Background: an optimization exercise with open tools, aiming at small area, a short achievable clock period and few clock cycles per item. Do not read the settings as production practice.
Where RTL was checked, it was by simulation tests only, not by an equivalence proof against the original.
Not every run is shown, and edits may drop behaviour that the tests do not exercise.
The RTL of runs 5 to 8 was laid out without a check of its function.

## flow/design.v in outline (module list and top-level ports)
// module verilog_multiplier: 1386 lines
module verilog_multiplier(clk, rst, ready, op1, op2, res, done);
  // ...
==> flow/flow/run.sh <==
#!/bin/bash
# Own flow: the standard layout, except that synthesis runs Yosys's fine
# stage without its early "abc -fast", so that extract_fa finds the design's
# full adders as written (no inverter between adders). The standard synthesis
# runs first; its register names are given to the own netlist's registers,
# and the standard netlist is used as it is if the registers do not match.
set -uo pipefail
W=$(pwd)
R=$W/orfs/results/$FLOW_PLATFORM/verilog_multiplier/base
bash standard.sh synth > log_standard_synth.txt 2>&1 || exit 1
cp "$R/1_2_yosys.v" "$W/ref_1_2_yosys.v"
sed '1s/.*/proc synth {args} { if {[lsearch -glob $args "fine:*"] >= 0} { yosys synth -nofsm -noshare -noabc {*}$args } else { yosys synth -nofsm -noshare {*}$args } }/' synth_recipe.tcl > own_synth.tcl
sed "s|SYNTH_SCRIPT=[^ ]*|SYNTH_SCRIPT=$W/own_synth.tcl|" standard.sh > own_standard.sh
if bash own_standard.sh do-yosys > log_own_synth.txt 2>&1 \
   && python3 flow/rename.py "$W/ref_1_2_yosys.v" "$R/1_2_yosys.v" "$W/own_1_2_yosys.v" > log_rename.txt 2>&1; then
  cp "$W/own_1_2_yosys.v" "$R/1_2_yosys.v"
  echo "own synthesis used" >> log_rename.txt
else
  cp "$W/ref_1_2_yosys.v" "$R/1_2_yosys.v"
  echo "standard synthesis used" >> log_rename.txt
fi
rm -f "$R/1_synth.odb" "$R/1_synth.sdc"
bash standard.sh "BUFFER_PORTS_ARGS=-buffer_cell sky130_fd_sc_hd__buf_4" finish > log_standard_finish.txt 2>&1
==> flow/flow/rename.py <==
#!/usr/bin/env python3
# rename.py REF OWN OUT: give OWN's flip-flops the instance names that the
# standard synthesis (REF) gave the same registers. Registers are matched by
# their name without Yosys's "$_<cell>_" suffix. Exits 1 if the registers
# (count, names or cell types, drive strength aside) do not correspond.
import re, sys

pat = re.compile(r'^(\s*)(sky130_fd_sc_hd__(\w+?)_(\d+))\s+(\\\S+|\w+)\s*\(', re.M)

def flops(text):
    out = {}
    for m in pat.finditer(text):
        typ = m.group(3)
        if not (typ.startswith("df") or typ.startswith("edf") or typ.startswith("sdf") or typ.startswith("dl")):
            continue
        name = m.group(5)
        key = re.sub(r'\$_[A-Z0-9_]+_$', '', name.rstrip())
        if key in out:
            sys.exit("duplicate key %s" % key)
        out[key] = (typ, name)
    return out

ref = open(sys.argv[1]).read()
own = open(sys.argv[2]).read()
fr, fo = flops(ref), flops(own)
if set(fr) != set(fo):
    sys.exit("register sets differ: %s" % sorted(set(fr) ^ set(fo))[:10])
for k in fr:
    if fr[k][0] != fo[k][0]:
        sys.exit("cell type differs for %s: %s %s" % (k, fr[k][0], fo[k][0]))
ren = {fo[k][1]: fr[k][1] for k in fr if fo[k][1] != fr[k][1]}
def sub(m):
    name = m.group(5)
    if name in ren:
        return "%s%s %s (" % (m.group(1), m.group(2), ren[name] if ren[name].startswith("\\") is False else ren[name] + " ")
    return m.group(0)
new = pat.sub(sub, own)
# no instance name may clash after renaming
names = [m.group(5).rstrip() for m in pat.finditer(new)]
if len(names) != len(set(names)):
    sys.exit("name clash after renaming")
open(sys.argv[3], "w").write(new)
print("renamed %d of %d registers" % (len(ren), len(fr)))
==> flow/standard.sh <==
#!/bin/bash
# synth_recipe.tcl (not shown) runs the flow's synth.tcl, then flattens the netlist and writes it again
# the make line also repeats each setting of config.mk as NAME=value (left out here)
make -C /OpenROAD-flow-scripts/flow DESIGN_CONFIG=/design/flow/config.mk WORK_HOME=/design/flow/orfs CLKGATE_MAP_FILE= SYNTH_SCRIPT=/design/flow/synth_recipe.tcl "${@:-finish}"
==> flow/config.mk <==
export PLATFORM = sky130hd
export DESIGN_NAME = verilog_multiplier
export DESIGN_NICKNAME = verilog_multiplier
export VERILOG_FILES = /design/flow/design.v
export SDC_FILE = /design/flow/constraint.sdc
export NUM_CORES = 4
export LEC_CHECK = 0
export CAP_MARGIN = 20
export CORE_MARGIN = 2
export CORE_UTILIZATION = 40
export SETUP_SLACK_MARGIN = 2.0
export SLEW_MARGIN = 20
==> flow/constraint.sdc <==
create_clock -name core_clock -period 8.0 [get_ports {clk}]
set_input_delay 1.6000 -clock core_clock [delete_from_list [all_inputs] [get_ports {clk}]]
set_output_delay 1.6000 -clock core_clock [all_outputs]
set_load 0.01 [all_outputs]
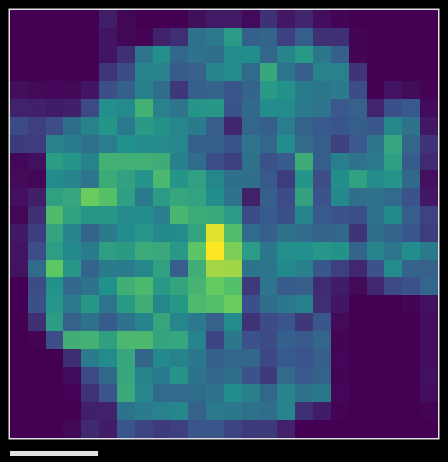
(run_1/metal_density.png)
Bar = 50 µm. 24 x 24 tiles, from dark purple (low) to yellow (high), scaled to the fullest tile. Values are wire area over tile area, all layers added.
emptiest ninth of the die = lower right
nearly empty tiles = 20%
tiles over half the peak = 17%
mean over tiles = 0.22
fullest tile = 0.74

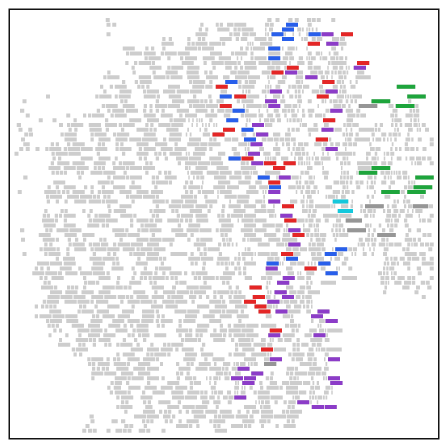
(run_1/flops_by_reg.png)
E -> green  # flops 10
st -> cyan  # flops 2
C -> red  # flops 31
pay -> blue  # flops 22
S -> purple  # flops 48
not coloured = 7

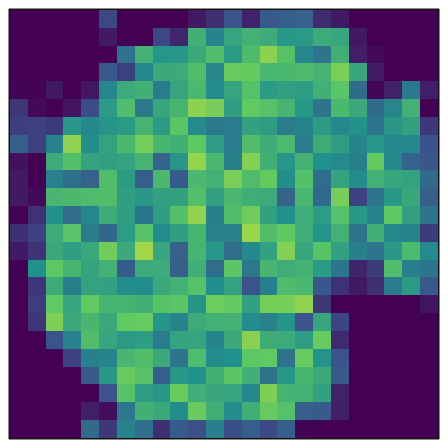
(run_1/cell_density.png)
24 x 24 tiles, from dark purple (low) to yellow (high), 0 to 100% covered.
tiles over 75% full = 6.9%
mean over tiles = 40%
fullest tile = 86%
nearly empty tiles = 21%
emptiest ninth of the die = lower right

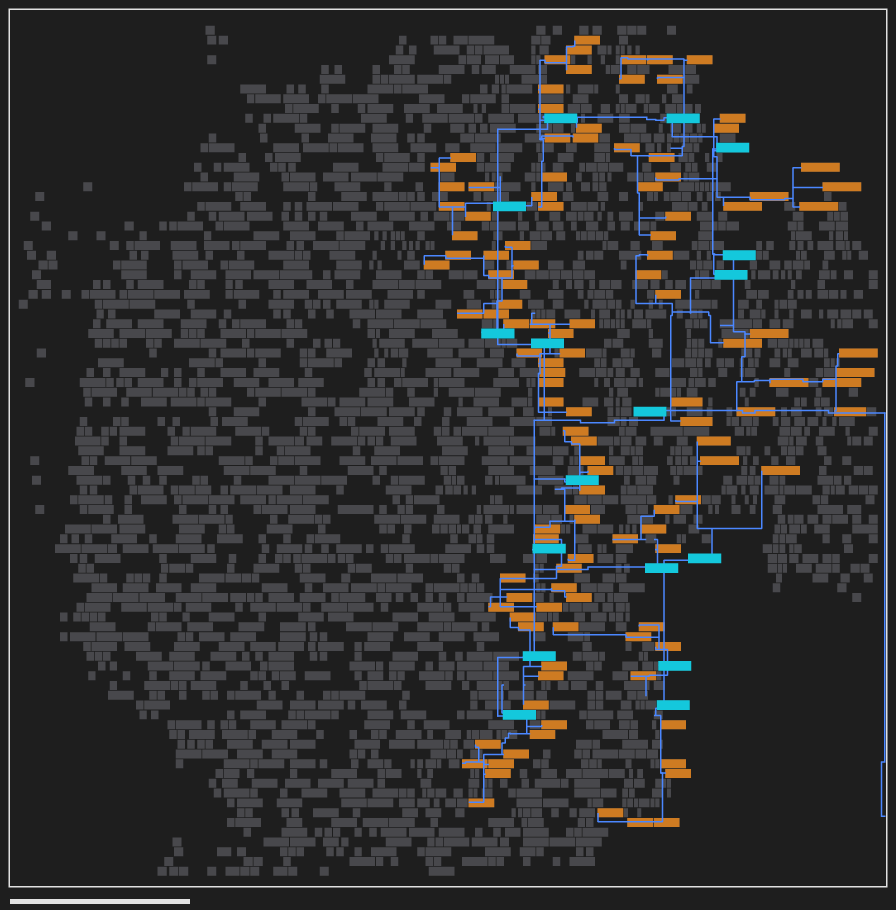
(run_1/clk_routes.png)
Bar = 50 µm.
clock drivers -> cyan  # count 17
clock wires -> blue  # length 1,890 µm
flip-flops -> orange  # count 120
routed clock nets = 18

==> summary.txt, run 1 <==
- The run finished with no timing, DRC or antenna violations.
- Summing over every cut layer, the via total after detailed routing is 18,600.
- After the first detailed-routing iteration, the DRC count stood at 1,700.
- The total I/O pin count is 100.
- The count of filler cells inserted in the layout is 5,468.
- Leaving out fill and tap cells, the most frequent cell in the layout is and3_1.
- In this run, distinct cell masters in the synthesized netlist total 78.
- The maximum fanout along the worst path is 26.
- Counting flops and latches in the post-synthesis netlist gives 120.
- The length in cells of the worst reg-to-reg path is 14.
- The number of CTS-inserted buffers is 17.
- Global routing used 4.92% of the available met3 tracks.
- The first-pass detailed-route iteration total is 5.
- The insertion delay to the later sink of the worst-skew pair is 0.44 ns.
- The cell area that synthesis handed to floorplanning was 23,000 µm².
- The post-route antenna net violation count is 0.
- The path category of the worst min-delay check is flip-flop to flip-flop.
- The final clock period utilization by the worst path is 73.4%.
- The tool flagged a number of max-cap violations equal to 0.
- In the synthesized netlist, the number of instances is 2,269.
- Setup slack closes at 2.13 ns.
- The layout cell share with drive strength beyond 1 is 9.39%.
- Counting instances, the worst hold path has a depth of 2.
- The congestion estimate from routability-driven global placement came to 0.920.
- The main flop type after synthesis is dfxtp_1.
- The number of remaining DRC errors is 0.
- Derived from the worst setup path, the maximum achievable clock frequency is 170 MHz.
- The core region is 56,600 µm².
- The number of antenna violations at the first check in global routing is 0.
- The endpoint kind of the worst setup timing path is a flip-flop.
- The initial core utilization is 40.6%.
- Across the whole layout, storage elements account for 2560 µm².
- STA classifies the critical path startpoint as a primary input.
- In this run the most used layer during global routing was met2.
- The die covers 59,400 µm².
- Of the synthesized area, sequential elements account for 11.2%.
- The number of buffers inserted by port buffering is 99.
- The routed design could run at a clock period as short as 5.87 ns.
- The number of nets in the synthesized netlist is 2,940.
- The number of global-route vias before repair is 19,700.
- The number of warnings issued by yosys is 1.
- For met1 alone, demand over resource in global routing was 37.6%.
- The final worst clock skew is 0.0129 ns.
- The max-slew violation total from the final report is 0.
- TritonCTS built the clock tree.
- Hold repair after CTS inserted 0 buffers.
- The die is 244 µm wide.
- Setup total negative slack on the finished layout was measured at 0 ns.
- On the final layout, the worst hold slack is 0.460 ns.
- The startpoint-to-endpoint class of the critical path is primary input to flip-flop.
Testbench counts for the RTL of run 1, summed over its fixed seeds: cycles 6,400, items 3,200.
run 1: cell families after synthesis:
kind of cell               after synthesis  synth area share (%)
buffers and inverters                  255                  4.43
and+or+nand+nor                        903                  22.2
xor gates and xnor gates                84                  3.20
AOI/OAI and AO/OA                      272                  8.54
DFF                                    120                  11.2
adders and majority gates              605                  49.0
muxes                                   30                  1.45
run 1: layout make-up:
cell class,instances,area share [%]
clock buffer,21,1.91
clock inverter,10,0.279
inverter,49,0.745
multi-input combinational,1894,78.8
sequential,120,10.4
tap,756,3.83
timing repair buffer,122,4.08
run 1: worst max-delay path, stage by stage:
cell	delay, ns
buf_4	0.33
and3_1	0.25
fa_1	0.47
fa_1	0.50
fa_1	0.54
fa_1	0.43
fa_1	0.40
fa_1	0.62
fa_1	0.44
ha_1	0.28
a221oi_1	0.22
nand2_1	0.09
run 1: synth_stat cells, types with 7 or more instances:
library cell | n | share of area, %
and2_1 | 7 | 0.19
a21oi_1 | 57 | 1.2
buf_2 | 8 | 0.17
a31oi_1 | 7 | 0.19
nor4_1 | 12 | 0.33
a22oi_1 | 15 | 0.49
or3_1 | 9 | 0.25
o21a_1 | 8 | 0.26
o21ai_0 | 39 | 0.85
a222oi_1 | 8 | 0.35
a221oi_1 | 37 | 1.4
nand2_1 | 148 | 2.4
xnor2_1 | 56 | 2.1
nor2_1 | 71 | 1.2
xor2_1 | 28 | 1.1
inv_1 | 49 | 0.80
edfxtp_1 | 14 | 1.8
a21o_1 | 19 | 0.62
dfxtp_1 | 102 | 8.9
a211oi_1 | 10 | 0.33
nor3_1 | 30 | 0.65
nand4_1 | 12 | 0.33
clkbuf_1 | 188 | 3.1
nand3_1 | 27 | 0.59
o21bai_1 | 7 | 0.23
ha_1 | 111 | 6.0
o21ai_1 | 9 | 0.20
and3_1 | 560 | 15
mux2_2 | 24 | 1.2
fa_1 | 493 | 43
run 1: through the flow:
stage / utilization [%] / cells / cell area, µm²
after floorplan: - / 2269 / 23000
after global placement: 42.4 / 2932 / 24000
after detailed placement: 42.4 / 2932 / 24000
after CTS: 43.4 / 2965 / 24600
after global routing: 43.6 / 2972 / 24700
final: 43.6 / 2972 / 24700
run 1: what timing repair did:
| action | 4_1_cts | 5_1_grt |
|---|---|---|
| pin swaps | 1 | 3 |
| resized for setup | 3 | 13 |
| setup endpoints to repair | 16 | 24 |
| hold endpoints to repair | 0 | 0 |
| buffers inserted | 2 | 6 |
| gates cloned | 0 | 1 |
run 1: per-layer routing:
layer  share of wire (%)  vias up
li1                    -     7787
met1                  43     9639
met2                  44     1013
met3                  10      142
met4                 2.7        0
met5                   0        -
--- run 2 (diff from run 1) ---
--- a/flow/config.mk
+++ b/flow/config.mk
@@ -8,5 +8,5 @@
 export CAP_MARGIN = 20
 export CORE_MARGIN = 2
-export CORE_UTILIZATION = 40
-export SETUP_SLACK_MARGIN = 2.0
+export CORE_UTILIZATION = 60
+export SETUP_SLACK_MARGIN = 1.5
 export SLEW_MARGIN = 20
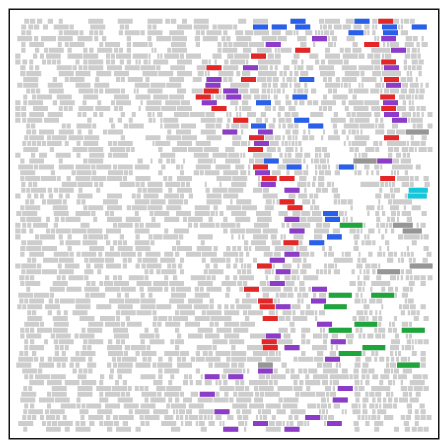
(run_2/flops_by_reg.png)
S -> purple  # flops 48
pay -> blue  # flops 22
st -> cyan  # flops 2
E -> green  # flops 10, where lower right
C -> red  # flops 31
not coloured = 7

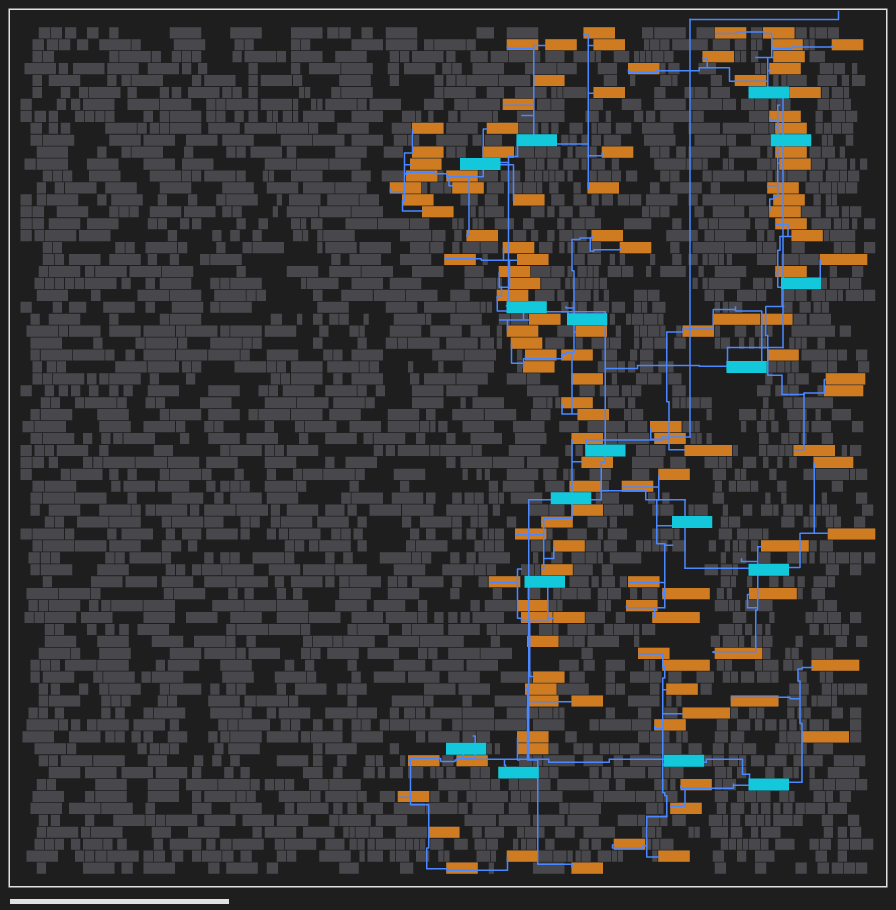
(run_2/clk_routes.png)
Bar = 50 µm.
flip-flops -> orange  # count 120
clock wires -> blue  # length 1,830 µm
clock drivers -> cyan  # count 17
routed clock nets = 18

==> run 2 against run 1 <==
- still clean on timing, DRC and antenna
- global-route usage is 13 points higher
- synthesized cell count stayed put
- final cell count is 8.3% lower
- maximum frequency is 4.2% lower
- via count is 1.4% higher
- sequential share of layout area is 0.17 points higher
- cell area is 1.6% lower
- wire length is 1.4% lower
- critical path type is now flip-flop to flip-flop
- largest cell class unchanged
==> summary.txt, run 2 <==
- The flow ran to the end and the layout has no timing, DRC or antenna violations.
- The number of buffers inserted by port buffering is 99.
- The die outline area is 39,900 µm².
- The area of placed instances is 23,700 µm².
- In this run the biggest area consumer among cell types represents 43.0% of the synthesized area.
- The routability-driven placement congestion ratio is 0.926.
- The floorplan step defined a core boundary enclosing 37,700 µm².
- For this run, the slowest stage of the critical path takes 0.56 ns.
- The number of antenna violations at the first check in global routing is 3.
- Sequential cells were found to cover 11.2% of the synthesized design area.
- The tool flagged a number of max-cap violations equal to 0.
- Summing all non-filler instances in the final layout gives an area of 24,300 µm².
- The clock arrives with 0.00881 ns of skew.
- The detailed router finished its first iteration with 2,138 violations.
- The insertion delay to the later sink of the worst-skew pair is 0.44 ns.
- The tightest min-delay check is of the flip-flop to flip-flop type.
- The number of global-route vias before repair came to 19,200.
- Ranked by total cell area, the synthesized netlist is headed by fa_1 (43%), and3_1 (15%), dfxtp_1 (8.9%).
- Cells with a size suffix above 1 make up 9.04% of the layout.
- The most common library cell in the layout ignoring fill and taps is and3_1.
- In the routed design, unresolved DRC markers number 0.
- The final clock period utilization by the worst path is 76.6%.
- After layout, the minimum clock period comes to 6.13 ns.
- The peak clock frequency supported by timing is 163 MHz.
- The post-synthesis cell type with the largest combined area is fa_1.
- The CTS tree is yes.
- The met1 track utilization from global routing is 55.9%.
- The post-route setup TNS is 0 ns.
- Synthesis inferred 120 register bits.
- The initial core utilization is 61.0%.
- The post-route antenna net violation count is 0.
- Gates resized during post-CTS repair numbered 0.
- The max-slew violation total from the final report was 0.
- In the synthesized netlist, the number of instances is 2,269.
- The count of hold buffers inserted by post-cts repair is 0.
- For this design, the slowest cell found on the critical path is fa_1.
- The worst setup path is of the flip-flop to flip-flop kind.
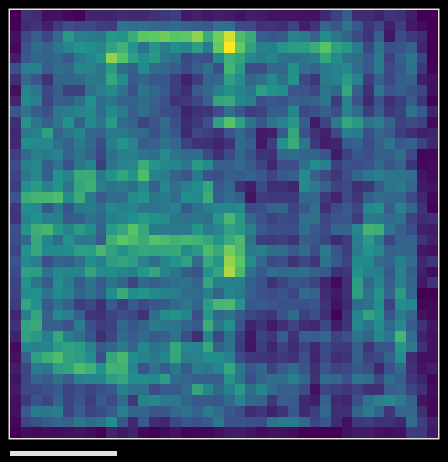
(run_2/metal_density.png)
Bar = 50 µm. 40 x 40 tiles, from dark purple (low) to yellow (high), scaled to the fullest tile. Values are wire area over tile area, all layers added.
tiles over half the peak = 13%
mean over tiles = 0.33
densest ninth of the die = middle left
nearly empty tiles = 1.7%

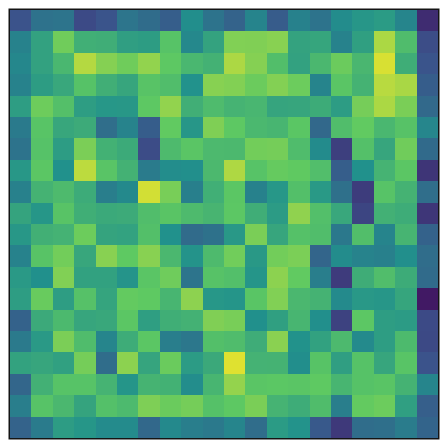
(run_2/cell_density.png)
20 x 20 tiles, from dark purple (low) to yellow (high), 0 to 100% covered.
fullest tile = 95%
mean over tiles = 59%
tiles over 75% full = 18%

[run 2: cell counts after synthesis]
No cell type changed its count.
[run 2: cell type report]
cell class | count | area (µm²)
diodes | 2 | 5.00
clock buffers | 17 | 425
clock inverters | 15 | 140
fillers | 3155 | 13400
inverters | 49 | 184
multi-input cells | 1894 | 19400
flip-flops and latches | 120 | 2560
well taps | 511 | 639
repair buffers | 118 | 910
[run 2: cells by family after synthesis]
group,count (synthesis),share of synthesized area (%)
xor gates and xnor gates,84,3.20
muxes,30,1.45
AOI/OAI and AO/OA,272,8.54
DFF,120,11.2
buffers and inverters,255,4.43
and+or+nand+nor,903,22.2
adders and majority gates,605,49.0
[run 2: through the flow]
step                worst slack [ns]  instances  util, %  hold slack, ns
finish                          1.87       2726     64.5           0.468
global route                    1.59       2726     64.5           0.497
CTS                             1.61       2723     64.4           0.468
detailed placement              1.40       2691     62.9           0.459
global placement                1.49       2691     62.9           0.453
floorplan                       1.79       2269        -           0.431
[run 2: layer usage]
layer  part of all wire (%)  up-vias  wire, µm
met2                     44     1244     33100
met1                     40     9640     30500
li1                       -     7798         -
met5                  0.072        -        54
met4                    2.7        2      2070
met3                     13      156      9730
[run 2: critical path, delay by kind of cell (launching register included)]
family / cells / cell delay, ns
AO/OA/AOI/OAI: 1 / 0.21
adder cells (fa/ha/maj): 9 / 4.10
buffers and inverters: 3 / 0.90
flip-flops: 1 / 0.42
AND/OR/NAND/NOR: 2 / 0.32
--- run 3 (diff from run 2) ---
--- a/flow/config.mk
+++ b/flow/config.mk
@@ -9,4 +9,4 @@
 export CORE_MARGIN = 2
 export CORE_UTILIZATION = 60
-export SETUP_SLACK_MARGIN = 1.5
+export SETUP_SLACK_MARGIN = 2.5
 export SLEW_MARGIN = 20
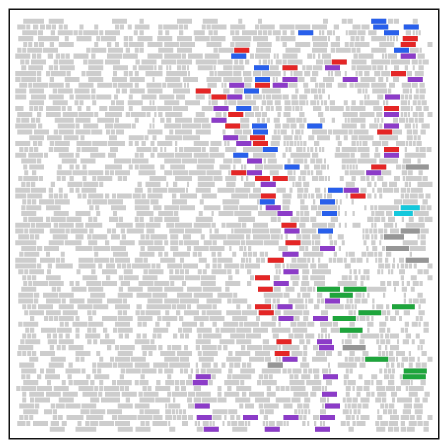
(run_3/flops_by_reg.png)
E -> green  # flops 10
st -> cyan  # flops 2
pay -> blue  # flops 22
C -> red  # flops 31
S -> purple  # flops 48
not coloured = 7

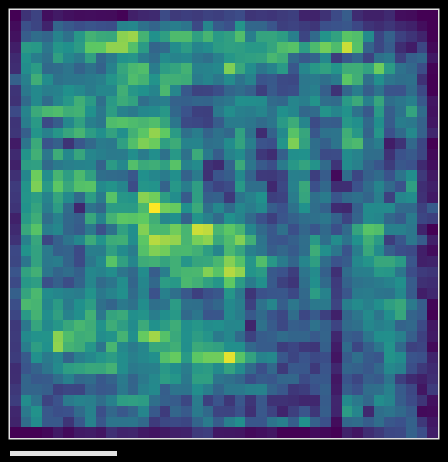
(run_3/metal_density.png)
Bar = 50 µm. 40 x 40 tiles, from dark purple (low) to yellow (high), scaled to the fullest tile. Values are wire area over tile area, all layers added.
number of vias after detailed routing: 19,000
overall global routing resource usage: 38.9%
detailed-route wire length: 77,800 µm

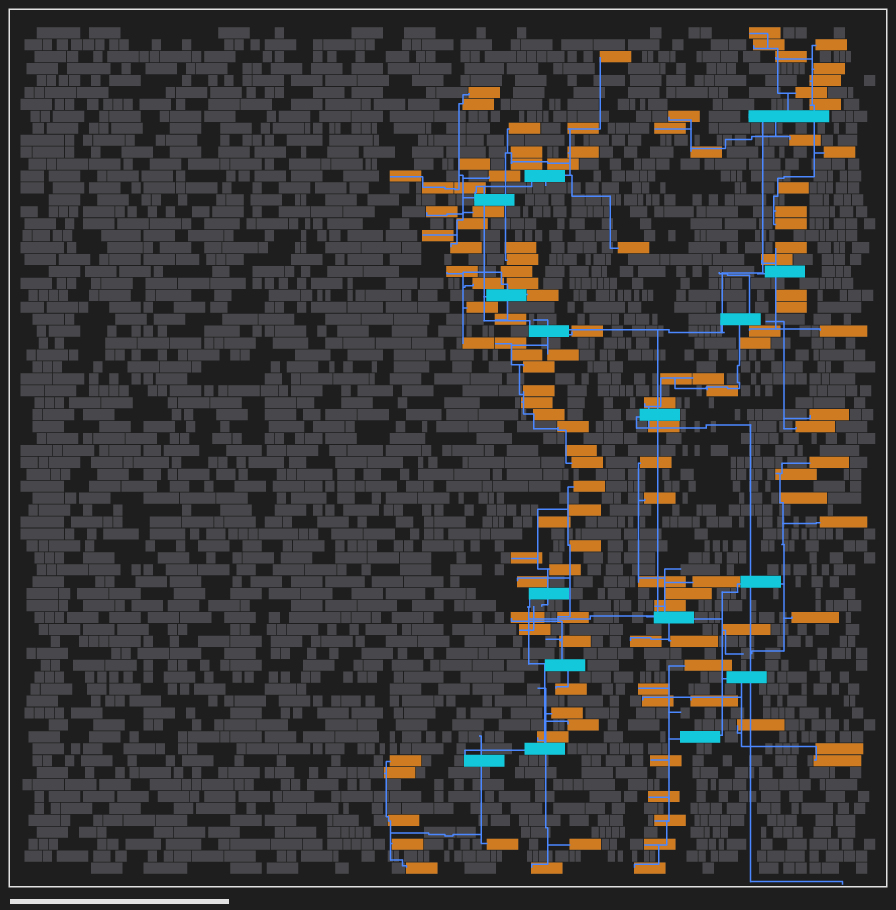
(run_3/clk_routes.png)
Bar = 50 µm.
clock wires -> blue  # length 1,820 µm
clock drivers -> cyan  # count 17
flip-flops -> orange  # count 120
routed clock nets = 18

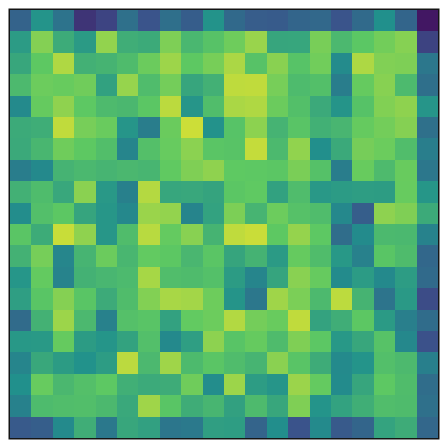
(run_3/cell_density.png)
20 x 20 tiles, from dark purple (low) to yellow (high), 0 to 100% covered.
mean over tiles = 64%
fullest tile = 92%
tiles over 75% full = 28%

==> run 3 against run 2 <==
- area after synthesis is the same
- die area stayed put
- largest cell class unchanged
- critical endpoint is now S[24]$_DFF_P_
==> summary.txt, run 3 <==
- The initial core utilization is 61.0%.
- Along the worst path, the maximum fanout reaches 13.
- Counting instances, the worst hold path has a depth of 2.
- The share of the yosys chip area belonging to registers is 11.2%.
- 100 I/O pins were placed.
- The main flop type after synthesis is dfxtp_1.
- The max-slew violation total from the final report is 0.
- The multi-input gate area in the final layout is 20,100 µm².
- The routed design could run at a clock period as short as 5.52 ns.
- The number of antenna repair diodes is 0.
- The synthesized net count is 2,940.
- The number of buffers inserted by port buffering is 99.
- Measured along the x axis, the die boundary spans 200 µm.
- In this run the top signal layer used is met4.
- The insertion delay to the later sink of the worst-skew pair is 0.44 ns.
- For this run, the number of Yosys warnings is 1.
- The count of maximum capacitance violations is 0.
- For this block, wires on met1 add up to 31,100 µm.
- The count of nets left with antenna violations once routing finished came out at 0.
- The number of antenna violations at the first check in global routing is 1.
- The endpoint kind of the worst setup timing path is a flip-flop.
- The number of CTS-inserted buffers is 17.
- Once placement finished, the instance area stood at 23,900 µm².
- The post-route setup TNS is 0 ns.
- The run finished with no timing, DRC or antenna violations.
- The die outline area is 39,900 µm².
- The critical path is of the primary input to flip-flop type.
- The cell area after synthesis is 23,000 µm².
- The unique cell type count in the Yosys netlist is 78.
- The most common cell in the synthesized netlist is and3_1.
- TritonCTS built the clock tree.
- Hold repair after CTS inserted 0 buffers.
- For this run, the top clock speed supported by timing is 181 MHz.
- For the worst setup path, the data arrival time is 5.84 ns.
- The number of global-route vias before repair is 19,700.
- Routability-driven placement finished with a final weighted congestion of 0.917.
- The core region is 37,700 µm².
- After synthesis, the cell types taking the most area are fa_1 (43%), and3_1 (15%), dfxtp_1 (8.9%).
- After detailed routing, the met2 layer carries 34,400 µm of wire.
- After synthesis, the most frequently instantiated cells are and3_1 (560), fa_1 (493), clkbuf_1 (188).
- The sequential cell area is 2570 µm².
- The number of remaining DRC errors is 0.
- Hold timing on the final database bottoms out at a slack of 0.467 ns.
- The count of filler cells inserted in the layout is 2,929.
- The path class of the tightest hold or removal check is flip-flop to flip-flop.
- The first TritonRoute pass finished after 6 iterations.
- Entering global routing, the biggest net connects 99 pins.
- The layout overhead on the synthesized area is 13.3%.
- The detailed router's first-iteration violation count is 1,843.
- After routing the design area is 26,000 µm².
- Synthesis inferred 120 register bits.
- The worst setup path is launched from a primary input.
- The final clock period utilization by the worst path is 68.9%.
- The cell count after synthesis is 2,269.
- The post-synthesis cell type with the largest combined area is fa_1.
- The length in cells of the worst reg-to-reg path is 15.
- The layout cell share with drive strength beyond 1 is 16.7%.
- Leaving out fill and tap cells, the most frequent cell in the layout is and3_1.
run 3: routing by layer:
metal  track usage (%)  vias up
met3              12.9      139
li1                  -     7891
met4              11.4        0
met2              57.9     1244
met1              54.6     9718
met5                 0        -
run 3: timing repair:
action / CTS / global route
setup buffers: 21 / 15
gates resized for setup: 89 / 120
pin swaps: 24 / 58
gates cloned: 2 / 11
setup endpoints to repair: 59 / 48
run 3: final cells by class:
type                       count  share of cell area [%]
sequential                   120                    9.86
tap                          511                    2.46
inverter                      49                   0.706
timing repair buffer         160                    7.63
clock buffer                  21                    1.89
multi-input combinational   1895                    77.0
clock inverter                11                   0.418
run 3: cells by family (layout without fill, tap and decap cells):
group	count (synthesis)	count (layout)	synth area share (%)
AND/OR/NAND/NOR	903	904	22.2
adder cells (fa/ha/maj)	605	605	49.0
AO/OA/AOI/OAI	272	272	8.54
buffers and inverters	255	241	4.43
flip-flops	120	120	11.2
XOR/XNOR	84	84	3.20
multiplexers	30	30	1.45
run 3: metrics by stage:
stage	worst slack, ns	utilization [%]	std cells
global placement	1.73	63.4	2686
detailed placement	1.66	63.4	2686
CTS	2.46	66.6	2741
global route	2.38	69.1	2767
floorplan	2.20	-	2269
finish	2.48	69.1	2767
run 3: worst max-delay path: stages:
cell	delay [ns]
buf_16	0.13
and3_1	0.20
fa_1	0.57
fa_2	0.47
fa_2	0.56
fa_2	0.45
fa_2	0.37
fa_2	0.53
fa_1	0.41
ha_1	0.29
a221oi_2	0.17
nand2_1	0.07
--- run 4 (diff from run 3) ---
--- a/flow/config.mk
+++ b/flow/config.mk
@@ -9,4 +9,4 @@
 export CORE_MARGIN = 2
 export CORE_UTILIZATION = 60
-export SETUP_SLACK_MARGIN = 2.5
+export SETUP_SLACK_MARGIN = 2.0
 export SLEW_MARGIN = 20
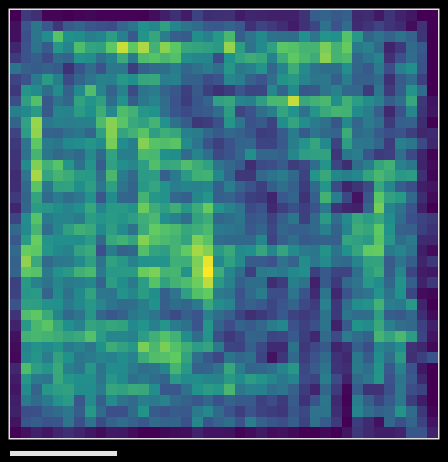
(run_4/metal_density.png)
Bar = 50 µm. 40 x 40 tiles, from dark purple (low) to yellow (high), scaled to the fullest tile. Values are wire area over tile area, all layers added.
mean over tiles = 0.32
tiles over half the peak = 27%
emptiest ninth of the die = lower right

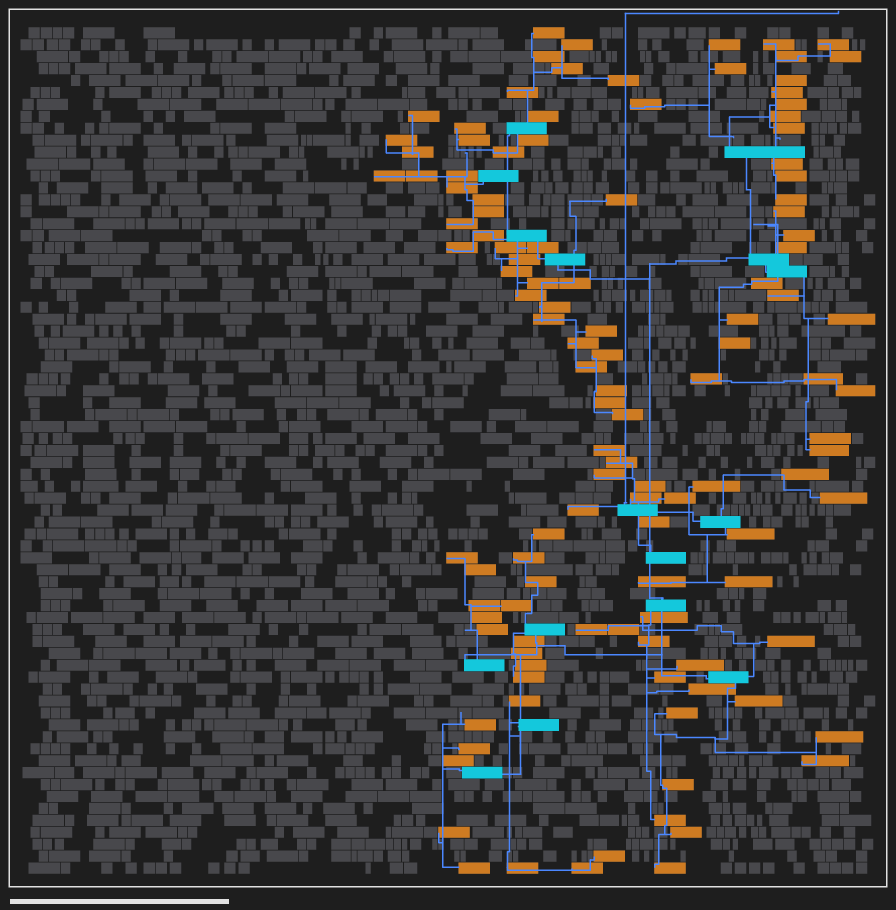
(run_4/clk_routes.png)
Bar = 50 µm.
clock drivers -> cyan  # count 17
clock wires -> blue  # length 1,840 µm
flip-flops -> orange  # count 120
routed clock nets = 18

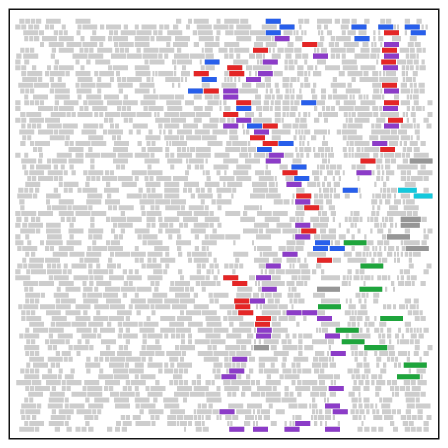
(run_4/flops_by_reg.png)
final core utilization: 65.0%
sequential portion of the cell area: 10.5%
Sequential Area: 2560 µm²

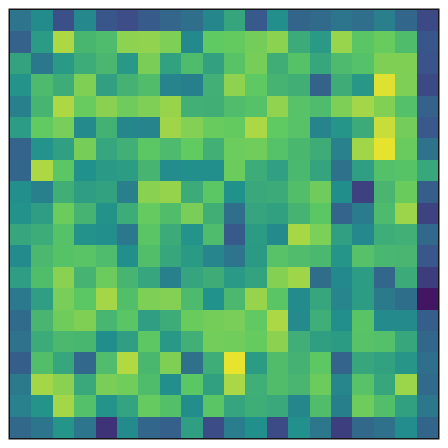
(run_4/cell_density.png)
20 x 20 tiles, from dark purple (low) to yellow (high), 0 to 100% covered.
initial standard-cell utilization of the core: 61.0%
Placeable Area: 37,700 µm²

==> run 4 against run 3 <==
- area after synthesis is the same
- utilization shrank 4.2 points
- still clean on timing, DRC and antenna
- final cell count shrank 1.4%
- largest cell class unchanged
- global-route usage grew 0.13 points
==> summary.txt, run 4 <==
- The run finished with no timing, DRC or antenna violations.
- STA classifies the critical path startpoint as a primary input.
- The library cell used most frequently in the layout, excluding fill and tap cells, is and3_1.
- The number of global-route vias before repair came to 19,700.
- The post-synthesis cell type with the largest combined area is fa_1.
- Cells with a size suffix above 1 make up 9.47% of the layout.
- The count of hold buffers inserted by post-cts repair is 0.
- For this run, the leading register cell type out of synthesis is dfxtp_1.
- The number of buffers inserted by port buffering is 99.
- The area growth from synthesis to layout is 6.49%.
- Max-cap violations in this run came to 0.
- TritonCTS built the clock tree.
- The final worst clock skew is 0.0162 ns.
- The peak clock frequency supported by timing is 171 MHz.
- The cell area after synthesis is 23,000 µm².
- Yosys mapped the design onto 78 distinct sky130hd cell types.
- The post-route antenna net violation count is 0.
- Adding up every negative setup slack in the final design gives 0 ns.
- The synthesized net count is 2,940.
- Across all layers, the routed design uses 18,800 vias.
- The most numerous cell type found on the critical path is fa_1.
- The length in cells of the worst reg-to-reg path is 13.
- Along the worst path, the maximum fanout reaches 26.
- Data arrives at the worst endpoint at 6.16 ns.
- The worst setup path is captured at a flip-flop.
- The insertion delay to the later sink of the worst-skew pair is 0.43 ns.
- The number of antenna violations at the first check in global routing was 1.
- The critical path's largest stage delay is 0.61 ns.
- Sequential cells were found to cover 11.2% of the synthesized design area.
- The first TritonRoute pass finished after 8 iterations.
- The number of storage elements in the synthesis netlist is 120.
- The number of cells on the critical path is 12.
- Synthesis produced a netlist whose cell count is 2,269.
- 100 I/O pins were placed.
- The count of filler cells inserted in the layout is 3,149.
- The smallest clock period supported by the final layout is computed as 5.85 ns.
- The slowest stage of the critical path belongs to the cell fa_1.
- The number of remaining DRC errors is 0.
- The path category of the worst min-delay check is flip-flop to flip-flop.
- Counting both buffers and inverters, the worst setup path holds a total of 1.
- The number of CTS-inserted buffers is 17.
- In the synthesized netlist, the cells that appear most often are and3_1 (560), fa_1 (493), clkbuf_1 (188).
- Global routing finished with a remaining overflow of 0.
- Entering global routing, the biggest net connects 164 pins.
- The dominant cell by count in the synthesized netlist is and3_1.
- For this run, the total global-route usage over all layers was measured as 39.1%.
- The critical path goes through buf_4 -> and3_1 -> fa_1 -> fa_1 -> fa_1 -> fa_1 -> fa_1 -> fa_1 -> fa_1 -> ha_1 -> a221oi_1 -> nand2_1.
- After synthesis, the cell types taking the most area are fa_1 (43%), and3_1 (15%), dfxtp_1 (8.9%).
- The worst setup path is of the primary input to flip-flop kind.
- Summed over all layers, the routed wires come to 75,200 µm.
- The first routing iteration left 1,824 violations.
==> run 4: stage by stage <==
step                instance area, µm²  hold slack, ns  setup WS, ns  cells
finish                           24500           0.458          2.15   2728
global route                     24500           0.487          2.00   2728
CTS                              24400           0.462          1.99   2722
detailed placement               23700           0.456          1.54   2686
global placement                 23700           0.447          1.65   2686
floorplan                        23000           0.431          2.01   2269
==> run 4: logic make-up (layout without fill, tap and decap cells) <==
family                   Yosys count  after routing  synth area share [%]
XOR/XNOR                          84             84                  3.20
adder cells (fa/ha/maj)          605            605                  49.0
AND/OR/NAND/NOR                  903            904                  22.2
multiplexers                      30             30                  1.45
buffers and inverters            255            202                  4.43
AO/OA/AOI/OAI                    272            272                  8.54
flip-flops                       120            120                  11.2
==> run 4: final cells by class <==
type	instances	area [µm²]	area share, %
timing repair buffer	122	1010	4.14
clock inverter	9	86.3	0.353
multi-input combinational	1895	19500	79.6
inverter	49	184	0.752
sequential	120	2560	10.5
clock buffer	22	507	2.07
tap	511	639	2.61
==> run 4: repair_timing <==
action | CTS | global route
setup endpoints to repair | 23 | 36
gates resized for setup | 3 | 14
cloned | 1 | 0
pin swaps | 2 | 3
setup buffers | 4 | 6
==> run 4: routing by layer <==
layer	routed length (µm)	GRT usage, %	share of wire (%)
met5	0	0	0
met4	1900	11.5	2.5
met3	9770	10.9	13
met2	33000	59.0	44
met1	30600	55.3	41
==> run 4: worst min-delay path: cells and delay by family (launching register included) <==
| kind | cells | cell delay, ns |
|---|---|---|
| and+or+nand+nor | 2 | 0.10 |
| DFF | 1 | 0.33 |
--- run 5 (diff from run 4) ---
--- a/flow/design.v
+++ b/flow/design.v
@@ -6,6 +6,6 @@
     output wire [31:0] res;
     output reg done;
-    localparam IDLE = 2'd0, R0 = 2'd1, LSH = 2'd2, RSH = 2'd3;
-    reg [1:0] st;
+    localparam IDLE = 3'd0, R0 = 3'd1, CHK = 3'd2, LSH = 3'd3, RSH = 3'd4;
+    reg [2:0] st;
     reg [47:0] S;
     reg [47:16] C;
@@ -1307,7 +1307,6 @@
 wire [47:24] q1 = {(ut47 ^ (sk_g4_22 | (sk_p4_22 & k1))), (ut46 ^ (sk_g4_21 | (sk_p4_21 & k1))), (ut45 ^ (sk_g4_20 | (sk_p4_20 & k1))), (ut44 ^ (sk_g4_19 | (sk_p4_19 & k1))), (ut43 ^ (sk_g4_18 | (sk_p4_18 & k1))), (ut42 ^ (sk_g4_17 | (sk_p4_17 & k1))), (ut41 ^ (sk_g4_16 | (sk_p4_16 & k1))), (ut40 ^ (sk_g3_15 | (sk_p3_15 & k1))), (ut39 ^ (sk_g3_14 | (sk_p3_14 & k1))), (ut38 ^ (sk_g3_13 | (sk_p3_13 & k1))), (ut37 ^ (sk_g3_12 | (sk_p3_12 & k1))), (ut36 ^ (sk_g3_11 | (sk_p3_11 & k1))), (ut35 ^ (sk_g3_10 | (sk_p3_10 & k1))), (ut34 ^ (sk_g3_9 | (sk_p3_9 & k1))), (ut33 ^ (sk_g3_8 | (sk_p3_8 & k1))), (ut32 ^ (sk_g2_7 | (sk_p2_7 & k1))), (ut31 ^ (sk_g2_6 | (sk_p2_6 & k1))), (ut30 ^ (sk_g2_5 | (sk_p2_5 & k1))), (ut29 ^ (sk_g2_4 | (sk_p2_4 & k1))), (ut28 ^ (sk_g1_3 | (sk_p1_3 & k1))), (ut27 ^ (sk_g1_2 | (sk_p1_2 & k1))), (ut26 ^ (sk_g0_1 | (sk_p0_1 & k1))), (ut25 ^ (ug24 | (ut24 & k1))), (ut24 ^ k1)};
     assign rnd = rndr;
-    wire [47:0] p = q0;
-    wire top = p[47];
-    wire p46 = p[46];
+    wire top = S[47];
+    wire p46 = S[46];
     wire hi = q0[47];
     wire [9:0] e1 = E + 10'd1;
@@ -1339,5 +1338,6 @@
                           rndr <= 1'b1;
                       end
-                R0: begin
+                R0: st <= CHK;
+                CHK: begin
                     if (top) begin
                         if (~E[9]) begin done <= 1'b1; st <= IDLE; rndr <= 1'b1; end
@@ -1359,7 +1359,7 @@
         end
     end
-    wire shl = (st == R0) ? (~top & ~p46) : (st == LSH) ? (e_pos & ~p46) : 1'b0;
-    wire shr = (st == R0) ? (top & E[9]) : (st == RSH) ? ~e_under : 1'b0;
-    wire [47:0] p_next = shl ? {p[46:0], 1'b0} : shr ? {1'b0, p[47:1]} : p;
+    wire shl = (st == CHK) ? (~top & ~p46) : (st == LSH) ? (e_pos & ~p46) : 1'b0;
+    wire shr = (st == CHK) ? (top & E[9]) : (st == RSH) ? ~e_under : 1'b0;
+    wire [47:0] p_next = (st == R0) ? q0 : shl ? {S[46:0], 1'b0} : shr ? {1'b0, S[47:1]} : S;
     always @(posedge clk) begin
         S <= {t_ha, tree_s[22:16], t_lo} | (p_next & {48{~idle}});
@@ -1375,5 +1375,5 @@
                 fz <= zerox;
             end
-            R0, LSH: begin
+            CHK, LSH: begin
                 if (shl) E <= E - 10'd1;
                 else if (shr) E <= E + 10'd1;
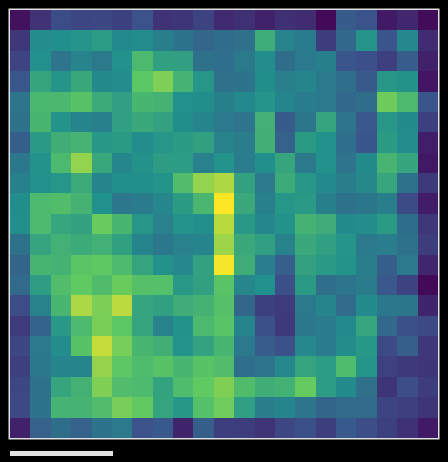
(run_5/metal_density.png)
Bar = 50 µm. 21 x 21 tiles, from dark purple (low) to yellow (high), scaled to the fullest tile. Values are wire area over tile area, all layers added.
mean over tiles = 0.35
tiles over half the peak = 43%
fullest tile = 0.75

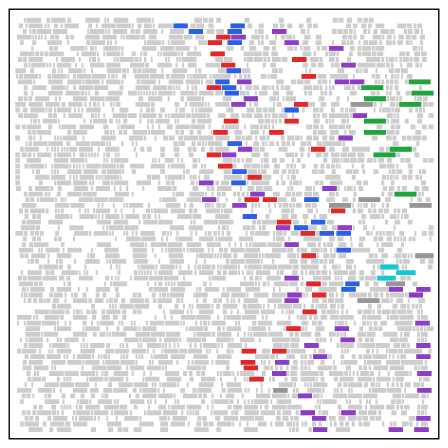
(run_5/flops_by_reg.png)
E -> green  # flops 10, where upper right
S -> purple  # flops 47
st -> cyan  # flops 3
pay -> blue  # flops 22
C -> red  # flops 31, where a vertical strip down the middle

==> run 5 against run 4 <==
- sequential cell count increased by 1
- highest routed layer unchanged
- utilization shrank 0.30 points
- synthesized cell count increased by 24%
- worst setup slack lost 0.050 ns
- clock-buffer cell count is the same
- wire length rose by 14%
- largest cell class unchanged
- maximum frequency shrank 0.85%
- first-iteration DRC count rose by 26%
- critical endpoint is now S[27]$_DFF_P_
==> summary.txt, run 5 <==
- The run finished with no timing, DRC or antenna violations.
- The max-slew violation total from the final report is 0.
- The layout cell share with drive strength beyond 1 is 9.53%.
- For the pin with the worst max-slew slack, the measured transition is 1.09 ns.
- TritonCTS built the clock tree.
- The core box area is 40,900 µm².
- Setup total negative slack on the finished layout was measured at 0 ns.
- The number of global-route vias before repair was 22,000.
- The endpoint kind of the worst setup timing path is a flip-flop.
- The total track usage is 40.5%.
- The routed layout has 21,000 vias.
- After the first detailed-routing iteration, the DRC count stood at 2,304.
- Data on the critical path is required at its endpoint by 8.33 ns.
- The critical path in this run is classified as primary input to flip-flop.
- The first detailed-routing pass ran for 6 iterations.
- The number of CTS-inserted buffers is 17.
- The worst path arrival time is 6.23 ns.
- For this run the aggregate overflow at the end of global routing stands at 0.
- The synthesized net count is 3,481.
- The layout overhead on the synthesized area is 6.36%.
- The horizontal die dimension is 208 µm.
- The cell area after synthesis is 24,900 µm².
- During I/O placement, the number of pins put on the boundary was 100.
- The die outline area is 43,100 µm².
- The largest net degree at the start of global routing is 179.
- After technology mapping, the gate count stands at 2,816.
- The number of antenna violations at the first check in global routing came to 3.
- The kind of launch point of the worst setup path is a primary input.
- The length in cells of the worst reg-to-reg path is 18.
- For this run, the number of Yosys warnings is 1.
- The number of remaining DRC errors is 0.
- The congestion estimate from routability-driven global placement came to 0.936.
- The number of buffers inserted by port buffering is 99.
- The minimum clock period after layout is 5.90 ns.
- Derived from the worst setup path, the maximum achievable clock frequency is 169 MHz.
- Once the floorplan was initialized, standard cells occupied 60.8% of the core.
- The wire length after detailed routing is 86,100 µm.
- The detail route stage leaves a number of antenna-violating nets equal to 0.
- The final clock period utilization by the worst path is 73.8%.
- Counting instances, the worst hold path has a depth of 2.
- The most common library cell in the layout ignoring fill and taps is inv_1.
- The path category of the worst min-delay check is flip-flop to flip-flop.
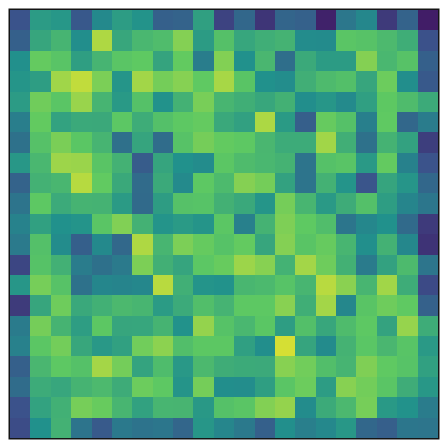
(run_5/cell_density.png)
21 x 21 tiles, from dark purple (low) to yellow (high), 0 to 100% covered.
mean over tiles = 60%
fullest tile = 94%
tiles over 75% full = 19%

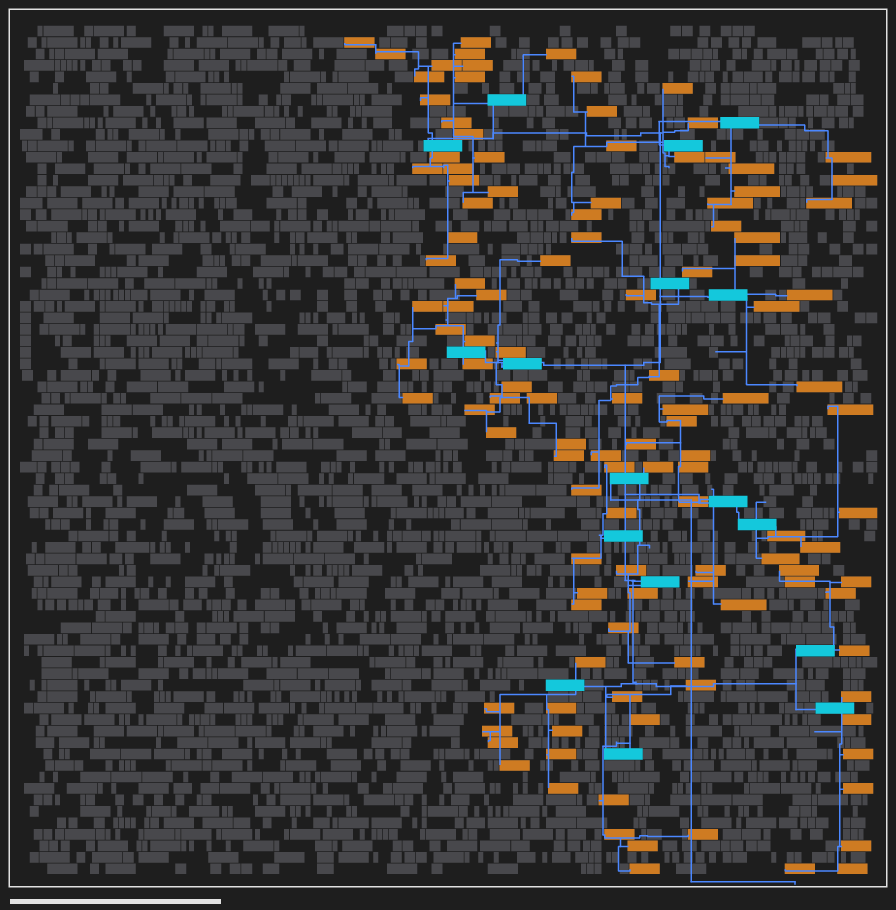
(run_5/clk_routes.png)
Bar = 50 µm.
Worst-Skew Late Latency: 0.44 ns
worst-case clock skew: 0.0126 ns

## run 5: final cells by class
| cell class | count | area, µm² |
|---|---|---|
| Timing Repair Buffer | 133 | 1110 |
| Tap cell | 532 | 666 |
| Multi-Input combinational cell | 1999 | 19600 |
| Fill cell | 3501 | 14500 |
| Antenna cell | 3 | 7.51 |
| Sequential cell | 121 | 2600 |
| Clock buffer | 22 | 474 |
| Clock inverter | 10 | 93.8 |
| Inverter | 497 | 1870 |
## run 5: critical path: stages
cell and delay, ns:
buf_6 0.22, and2_4 0.30, nand2_1 0.10, fa_1 0.47, fa_1 0.49, inv_1 0.05, fa_1 0.48, inv_1 0.05
fa_1 0.48, inv_1 0.06, fa_1 0.43, fa_1 0.40, fa_1 0.53, ha_1 0.31, a221o_1 0.25
## run 5: metrics by stage
stage                     instances  setup slack, ns  area, µm²  util, %
after floorplan                2816             1.98      24900        -
after global routing           3315             2.00      26500     64.6
after global placement         3261             1.25      25600     62.5
after detailed placement       3261             1.18      25600     62.5
final                          3317             2.10      26500     64.7
after CTS                      3295             2.00      26200     64.1
## run 5: per-layer routing
layer | vias up | share of wire (%) | track usage, %
met3 | 267 | 12 | 11.6
met1 | 10500 | 39 | 54.0
met2 | 1378 | 44 | 62.2
met5 | - | 0 | 0
met4 | 0 | 4.7 | 17.1
li1 | 8887 | - | -
## run 5: repair_timing
item / CTS / global route
setup endpoints to repair: 22 / 20
pin swaps: 1 / 4
endpoints found under the hold margin: 0 / 0
gates cloned: 1 / 2
buffers inserted: 1 / 17
gates resized for setup: 21 / 36
hold buffers: 0 / 0
--- run 6 (diff from run 5) ---
--- a/flow/config.mk
+++ b/flow/config.mk
@@ -9,4 +9,4 @@
 export CORE_MARGIN = 2
 export CORE_UTILIZATION = 60
-export SETUP_SLACK_MARGIN = 2.0
+export SETUP_SLACK_MARGIN = 2.5
 export SLEW_MARGIN = 20
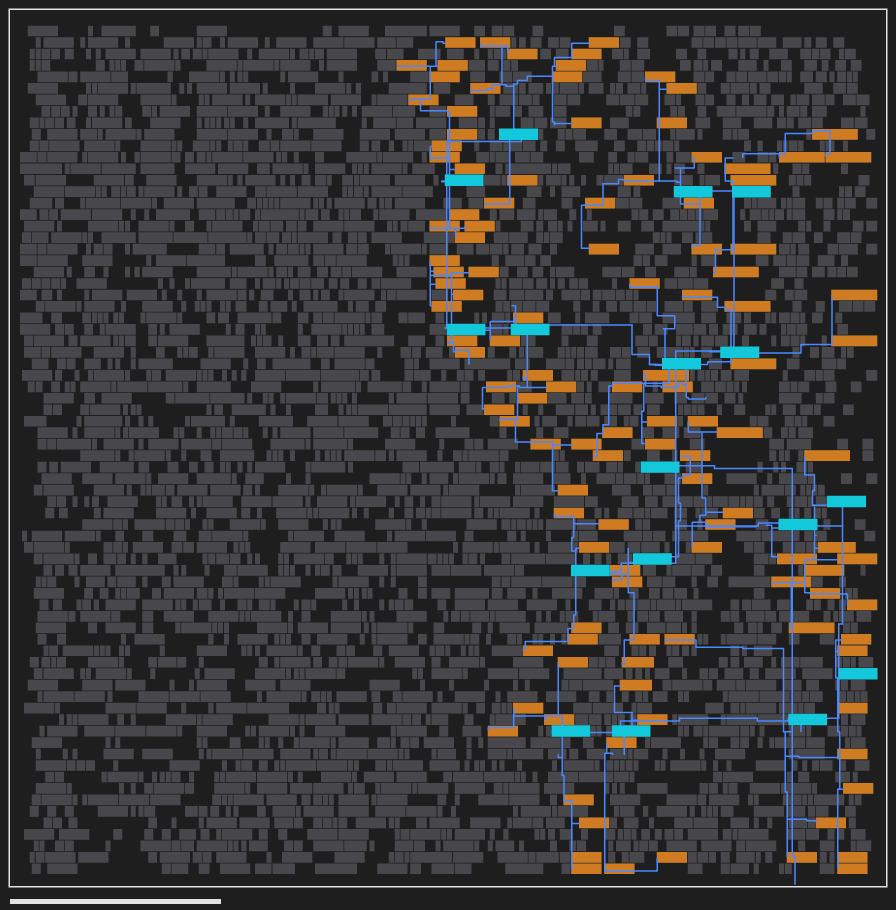
(run_6/clk_routes.png)
Bar = 50 µm.
worst-case clock skew: 0.0122 ns
Worst-Skew Late Latency: 0.45 ns

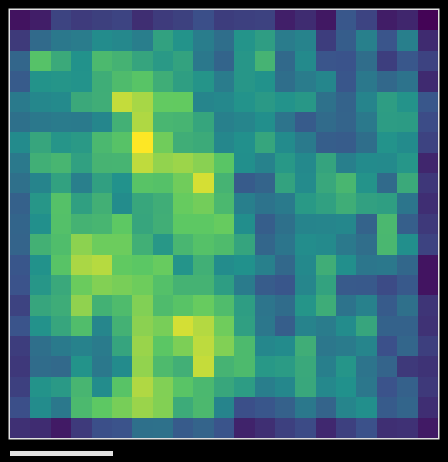
(run_6/metal_density.png)
Bar = 50 µm. 21 x 21 tiles, from dark purple (low) to yellow (high), scaled to the fullest tile. Values are wire area over tile area, all layers added.
mean over tiles = 0.36
nearly empty tiles = 0.20%
tiles over half the peak = 45%
fullest tile = 0.75

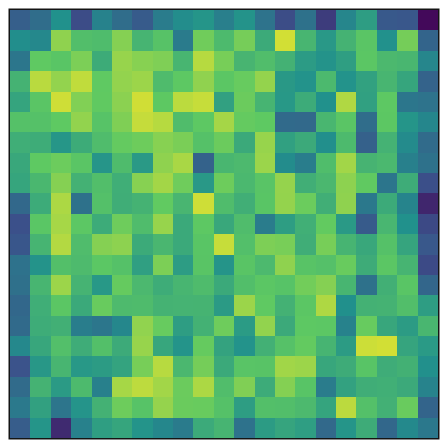
(run_6/cell_density.png)
21 x 21 tiles, from dark purple (low) to yellow (high), 0 to 100% covered.
final core utilization: 68.3%
initial standard-cell utilization of the core: 60.8%

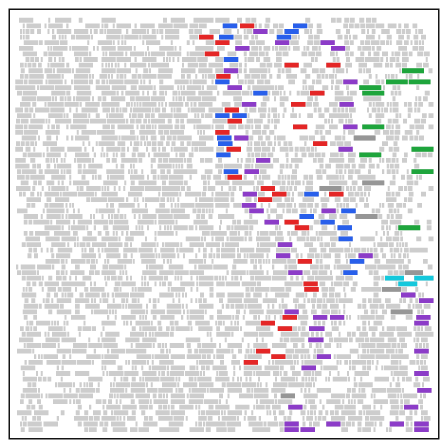
(run_6/flops_by_reg.png)
sequential portion of the cell area: 9.32%
Sequential Area: 2610 µm²

==> run 6 against run 5 <==
- register-to-register slack improved by 0.31 ns
- first-iteration DRC count up 12%
- worst setup slack improved by 0.19 ns
==> summary.txt, run 6 <==
- The run finished with no timing, DRC or antenna violations.
- The transition at the pin with the smallest max-transition slack is 1.07 ns.
- The total track usage is 40.8%.
- The first TritonRoute pass finished after 7 iterations.
- The tightest hold path in the finished design has a slack of 0.536 ns.
- The H-tree was split into 4 levels.
- The number of warnings issued by yosys is 1.
- The final clock period utilization by the worst path is 71.4%.
- After synthesis the cells add up to 24,900 µm².
- The core box area is 40,900 µm².
- The post-route setup TNS is 0 ns.
- STA classifies the critical path startpoint as a primary input.
- For this run, the top clock speed supported by timing is 175 MHz.
- The synthesized net count is 3,481.
- The worst path arrival time is 6.04 ns.
- TritonCTS built the clock tree.
- The layout overhead on the synthesized area is 12.3%.
- For this run, design rule violations remaining after detail routing come to 0.
- Buffers inserted to repair hold after CTS numbered 0.
- In this run the remaining antenna-violating nets after routing total 0.
- The number of CTS-inserted buffers is 17.
- The die covers 43,100 µm².
- Buffers placed on the I/O ports in this run total 99.
- The worst path in the final design needs a cycle of 5.71 ns, including I/O delays and setup.
- The final global-route overflow total is 0.
- The congestion estimate from routability-driven global placement came to 0.989.
- Synthesis produced a netlist whose cell count is 2,816.
- The number of global-route vias before repair came to 22,200.
- The data required time of the worst path is 8.34 ns.
- The count of filler cells inserted in the layout is 3,332.
- The number of antenna violations at the first check in global routing is 4.
- The largest net degree at the start of global routing is 102.
- The area of placed instances is 25,600 µm².
- From left edge to right edge, the die measures 208 µm.
- After routing the design area is 27,900 µm².
- The endpoint kind of the worst setup timing path is a flip-flop.
- The detailed router's first-iteration violation count is 2,588.
- For the worst flop-to-flop path, the logic depth is 15.
- The maximum fanout along the worst path is 4.
- After clock tree synthesis, the clock-pin slew on the worst setup and hold paths is 0.06 ns.
-- run 6: layout make-up --
cell class                      instances  area [µm²]  area share (%)
Multi-Input combinational cell       2002       20100            71.9
Clock inverter                         15         176           0.631
Antenna cell                            4        10.0          0.0358
Clock buffer                           17         425            1.52
Tap cell                              532         666            2.38
Inverter                              497        1870            6.68
Timing Repair Buffer                  194        2100            7.51
Sequential cell                       121        2610            9.32
-- run 6: through the flow --
stage	std cells	setup WS (ns)
3_5_place_dp	3262	1.44
2_1_floorplan	2816	1.99
6_report	3382	2.29
5_1_grt	3378	2.22
4_1_cts	3324	2.31
3_3_place_gp	3262	1.51
-- run 6: critical path, cell delays in order --
cell and delay, ns:
buf_16 0.10, and2_4 0.17, nand2_2 0.07, fa_1 0.55
inv_1 0.06, fa_2 0.51, inv_1 0.05, fa_1 0.47
inv_1 0.05, fa_1 0.48, inv_1 0.06, fa_2 0.35
inv_2 0.06, fa_2 0.44, fa_1 0.48, ha_1 0.29
a221o_1 0.26
-- run 6: metal layers --
layer / global-route usage (%) / vias up / routed length [µm]
li1: - / 9035 / -
met1: 54.1 / 10600 / 33500
met2: 63.3 / 1393 / 39600
met3: 9.64 / 318 / 10600
met4: 20.3 / 0 / 4860
met5: 0 / - / 0
-- run 6: timing repair --
action | CTS | global route
pin swaps | 21 | 55
setup endpoints to repair | 58 | 32
gates resized for setup | 139 | 122
buffers inserted | 28 | 47
gates cloned | 2 | 7
--- run 7 (diff from run 6) ---
==> flow/flow/rename.py (replaced) <==
#!/usr/bin/env python3
# rename.py REF OWN OUT: make OWN's flip-flops match those of the standard
# synthesis REF: the same instance names and cell types (drive strength may
# differ). Registers are paired by the net their Q drives. Where the two
# syntheses inferred an enable differently, the register is rebuilt in REF's
# cell type with the same function: an enable flip-flop with its enable tied
# high, or a plain flip-flop behind a 2:1 multiplexer. Exits 1 if registers
# cannot be paired.
import re, sys

inst_re = re.compile(r'^(\s*)(sky130_fd_sc_hd__(\w+?)_(\d+))\s+(\\\S+\s|\w+)\s*\((.*?)\);', re.M | re.S)
pin_re = re.compile(r'\.(\w+)\(([^()]*)\)')

def is_ff(base):
    return base.startswith(("df", "edf", "sdf", "dl"))

def flops(text):
    out = {}
    for m in inst_re.finditer(text):
        base = m.group(3)
        if not is_ff(base):
            continue
        pins = {p: n.strip() for p, n in pin_re.findall(m.group(6))}
        q = pins.get("Q") or pins.get("Q_N")
        if q is None or q in out:
            sys.exit("cannot key register %s" % m.group(5))
        out[q] = (base, m.group(5).strip(), pins, m)
    return out

ref = open(sys.argv[1]).read()
own = open(sys.argv[2]).read()
fr, fo = flops(ref), flops(own)
if set(fr) != set(fo):
    sys.exit("register sets differ: %s" % sorted(set(fr) ^ set(fo))[:10])

def esc(name):
    return name + " " if name.startswith("\\") else name

edits = {}   # start offset -> (end offset, replacement)
extra = []
decl = []
need_one = False
renamed = converted = 0
for q, (rbase, rname, rpins, _) in fr.items():
    obase, oname, opins, m = fo[q]
    ind = m.group(1)
    if rbase == obase:
        if oname != rname:
            text = m.group(0)
            new = text.replace(m.group(5), esc(rname), 1)
            edits[m.start()] = (m.end(), new)
            renamed += 1
        continue
    pins = ", ".join(".%s(%s)" % (p, n) for p, n in opins.items())
    if rbase == "edfxtp" and obase == "dfxtp":
        new = "%ssky130_fd_sc_hd__edfxtp_1 %s (.CLK(%s), .D(%s), .DE(my_one), .Q(%s));" % (
            ind, esc(rname), esc(opins["CLK"]), esc(opins["D"]), esc(opins["Q"]))
        need_one = True
    elif rbase == "dfxtp" and obase == "edfxtp":
        mo = "my_mux_%d" % converted
        decl.append("  wire %s;" % mo)
        extra.append("  sky130_fd_sc_hd__mux2_1 %s_c (.A0(%s), .A1(%s), .S(%s), .X(%s));" % (
            mo, esc(opins["Q"]), esc(opins["D"]), esc(opins["DE"]), mo))
        new = "%ssky130_fd_sc_hd__dfxtp_1 %s (.CLK(%s), .D(%s), .Q(%s));" % (
            ind, esc(rname), esc(opins["CLK"]), mo, esc(opins["Q"]))
    else:
        sys.exit("cell type differs for %s: %s %s" % (q, rbase, obase))
    edits[m.start()] = (m.end(), new)
    converted += 1

out, pos = [], 0
for start in sorted(edits):
    end, new = edits[start]
    out.append(own[pos:start]); out.append(new); pos = end
out.append(own[pos:])
text = "".join(out)
if need_one:
    decl.append("  wire my_one, my_zero;")
    extra.append("  sky130_fd_sc_hd__conb_1 my_tie (.HI(my_one), .LO(my_zero));")
if extra:
    i = text.rindex("endmodule")
    text = text[:i] + "\n".join(extra) + "\n" + text[i:]
if decl:
    i = text.index("\n  wire ")
    text = text[:i + 1] + "\n".join(decl) + "\n" + text[i + 1:]
# the result must pair with REF exactly
f2 = flops(text)
for q, (rbase, rname, _, _) in fr.items():
    if q not in f2 or f2[q][0] != rbase or f2[q][1] != rname:
        sys.exit("pairing failed for %s" % q)
names = [m.group(5).strip() for m in inst_re.finditer(text)]
if len(names) != len(set(names)):
    sys.exit("name clash after renaming")
open(sys.argv[3], "w").write(text)
print("renamed %d, rebuilt %d of %d registers" % (renamed, converted, len(fr)))
--- a/flow/config.mk
+++ b/flow/config.mk
@@ -9,4 +9,4 @@
 export CORE_MARGIN = 2
 export CORE_UTILIZATION = 60
-export SETUP_SLACK_MARGIN = 2.5
+export SETUP_SLACK_MARGIN = 2.0
 export SLEW_MARGIN = 20
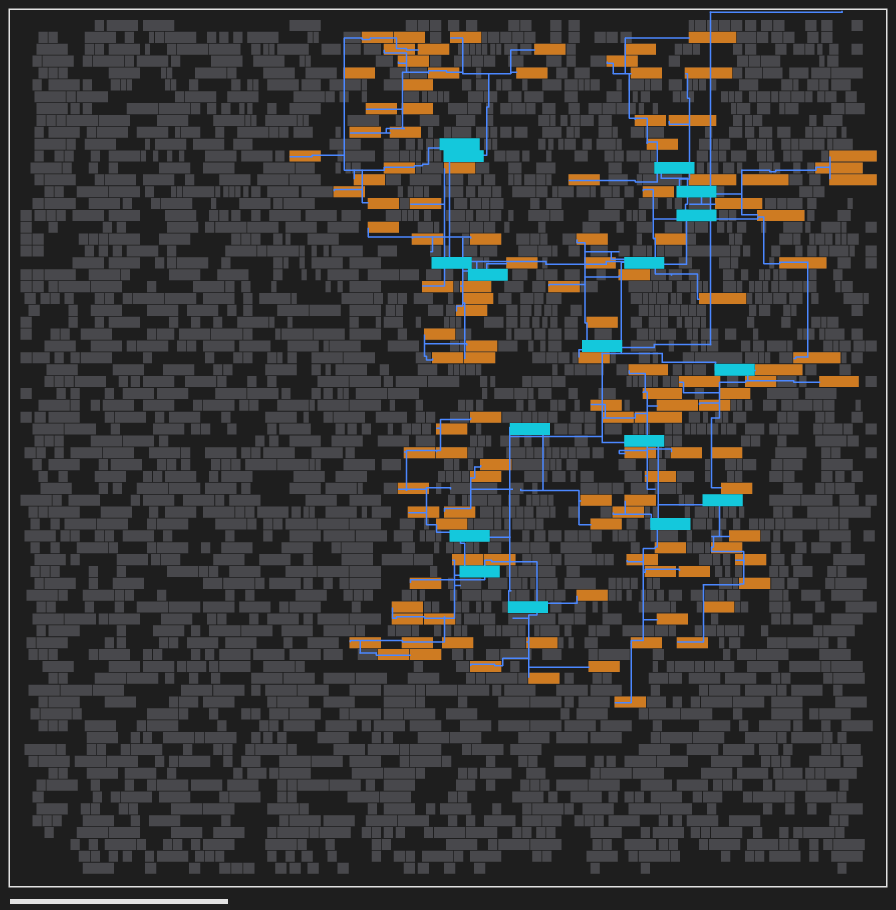
(run_7/clk_routes.png)
Bar = 50 µm.
clock drivers -> cyan  # count 17
clock wires -> blue  # length 1,840 µm
flip-flops -> orange  # count 121
routed clock nets = 18

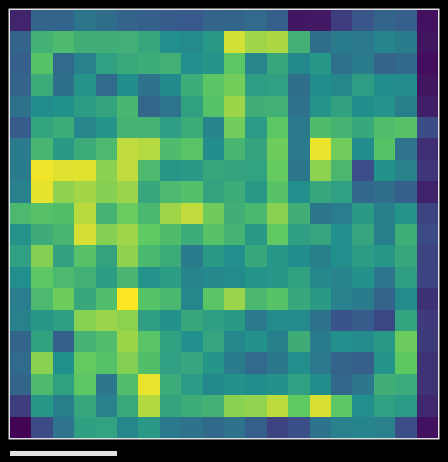
(run_7/metal_density.png)
Bar = 50 µm. 20 x 20 tiles, from dark purple (low) to yellow (high), scaled to the fullest tile. Values are wire area over tile area, all layers added.
number of vias after detailed routing: 18,900
overall global routing resource usage: 37.7%
detailed-route wire length: 74,400 µm
average wire length per cell after detail routing: 26.6 µm

==> run 7 against run 6 <==
- still clean on timing, DRC and antenna
- worst setup slack lost 0.21 ns
- sequential share of layout area grew 1.2 points
- register-to-register slack lost 0.28 ns
- area after synthesis shrank 6.6%
- global-route usage shrank 3.1 points
- die area shrank 6.5%
- critical path type is now flip-flop to output port
==> summary.txt, run 7 <==
- The endpoint kind of the worst setup timing path is an output port.
- Derived from the worst setup path, the maximum achievable clock frequency is 169 MHz.
- The total I/O pin count is 100.
- The post-route netlist has 9.74% of its cells at a drive strength greater than 1.
- The startpoint-to-endpoint class of the critical path is flip-flop to output port.
- The run finished with no timing, DRC or antenna violations.
- The tool flagged a number of max-cap violations equal to 0.
- The max-slew violation total from the final report is 0.
- The minimum clock period after layout is 5.92 ns.
- Counting instances, the worst hold path has a depth of 2.
- The H-tree was split into 4 levels.
- The CTS tree is yes.
- The number of global-route vias before repair was 19,800.
- The final clock period utilization by the worst path is 74.0%.
- For this block, the initial DRC count from the detailed router was 1,970.
- In this run the remaining antenna-violating nets after routing total 0.
- On the critical path the largest part of the delay comes from compound AO/OA/AOI/OAI gates.
- The number of antenna violations at the first check in global routing is 1.
- The critical path's largest stage delay is 0.73 ns.
- The congestion estimate from routability-driven global placement came to 0.911.
- The non-filler instance count after layout is 2,799.
- In the global route stage, met2 resource usage came out at 58.2%.
- Buffers inserted to repair hold after CTS numbered 0.
- Entering global routing, the biggest net connects 136 pins.
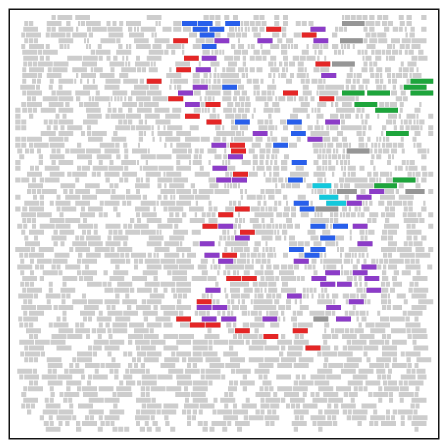
(run_7/flops_by_reg.png)
final core utilization: 64.2%
Sequential Area: 2600 µm²
sequential portion of the cell area: 10.5%

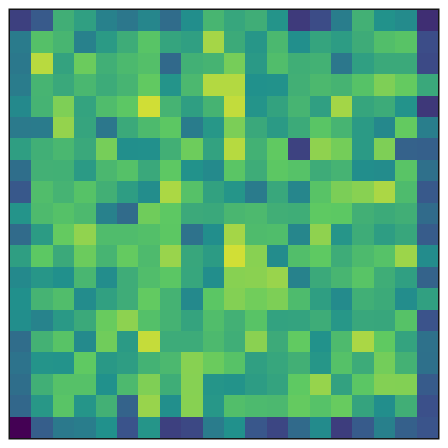
(run_7/cell_density.png)
20 x 20 tiles, from dark purple (low) to yellow (high), 0 to 100% covered.
Placeable Area: 38,500 µm²
initial standard-cell utilization of the core: 60.4%

-- run 7: area by class of cell --
class,instances,area [µm²]
Antenna cell,1,2.50
Clock inverter,9,110
Fill cell,3177,13800
Timing Repair Buffer,118,906
Multi-Input combinational cell,1981,19800
Clock buffer,23,519
Sequential cell,121,2600
Inverter,26,124
Timing Repair inverter,2,17.5
Tap cell,518,648
-- run 7: timing repair --
action                     in CTS  in global routing
buffers inserted                0                  3
gates resized for setup         5                 12
setup endpoints to repair      23                 22
pin swaps                       0                  1
cloned                          2                  0
-- run 7: through the flow --
step                instance area (µm²)
floorplan                         23200
global placement                  23900
detailed placement                23900
CTS                               24600
global route                      24700
finish                            24700
-- run 7: routing by layer --
layer / up-vias / wire (µm)
met5: - / 0
met4: 0 / 2250
met3: 161 / 7730
met2: 1118 / 33700
met1: 9636 / 30700
li1: 8002 / -
-- run 7: tightest hold or removal path: stages, from the launching register on --
cell      delay, ns
dfxtp_1        0.32
nor2_1         0.10
o21bai_1       0.06
--- run 8 (diff from run 7) ---
--- a/flow/design.v
+++ b/flow/design.v
@@ -37,6 +37,6 @@
     wire [15:0] t_lo;
     wire t_cl;
-    wire [47:23] t_ha;
-    wire [46:23] t_hb;
+    wire [47:22] t_ha;
+    wire [46:22] t_hb;
     wire idle = (st == IDLE);    
     wire rnd;
@@ -1122,6 +1122,6 @@
 assign t_cl = lk_g3_15;
 assign t_lo = {((tree_s[15] ^ tree_c[15]) ^ lk_g3_14), ((tree_s[14] ^ tree_c[14]) ^ lk_g3_13), ((tree_s[13] ^ tree_c[13]) ^ lk_g3_12), ((tree_s[12] ^ tree_c[12]) ^ lk_g3_11), ((tree_s[11] ^ tree_c[11]) ^ lk_g3_10), ((tree_s[10] ^ tree_c[10]) ^ lk_g3_9), ((tree_s[9] ^ tree_c[9]) ^ lk_g3_8), ((tree_s[8] ^ tree_c[8]) ^ lk_g2_7), ((tree_s[7] ^ tree_c[7]) ^ lk_g2_6), ((tree_s[6] ^ tree_c[6]) ^ lk_g2_5), ((tree_s[5] ^ tree_c[5]) ^ lk_g2_4), ((tree_s[4] ^ tree_c[4]) ^ lk_g1_3), ((tree_s[3] ^ tree_c[3]) ^ lk_g1_2), ((tree_s[2] ^ tree_c[2]) ^ lk_g0_1), ((tree_s[1] ^ tree_c[1]) ^ (tree_s[0] & tree_c[0])), (tree_s[0] ^ tree_c[0])};
-assign t_ha = tree_s[47:23] ^ tree_c[47:23];
-assign t_hb = tree_s[46:23] & tree_c[46:23];
+assign t_ha = tree_s[47:22] ^ tree_c[47:22];
+assign t_hb = tree_s[46:22] & tree_c[46:22];
 wire mk_g0_1 = (S[16] & C[16]) | ((S[16] ^ C[16]) & ccl);
 wire mk_p0_1 = (S[16] ^ C[16]) & 1'b0;
@@ -1144,6 +1144,6 @@
 wire c22 = mk_g2_6;
 wire [21:0] lo = {((S[21] ^ C[21]) ^ mk_g2_5), ((S[20] ^ C[20]) ^ mk_g2_4), ((S[19] ^ C[19]) ^ mk_g1_3), ((S[18] ^ C[18]) ^ mk_g1_2), ((S[17] ^ C[17]) ^ mk_g0_1), ((S[16] ^ C[16]) ^ ccl), S[15:0]};
-wire [47:22] ha = {S[47:23], S[22] ^ C[22]};
-wire [46:22] hb = {C[47:24], S[22] & C[22]};
+wire [47:22] ha = S[47:22];
+wire [46:22] hb = C[47:23];
 wire ut24 = ha[24] ^ hb[23];
 wire ug24 = ha[24] & hb[23];
@@ -1363,6 +1363,6 @@
     wire [47:0] p_next = (st == R0) ? q0 : shl ? {S[46:0], 1'b0} : shr ? {1'b0, S[47:1]} : S;
     always @(posedge clk) begin
-        S <= {t_ha, tree_s[22:16], t_lo} | (p_next & {48{~idle}});
-        C <= {t_hb, 1'b0, tree_c[22:16]};
+        S <= {t_ha, tree_s[21:16], t_lo} | (p_next & {48{~idle}});
+        C <= {t_hb, 1'b0, tree_c[21:16]};
         ccl <= t_cl;
         pay <= nan2 ? op2[21:0] : op1[21:0];
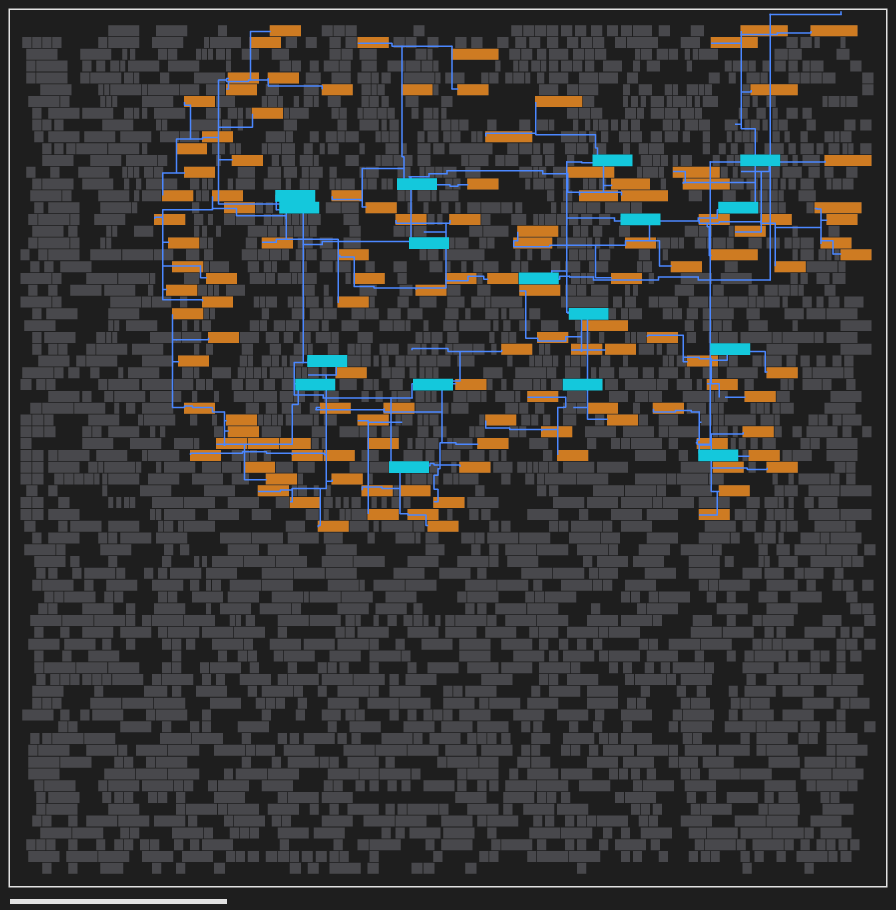
(run_8/clk_routes.png)
Bar = 50 µm.
clock drivers -> cyan  # count 17
flip-flops -> orange  # count 121
clock wires -> blue  # length 1,940 µm
routed clock nets = 18

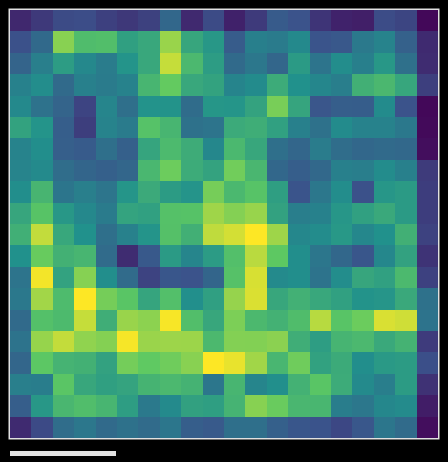
(run_8/metal_density.png)
Bar = 50 µm. 20 x 20 tiles, from dark purple (low) to yellow (high), scaled to the fullest tile. Values are wire area over tile area, all layers added.
average wire length per cell after detail routing: 27.5 µm
number of vias after detailed routing: 20,000
detailed-route wire length: 78,600 µm
overall global routing resource usage: 39.5%

==> run 8 against run 7 <==
- die area rose by 1.2%
- non-clock buffer count decreased by 2
- sequential cell count unchanged
- final cell count increased by 1.9%
- first-iteration DRC count rose by 18%
- worst hold slack worse by 0.0040 ns
- largest cell class unchanged
- maximum frequency rose by 0.96%
- utilization increased by 0.23 points
==> summary.txt, run 8 <==
- The flow ran to the end and the layout has no timing, DRC or antenna violations.
- The number of CTS-inserted buffers is 17.
- Setup total negative slack on the finished layout was measured at 0 ns.
- After synthesis the cells add up to 23,500 µm².
- The die covers 40,800 µm².
- The worst hold path depth is 2.
- The cell count after synthesis is 2,404.
- After layout, the minimum clock period comes to 5.86 ns.
- Leaving out fill and tap cells, the most frequent cell in the layout is and3_1.
- The peak clock frequency supported by timing is 171 MHz.
- For this configuration, the core starts out at a cell density of 60.8%.
- At the later pin of the worst-skew pair, clock insertion delay measures 0.44 ns.
- The largest net degree at the start of global routing is 114.
- The number of buffers inserted by port buffering is 99.
- The startpoint-to-endpoint class of the critical path is flip-flop to output port.
- The pre-antenna-repair detailed-routing pass consisted of 6 iterations.
- The worst hold slack across all endpoints is 0.528 ns.
- The number of remaining DRC errors is 0.
- The worst slack at placement is 1.57 ns.
- The count of filler cells inserted in the layout is 3,222.
- After layout, the worst path uses 73.3% of the clock period.
- Routability-driven placement finished with a final weighted congestion of 0.903.
- The transition at the pin with the smallest max-transition slack is 1.11 ns.
- The clock transition time at the flip-flop clock pins of the worst setup and hold paths is 0.06 ns.
- Pin placement for this block handled 100 I/O pins.
- The worst path arrival time is 4.26 ns.
- The H-tree depth is 4.
- The post-route worst setup slack is 2.14 ns.
- The worst setup path is captured at an output port.
- The maximum fanout along the worst path is 6.
- The number of warnings issued by yosys is 1.
- For the worst setup path, the data required time is 6.40 ns.
- The max-slew violation total from the final report is 0.
- The horizontal die dimension is 202 µm.
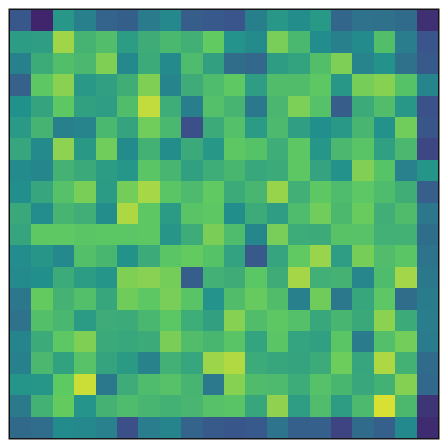
(run_8/cell_density.png)
20 x 20 tiles, from dark purple (low) to yellow (high), 0 to 100% covered.
tiles over 75% full = 14%
mean over tiles = 59%
fullest tile = 94%

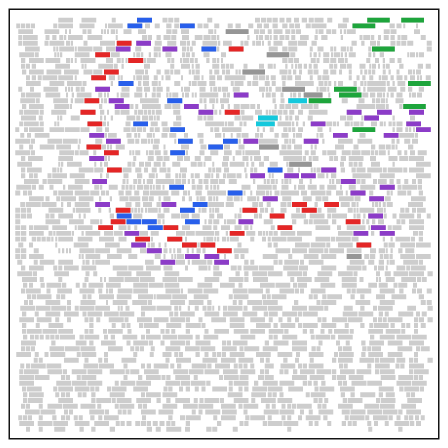
(run_8/flops_by_reg.png)
S -> purple  # flops 47
E -> green  # flops 10, where upper right
st -> cyan  # flops 3
C -> red  # flops 31
pay -> blue  # flops 22
not coloured = 8

run 8: area by class of cell:
| type | count | area [µm²] | area share [%] |
|---|---|---|---|
| Antenna cell | 7 | 17.5 | 0.0704 |
| Clock buffer | 19 | 464 | 1.86 |
| Clock inverter | 13 | 106 | 0.427 |
| Inverter | 27 | 128 | 0.513 |
| Multi-Input combinational cell | 2030 | 20000 | 80.4 |
| Sequential cell | 121 | 2600 | 10.4 |
| Tap cell | 518 | 648 | 2.60 |
| Timing Repair Buffer | 116 | 890 | 3.57 |
| Timing Repair inverter | 2 | 17.5 | 0.0704 |
run 8: repair_timing:
item / CTS / global route
pin swaps: 1 / 3
setup endpoints to repair: 31 / 31
buffers inserted: 0 / 1
hold buffers: 0 / 0
gates resized for setup: 10 / 12
gates cloned: 2 / 0
run 8: stage by stage:
step           instance area, µm²  instances  util, %
2_1_floorplan               23500       2404        -
3_3_place_gp                24200       2811     62.6
3_5_place_dp                24200       2811     62.6
4_1_cts                     24800       2845     64.2
5_1_grt                     24900       2851     64.4
6_report                    24900       2853     64.4
run 8: layer usage:
layer | track usage, % | vias up
met5 | 0 | -
met1 | 50.4 | 10200
met3 | 7.47 | 315
li1 | - | 8257
met4 | 22.3 | 0
met2 | 63.5 | 1218
run 8: critical path: cells and delay by family, from the launching register on:
family / cells / cell delay [ns]
xor gates and xnor gates: 1 / 0.16
DFF: 1 / 0.35
buffers and inverters: 1 / 0.16
adders and majority gates: 2 / 0.68
AOI/OAI and AO/OA: 9 / 2.23
and+or+nand+nor: 1 / 0.25
--- run 9 (diff from run 8) ---
--- a/flow/design.v
+++ b/flow/design.v
@@ -6,6 +6,6 @@
     output wire [31:0] res;
     output reg done;
-    localparam IDLE = 3'd0, R0 = 3'd1, CHK = 3'd2, LSH = 3'd3, RSH = 3'd4;
-    reg [2:0] st;
+    localparam IDLE = 2'd0, R0 = 2'd1, LSH = 2'd2, RSH = 2'd3;
+    reg [1:0] st;
     reg [47:0] S;
     reg [47:16] C;
@@ -37,6 +37,6 @@
     wire [15:0] t_lo;
     wire t_cl;
-    wire [47:22] t_ha;
-    wire [46:22] t_hb;
+    wire [47:23] t_ha;
+    wire [46:23] t_hb;
     wire idle = (st == IDLE);    
     wire rnd;
@@ -1122,6 +1122,6 @@
 assign t_cl = lk_g3_15;
 assign t_lo = {((tree_s[15] ^ tree_c[15]) ^ lk_g3_14), ((tree_s[14] ^ tree_c[14]) ^ lk_g3_13), ((tree_s[13] ^ tree_c[13]) ^ lk_g3_12), ((tree_s[12] ^ tree_c[12]) ^ lk_g3_11), ((tree_s[11] ^ tree_c[11]) ^ lk_g3_10), ((tree_s[10] ^ tree_c[10]) ^ lk_g3_9), ((tree_s[9] ^ tree_c[9]) ^ lk_g3_8), ((tree_s[8] ^ tree_c[8]) ^ lk_g2_7), ((tree_s[7] ^ tree_c[7]) ^ lk_g2_6), ((tree_s[6] ^ tree_c[6]) ^ lk_g2_5), ((tree_s[5] ^ tree_c[5]) ^ lk_g2_4), ((tree_s[4] ^ tree_c[4]) ^ lk_g1_3), ((tree_s[3] ^ tree_c[3]) ^ lk_g1_2), ((tree_s[2] ^ tree_c[2]) ^ lk_g0_1), ((tree_s[1] ^ tree_c[1]) ^ (tree_s[0] & tree_c[0])), (tree_s[0] ^ tree_c[0])};
-assign t_ha = tree_s[47:22] ^ tree_c[47:22];
-assign t_hb = tree_s[46:22] & tree_c[46:22];
+assign t_ha = tree_s[47:23] ^ tree_c[47:23];
+assign t_hb = tree_s[46:23] & tree_c[46:23];
 wire mk_g0_1 = (S[16] & C[16]) | ((S[16] ^ C[16]) & ccl);
 wire mk_p0_1 = (S[16] ^ C[16]) & 1'b0;
@@ -1144,6 +1144,6 @@
 wire c22 = mk_g2_6;
 wire [21:0] lo = {((S[21] ^ C[21]) ^ mk_g2_5), ((S[20] ^ C[20]) ^ mk_g2_4), ((S[19] ^ C[19]) ^ mk_g1_3), ((S[18] ^ C[18]) ^ mk_g1_2), ((S[17] ^ C[17]) ^ mk_g0_1), ((S[16] ^ C[16]) ^ ccl), S[15:0]};
-wire [47:22] ha = S[47:22];
-wire [46:22] hb = C[47:23];
+wire [47:22] ha = {S[47:23], S[22] ^ C[22]};
+wire [46:22] hb = {C[47:24], S[22] & C[22]};
 wire ut24 = ha[24] ^ hb[23];
 wire ug24 = ha[24] & hb[23];
@@ -1307,6 +1307,7 @@
 wire [47:24] q1 = {(ut47 ^ (sk_g4_22 | (sk_p4_22 & k1))), (ut46 ^ (sk_g4_21 | (sk_p4_21 & k1))), (ut45 ^ (sk_g4_20 | (sk_p4_20 & k1))), (ut44 ^ (sk_g4_19 | (sk_p4_19 & k1))), (ut43 ^ (sk_g4_18 | (sk_p4_18 & k1))), (ut42 ^ (sk_g4_17 | (sk_p4_17 & k1))), (ut41 ^ (sk_g4_16 | (sk_p4_16 & k1))), (ut40 ^ (sk_g3_15 | (sk_p3_15 & k1))), (ut39 ^ (sk_g3_14 | (sk_p3_14 & k1))), (ut38 ^ (sk_g3_13 | (sk_p3_13 & k1))), (ut37 ^ (sk_g3_12 | (sk_p3_12 & k1))), (ut36 ^ (sk_g3_11 | (sk_p3_11 & k1))), (ut35 ^ (sk_g3_10 | (sk_p3_10 & k1))), (ut34 ^ (sk_g3_9 | (sk_p3_9 & k1))), (ut33 ^ (sk_g3_8 | (sk_p3_8 & k1))), (ut32 ^ (sk_g2_7 | (sk_p2_7 & k1))), (ut31 ^ (sk_g2_6 | (sk_p2_6 & k1))), (ut30 ^ (sk_g2_5 | (sk_p2_5 & k1))), (ut29 ^ (sk_g2_4 | (sk_p2_4 & k1))), (ut28 ^ (sk_g1_3 | (sk_p1_3 & k1))), (ut27 ^ (sk_g1_2 | (sk_p1_2 & k1))), (ut26 ^ (sk_g0_1 | (sk_p0_1 & k1))), (ut25 ^ (ug24 | (ut24 & k1))), (ut24 ^ k1)};
     assign rnd = rndr;
-    wire top = S[47];
-    wire p46 = S[46];
+    wire [47:0] p = q0;
+    wire top = p[47];
+    wire p46 = p[46];
     wire hi = q0[47];
     wire [9:0] e1 = E + 10'd1;
@@ -1338,6 +1339,5 @@
                           rndr <= 1'b1;
                       end
-                R0: st <= CHK;
-                CHK: begin
+                R0: begin
                     if (top) begin
                         if (~E[9]) begin done <= 1'b1; st <= IDLE; rndr <= 1'b1; end
@@ -1359,10 +1359,10 @@
         end
     end
-    wire shl = (st == CHK) ? (~top & ~p46) : (st == LSH) ? (e_pos & ~p46) : 1'b0;
-    wire shr = (st == CHK) ? (top & E[9]) : (st == RSH) ? ~e_under : 1'b0;
-    wire [47:0] p_next = (st == R0) ? q0 : shl ? {S[46:0], 1'b0} : shr ? {1'b0, S[47:1]} : S;
+    wire shl = (st == R0) ? (~top & ~p46) : (st == LSH) ? (e_pos & ~p46) : 1'b0;
+    wire shr = (st == R0) ? (top & E[9]) : (st == RSH) ? ~e_under : 1'b0;
+    wire [47:0] p_next = shl ? {p[46:0], 1'b0} : shr ? {1'b0, p[47:1]} : p;
     always @(posedge clk) begin
-        S <= {t_ha, tree_s[21:16], t_lo} | (p_next & {48{~idle}});
-        C <= {t_hb, 1'b0, tree_c[21:16]};
+        S <= {t_ha, tree_s[22:16], t_lo} | (p_next & {48{~idle}});
+        C <= {t_hb, 1'b0, tree_c[22:16]};
         ccl <= t_cl;
         pay <= nan2 ? op2[21:0] : op1[21:0];
@@ -1375,5 +1375,5 @@
                 fz <= zerox;
             end
-            CHK, LSH: begin
+            R0, LSH: begin
                 if (shl) E <= E - 10'd1;
                 else if (shr) E <= E + 10'd1;
--- a/flow/config.mk
+++ b/flow/config.mk
@@ -9,4 +9,4 @@
 export CORE_MARGIN = 2
 export CORE_UTILIZATION = 60
-export SETUP_SLACK_MARGIN = 2.0
+export SETUP_SLACK_MARGIN = 2.25
 export SLEW_MARGIN = 20
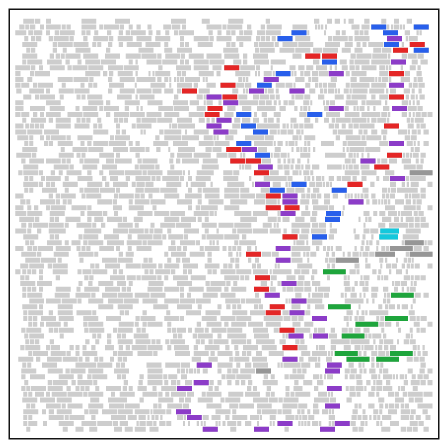
(run_9/flops_by_reg.png)
st -> cyan  # flops 2
S -> purple  # flops 48
C -> red  # flops 31
pay -> blue  # flops 22
E -> green  # flops 10, where lower right
not coloured = 7

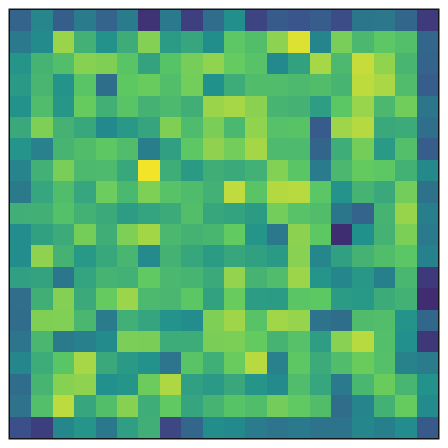
(run_9/cell_density.png)
20 x 20 tiles, from dark purple (low) to yellow (high), 0 to 100% covered.
tiles over 75% full = 22%
mean over tiles = 61%
fullest tile = 98%

==> run 9 against run 8 <==
- maximum frequency up 2.9%
- cell area up 0.31%
- sequential cell count down 1
- utilization up 1.9 points
- critical endpoint is now S[28]$_DFF_P_
- largest cell class unchanged
- highest routed layer unchanged
==> summary.txt, run 9 <==
- The final layout contains routed wiring with a total length of 75,900 µm.
- Summing every instance area after synthesis gives 23,000 µm².
- The number of remaining DRC errors is 0.
- After routing, the total negative slack on setup checks comes to 0 ns.
- Counting the buffers created by CTS gives 17.
- For the pin with the worst max-slew slack, the measured transition is 0.857 ns.
- The area of placed instances is 23,800 µm².
- STA classifies the critical path startpoint as a primary input.
- The routability-driven placement congestion ratio is 0.929.
- The number of buffers inserted by port buffering is 99.
- The routed wirelength normalized by instance count is 27.7 µm.
- Synthesis produced a netlist with a net count of 2,940.
- Yosys attributes the largest share of cell area to fa_1 (43%), and3_1 (15%), dfxtp_1 (8.9%).
- The detail route stage leaves a number of antenna-violating nets equal to 0.
- The initial utilization of the core area, before any placement, comes to 61.0%.
- The number of storage elements in the synthesis netlist is 120.
- The data required time of the worst path is 8.30 ns.
- Of the cells placed in the final design, the portion with a size suffix greater than 1 is 12.5%.
- The worst path uses 71.3% of the clock period.
- For this run, the top clock speed supported by timing is 175 MHz.
- The cell count after synthesis is 2,269.
- Of all cell types, the one taking the most synthesized area is fa_1.
- By area, the combinational part of the netlist is dominated by adder cells.
- The first-pass detailed-route iteration total is 5.
- Counting cells, the worst reg-to-reg path comes to 14.
- The netlist uses 78 different library cells.
- The flow ran to the end and the layout has no timing, DRC or antenna violations.
- Measured along the x axis, the die boundary spans 200 µm.
- Of all nets on the critical path, the largest fanout is 26.
- In this run the count of I/O pins placed on the die edge is 100.
- After Yosys synthesis, XOR and XNOR cells account for 3.20% of the synthesized area.
- Sequential cells were found to cover 11.2% of the synthesized design area.
- The multiplexer fraction of the synthesized cell area is 1.45%.
- The clock period could shrink to 5.70 ns.
- The startpoint-to-endpoint class of the critical path is primary input to flip-flop.
- The main flop type after synthesis is dfxtp_1.
- STA puts the critical path data arrival time at 6.00 ns.
- The signal on the critical path passes through buf_4 -> and3_1 -> fa_1 -> fa_2 -> fa_1 -> fa_1 -> fa_2 -> fa_1 -> fa_1 -> ha_1 -> a221oi_1 -> nand2_1.
- The worst hold path depth is 2.
- The total track usage is 38.9%.
- In this run, post-CTS hold repair placed 0 buffers.
- The die outline area is 39,900 µm².
- The clock transition time at the flip-flop clock pins of the worst setup and hold paths is 0.06 ns.
- The CTS tree is yes.
- The endpoint kind of the worst setup timing path is a flip-flop.
- The number of global-route vias before repair was 19,400.
- The complex-gate fraction of the synthesized area is 8.54%.
- The finished cells cover 25,000 µm².
- Entering global routing, the biggest net connects 153 pins.
- The area share of fa/ha/maj cells after synthesis is 49.0%.
- After synthesis, the most frequently instantiated cells are and3_1 (560), fa_1 (493), clkbuf_1 (188).
- Between clock sinks in the finished design, the worst skew comes to 0.0153 ns.
- The worst hold path belongs to the class flip-flop to flip-flop.
- The tool flagged a number of max-cap violations equal to 0.
Testbench counts for the RTL of run 9, summed over its fixed seeds: cycles 6,400, items 3,200.
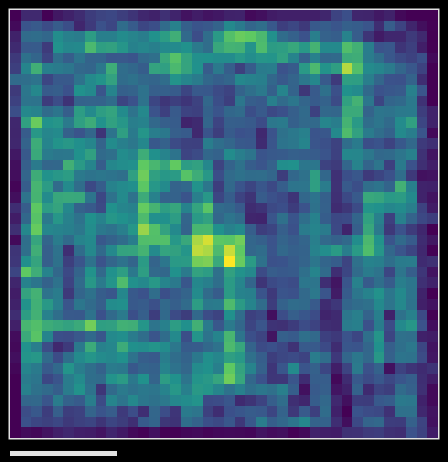
(run_9/metal_density.png)
Bar = 50 µm. 40 x 40 tiles, from dark purple (low) to yellow (high), scaled to the fullest tile. Values are wire area over tile area, all layers added.
fullest tile = 0.96
emptiest ninth of the die = lower right
tiles over half the peak = 17%
nearly empty tiles = 2.1%
mean over tiles = 0.33

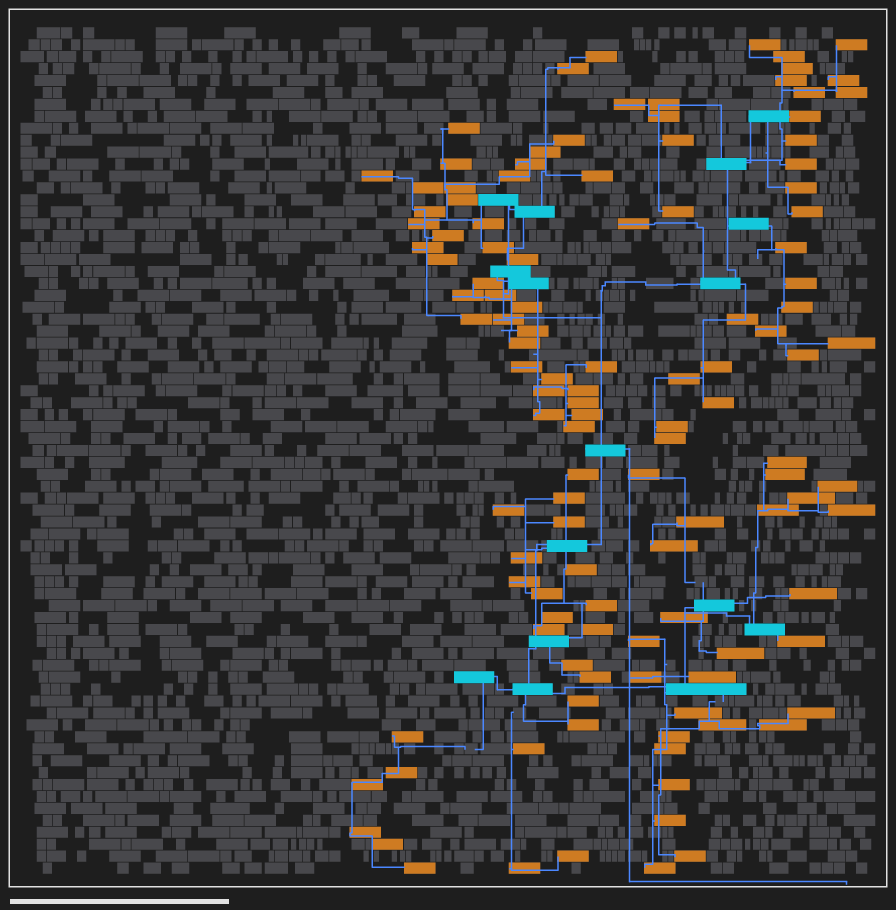
(run_9/clk_routes.png)
Bar = 50 µm.
clock wires -> blue  # length 1,870 µm
flip-flops -> orange  # count 120
clock drivers -> cyan  # count 17
routed clock nets = 18

run 9: critical path, delay by kind of cell:
kind / cells / cell delay (ns)
buffers and inverters: 1 / 0.38
AO/OA/AOI/OAI: 1 / 0.21
adder cells (fa/ha/maj): 8 / 3.45
AND/OR/NAND/NOR: 2 / 0.34
run 9: layer usage:
layer  GRT usage (%)  part of all wire [%]  vias to the layer above
met3            11.1                    13                      175
met2            57.7                    44                     1314
li1                -                     -                     7832
met5               0                     0                        -
met4            10.4                   2.7                        0
met1            56.2                    40                     9683
run 9: final cells by class:
cell class / instances / area (µm²)
Timing Repair Buffer: 136 / 1280
Antenna cell: 2 / 5.00
Multi-Input combinational cell: 1895 / 19700
Clock inverter: 15 / 165
Tap cell: 511 / 639
Clock buffer: 17 / 425
Inverter: 49 / 184
Sequential cell: 120 / 2560
Fill cell: 3072 / 12700
run 9: cell families after synthesis:
logic type / Yosys count
AND/OR/NAND/NOR: 903
adder cells (fa/ha/maj): 605
AO/OA/AOI/OAI: 272
buffers and inverters: 255
flip-flops: 120
XOR/XNOR: 84
multiplexers: 30
run 9: what timing repair did:
item / 4_1_cts / 5_1_grt
cloned: 1 / 1
pin swaps: 7 / 10
buffers inserted: 13 / 10
endpoints found under the hold margin: 0 / 0
resized for setup: 9 / 64
endpoints found under the setup margin: 36 / 30
run 9: metrics by stage:
| stage | setup slack, ns | std cells | utilization (%) |
|---|---|---|---|
| global route | 2.25 | 2744 | 66.3 |
| detailed placement | 1.63 | 2686 | 63.3 |
| finish | 2.30 | 2745 | 66.3 |
| floorplan | 2.20 | 2269 | - |
| global placement | 1.66 | 2686 | 63.3 |
| CTS | 2.20 | 2732 | 65.3 |
--- run 10 (diff from run 9) ---
--- a/flow/config.mk
+++ b/flow/config.mk
@@ -8,5 +8,5 @@
 export CAP_MARGIN = 20
 export CORE_MARGIN = 2
-export CORE_UTILIZATION = 60
-export SETUP_SLACK_MARGIN = 2.25
+export CORE_UTILIZATION = 70
+export SETUP_SLACK_MARGIN = 2.0
 export SLEW_MARGIN = 20
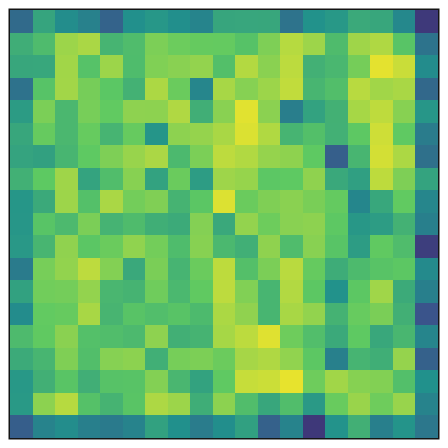
(run_10/cell_density.png)
19 x 19 tiles, from dark purple (low) to yellow (high), 0 to 100% covered.
tiles over 75% full = 45%
fullest tile = 97%
mean over tiles = 70%

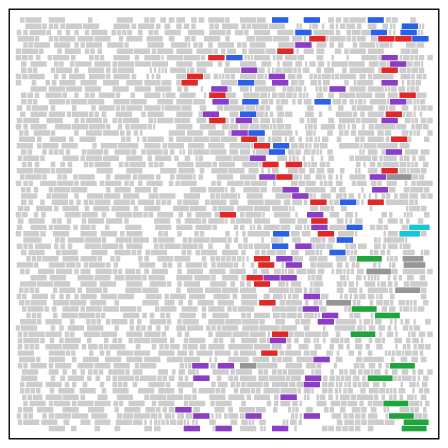
(run_10/flops_by_reg.png)
C -> red  # flops 31
pay -> blue  # flops 22
S -> purple  # flops 48
E -> green  # flops 10, where lower right
st -> cyan  # flops 2
not coloured = 7

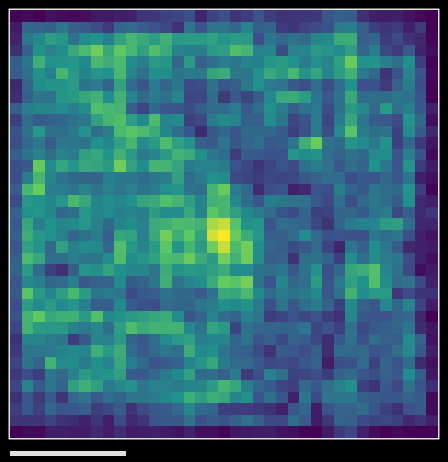
(run_10/metal_density.png)
Bar = 50 µm. 37 x 37 tiles, from dark purple (low) to yellow (high), scaled to the fullest tile. Values are wire area over tile area, all layers added.
overall global routing resource usage: 44.1%
average wire length per cell after detail routing: 27.7 µm
number of vias after detailed routing: 19,300

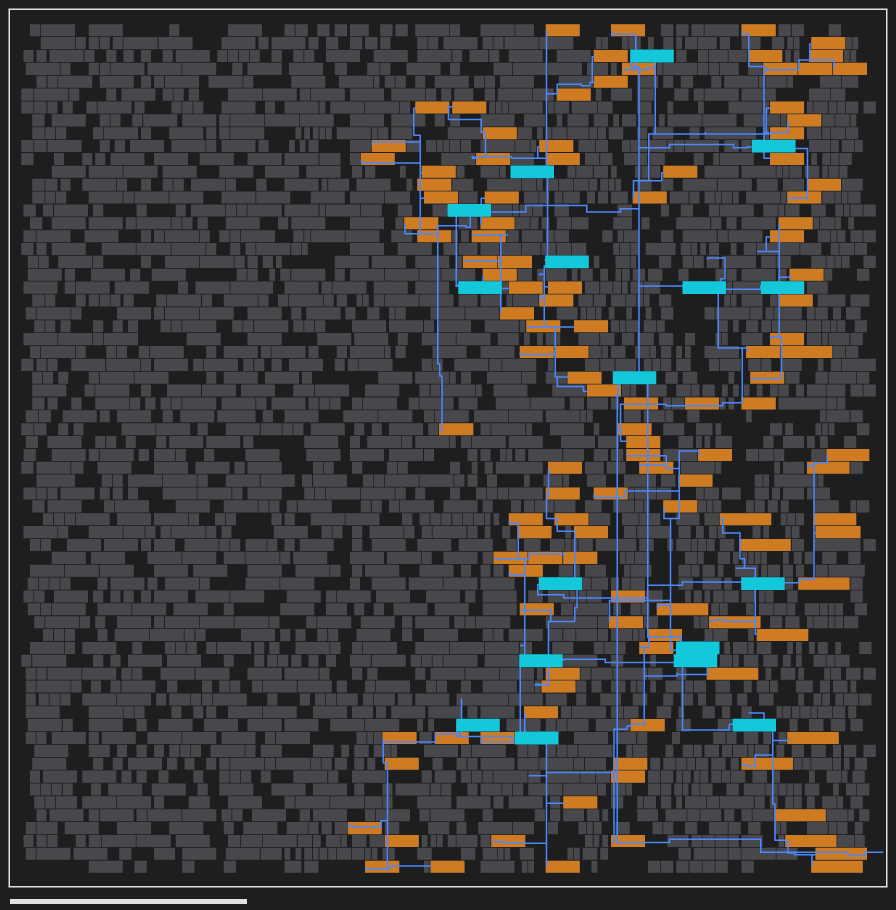
(run_10/clk_routes.png)
Bar = 50 µm.
flip-flops -> orange  # count 120
clock drivers -> cyan  # count 17
clock wires -> blue  # length 1,860 µm
routed clock nets = 18

==> run 10 against run 9 <==
- non-clock buffer count down 12
- sequential cell count is the same
- utilization is 9.0 points higher
- critical path type unchanged
- highest routed layer unchanged
- via count up 1.6%
==> summary.txt, run 10 <==
- In this run, synthesis produced a sequential element count of 120.
- The post-synthesis cell type with the largest combined area is fa_1.
- After synthesis, the most frequently instantiated cells are and3_1 (560), fa_1 (493), clkbuf_1 (188).
- The kind of cell adding the most delay to the critical path is adder cells.
- Along the worst hold path, the cell count comes to 2.
- In the post-synthesis netlist, the biggest area contributors are fa_1 (43%), and3_1 (15%), dfxtp_1 (8.9%).
- After filler insertion, the fill cell instance count of the layout stands at 2,311.
- The number of remaining DRC errors is 0.
- Cells with a size suffix above 1 make up 9.64% of the layout.
- The synthesized net count is 2,940.
- Among all flip-flop cells after synthesis, the most frequent one is dfxtp_1.
- Sequential elements use 11.2% of the synthesized area.
- The cell repeated most along the worst path is fa_1.
- The final worst clock skew is 0.0140 ns.
- The routability-driven placement congestion ratio is 0.934.
- The total I/O pin count is 100.
- The first detailed-routing pass ran for 7 iterations.
- The flow ran to the end and the layout has no timing, DRC or antenna violations.
- The number of CTS-inserted buffers is 17.
- The largest net degree at the start of global routing is 216.
- The transition at the pin with the smallest max-transition slack is 0.842 ns.
- The endpoint kind of the worst setup timing path is a flip-flop.
- The worst path arrival time is 6.15 ns.
- The count of maximum capacitance violations is 0.
- Timing analysis after detailed placement gives a worst setup slack of 1.55 ns.
- The core box area is 32,500 µm².
- At the later pin of the worst-skew pair, clock insertion delay measures 0.44 ns.
- For this configuration, the core starts out at a cell density of 70.8%.
- Data on the critical path is required at its endpoint by 8.32 ns.
- The dominant cell by count in the synthesized netlist is and3_1.
- Based on the critical path, the design can be clocked at up to 172 MHz.
- After clock tree synthesis, the clock-pin slew on the worst setup and hold paths is 0.06 ns.
- The minimum clock period after layout is 5.83 ns.
- Leaving out fill and tap cells, the most frequent cell in the layout is and3_1.
- On the worst path, the slowest cell contributes a delay of 0.65 ns.
- The post-route setup TNS is 0 ns.
- The share of Yosys cell area claimed by the top area cell type is 43.0%.
- The number of global-route vias before repair is 20,100.
- The final global-route overflow total is 0.
## run 10: cell types whose count changed in the layout (fill, tap and decap cells not counted), sizes merged
cell	previous run	this run
inv	56	51
buf	135	123
clkbuf	18	23
bufinv	2	3
clkinvlp	2	4
clkinv	4	1
diode	2	1
## run 10: stage by stage
stage	utilization [%]	instance area, µm²	cells
2_1_floorplan	-	23000	2269
4_1_cts	74.8	24300	2652
6_report	75.3	24500	2663
3_5_place_dp	72.7	23600	2616
5_1_grt	75.3	24400	2662
3_3_place_gp	72.7	23600	2616
## run 10: layout make-up
| cell class | instances | area, µm² | area share, % |
|---|---|---|---|
| multi-input cells | 1895 | 19500 | 79.7 |
| flip-flops and latches | 120 | 2560 | 10.5 |
| repair buffers | 124 | 1040 | 4.24 |
| well taps | 442 | 553 | 2.26 |
| clock buffers | 22 | 495 | 2.03 |
| inverters | 49 | 184 | 0.752 |
| clock inverters | 10 | 138 | 0.563 |
| diodes | 1 | 2.50 | 0.0102 |
## run 10: kinds of logic after synthesis
group,synth area share (%)
xor gates and xnor gates,3.20
and+or+nand+nor,22.2
DFF,11.2
buffers and inverters,4.43
AOI/OAI and AO/OA,8.54
adders and majority gates,49.0
muxes,1.45
## run 10: what timing repair did
item / CTS / global route
gates cloned: 1 / 1
setup endpoints to repair: 23 / 33
setup buffers: 3 / 9
pin swaps: 1 / 7
gates resized for setup: 3 / 11
## run 10: routing by layer
layer | global-route usage, % | vias up | part of all wire [%]
li1 | - | 7798 | -
met1 | 59.6 | 9725 | 37
met2 | 66.1 | 1529 | 44
met3 | 15.1 | 255 | 15
met4 | 17.1 | 0 | 3.8
met5 | 0.593 | - | 0
## run 10: worst register-to-register path, stage by stage, from the launching register on
cell and delay [ns]:
dfrtp_1 0.41, inv_1 0.15, ha_4 0.42, buf_12 0.43, and3_1 0.29, fa_1 0.46
fa_1 0.52, fa_1 0.44, fa_1 0.43, fa_1 0.65, fa_1 0.47, fa_1 0.40
ha_1 0.31, a221oi_1 0.21, nand2_1 0.08
--- run 11 (diff from run 10) ---
--- a/flow/config.mk
+++ b/flow/config.mk
@@ -8,5 +8,5 @@
 export CAP_MARGIN = 20
 export CORE_MARGIN = 2
-export CORE_UTILIZATION = 70
+export CORE_UTILIZATION = 60
 export SETUP_SLACK_MARGIN = 2.0
 export SLEW_MARGIN = 20
==> run 11 against run 10 <==
- still clean
- critical path depth unchanged
- non-clock buffer count decreased by 2
- wire length up 2.0%
- clock-buffer cell count unchanged
==> summary.txt, run 11 <==
- The core box area is 37,700 µm².
- After synthesis, the cell types taking the most area are fa_1 (43%), and3_1 (15%), dfxtp_1 (8.9%).
- Sorting the synthesized cells by how often they occur yields and3_1 (560), fa_1 (493), clkbuf_1 (188).
- When the netlist entered floorplanning its net count stood at 2,940.
- The dominant cell by count in the synthesized netlist is and3_1.
- The first-pass detailed-route iteration total is 8.
- Buffers inserted to repair hold after CTS numbered 0.
- The area growth from synthesis to layout is 6.49%.
- The largest net degree at the start of global routing is 164.
- The cell area that synthesis handed to floorplanning was 23,000 µm².
- The final global-route overflow total is 0.
- The post-route setup TNS is 0 ns.
- In the final routed layout, each cell accounts on average for 27.6 µm.
- The floorplan step defined a die boundary enclosing 39,900 µm².
- The insertion delay to the later sink of the worst-skew pair is 0.43 ns.
- Measured in cells, the most critical reg-to-reg path has a length of 13.
- Clock skew on the completed layout was measured at 0.0162 ns.
- The path category of the worst min-delay check is flip-flop to flip-flop.
- Of all cell types, the one taking the most synthesized area is fa_1.
- The routed design has 75,200 µm of wire.
- The minimum clock period after layout is 5.85 ns.
- The global routing usage on met3 is 10.9%.
- On the final layout, the worst hold slack is 0.458 ns.
- After clock tree synthesis, the clock-pin slew on the worst setup and hold paths is 0.07 ns.
- The critical path is of the primary input to flip-flop type.
- The final clock period utilization by the worst path is 73.1%.
- Once detail routing completed, the nets flagged for antenna violations numbered 0.
- The max-slew violation total from the final report was 0.
- The finished cells cover 24,500 µm².
- For this run, the register share of the synthesized area comes to 11.2%.
- The most common library cell in the layout ignoring fill and taps is and3_1.
- After the first detailed-routing iteration, the DRC count stood at 1,824.
- The worst path arrival time is 6.16 ns.
- 0 antenna diodes ended up in the layout.
- Across all layers, the routed design uses 18,800 vias.
- The area of placed instances is 23,700 µm².
- The CTS tree is yes.
- The routability-driven placement congestion ratio is 0.913.
- The initial utilization of the core area, before any placement, comes to 61.0%.
- The flow ran to the end and the layout has no timing, DRC or antenna violations.
- TritonCTS created 17 clock buffers.
- The tool flagged a number of max-cap violations equal to 0.
- Global routing used 55.3% of the available met1 tracks.
- Static timing analysis puts the maximum clock frequency at 171 MHz.
## run 11: cell counts after synthesis
Identical to the previous run, type by type.
## run 11: cells by family (layout without fill, tap and decap cells)
logic type                 after synthesis  after routing  synth area share [%]
buffers and inverters                  255            202                  4.43
adders and majority gates              605            605                  49.0
AOI/OAI and AO/OA                      272            272                  8.54
and+or+nand+nor                        903            904                  22.2
muxes                                   30             30                  1.45
xor gates and xnor gates                84             84                  3.20
DFF                                    120            120                  11.2
## run 11: critical path: stages
cell and delay [ns]:
buf_4 0.35, and3_1 0.25, fa_1 0.44, fa_1 0.43, fa_1 0.45, fa_1 0.61, fa_1 0.47, fa_1 0.54
fa_1 0.42, ha_1 0.29, a221oi_1 0.22, nand2_1 0.08
## run 11: layout make-up
type                            instances  area [µm²]
Fill cell                            3149       13200
Clock buffer                           22         507
Timing Repair Buffer                  122        1010
Inverter                               49         184
Clock inverter                          9        86.3
Sequential cell                       120        2560
Multi-Input combinational cell       1895       19500
Tap cell                              511         639
## run 11: timing repair
item | 4_1_cts | 5_1_grt
gates cloned | 1 | 0
gates resized for setup | 3 | 14
endpoints found under the hold margin | 0 | 0
setup buffers | 4 | 6
pin swaps | 2 | 3
setup endpoints to repair | 23 | 36
## run 11: stage by stage
| stage | util [%] | setup slack (ns) | cells |
|---|---|---|---|
| finish | 65.0 | 2.15 | 2728 |
| global route | 65.0 | 2.00 | 2728 |
| CTS | 64.7 | 1.99 | 2722 |
| detailed placement | 62.9 | 1.54 | 2686 |
| global placement | 62.9 | 1.65 | 2686 |
| floorplan | - | 2.01 | 2269 |
## run 11: routing by layer
layer  vias up  share of wire (%)
met3       140                 13
met2      1276                 44
li1       7791                  -
met1      9608                 41
met4         0                2.5
met5         -                  0

what the ideal ports hide:
The results above use ideal ports. As a check the final layouts listed here were re-extracted and re-timed, cells and wires unchanged.
Step 1 assumes that a clkbuf_16 drives the clock port and a buf_2 every other input.
Step 2 also shifts input and output timing later by t, the mid clock arrival at the registers, as if the neighbouring blocks saw the same clock.
Slacks: no drivers / after step 1 / after step 2; pairs: no drivers / after step 1.
run | shift t [ns] | slack for setup (ns) | worst setup path at the end | worst slew at a driven data input, ns
run 1 | 0.479 | 2.127 / 2.121 / 1.672 | input to register | 0.04
run 2 | 0.488 | 1.869 / 1.845 / 1.418 | input to register | 0.04
run 3 | 0.482 | 2.485 / 2.378 / 1.896 | input to register | 0.33
run 4 | 0.473 | 2.148 / 2.161 / 1.701 | input to register | 0.04
run 5 | 0.484 | 2.098 / 2.106 / 1.621 | input to register | 0.09
run 6 | 0.491 | 2.291 / 2.129 / 1.637 | input to register | 0.21
run 7 | 0.465 | 2.079 / 2.033 / 1.727 | input to register | 0.04
run 8 | 0.476 | 2.135 / 2.089 / 1.725 | input to register | 0.03
run 9 | 0.472 | 2.299 / 2.322 / 1.850 | input to register | 0.06
run 10 | 0.484 | 2.171 / 2.130 / 1.714 | input to register | 0.05
run 11 | 0.473 | 2.148 / 2.161 / 1.701 | input to register | 0.04
After both steps every run listed still meets setup and hold. For run 6, which loses most, drivers alone change the setup slack by -0.162 ns; drivers and shift together by -0.654 ns.
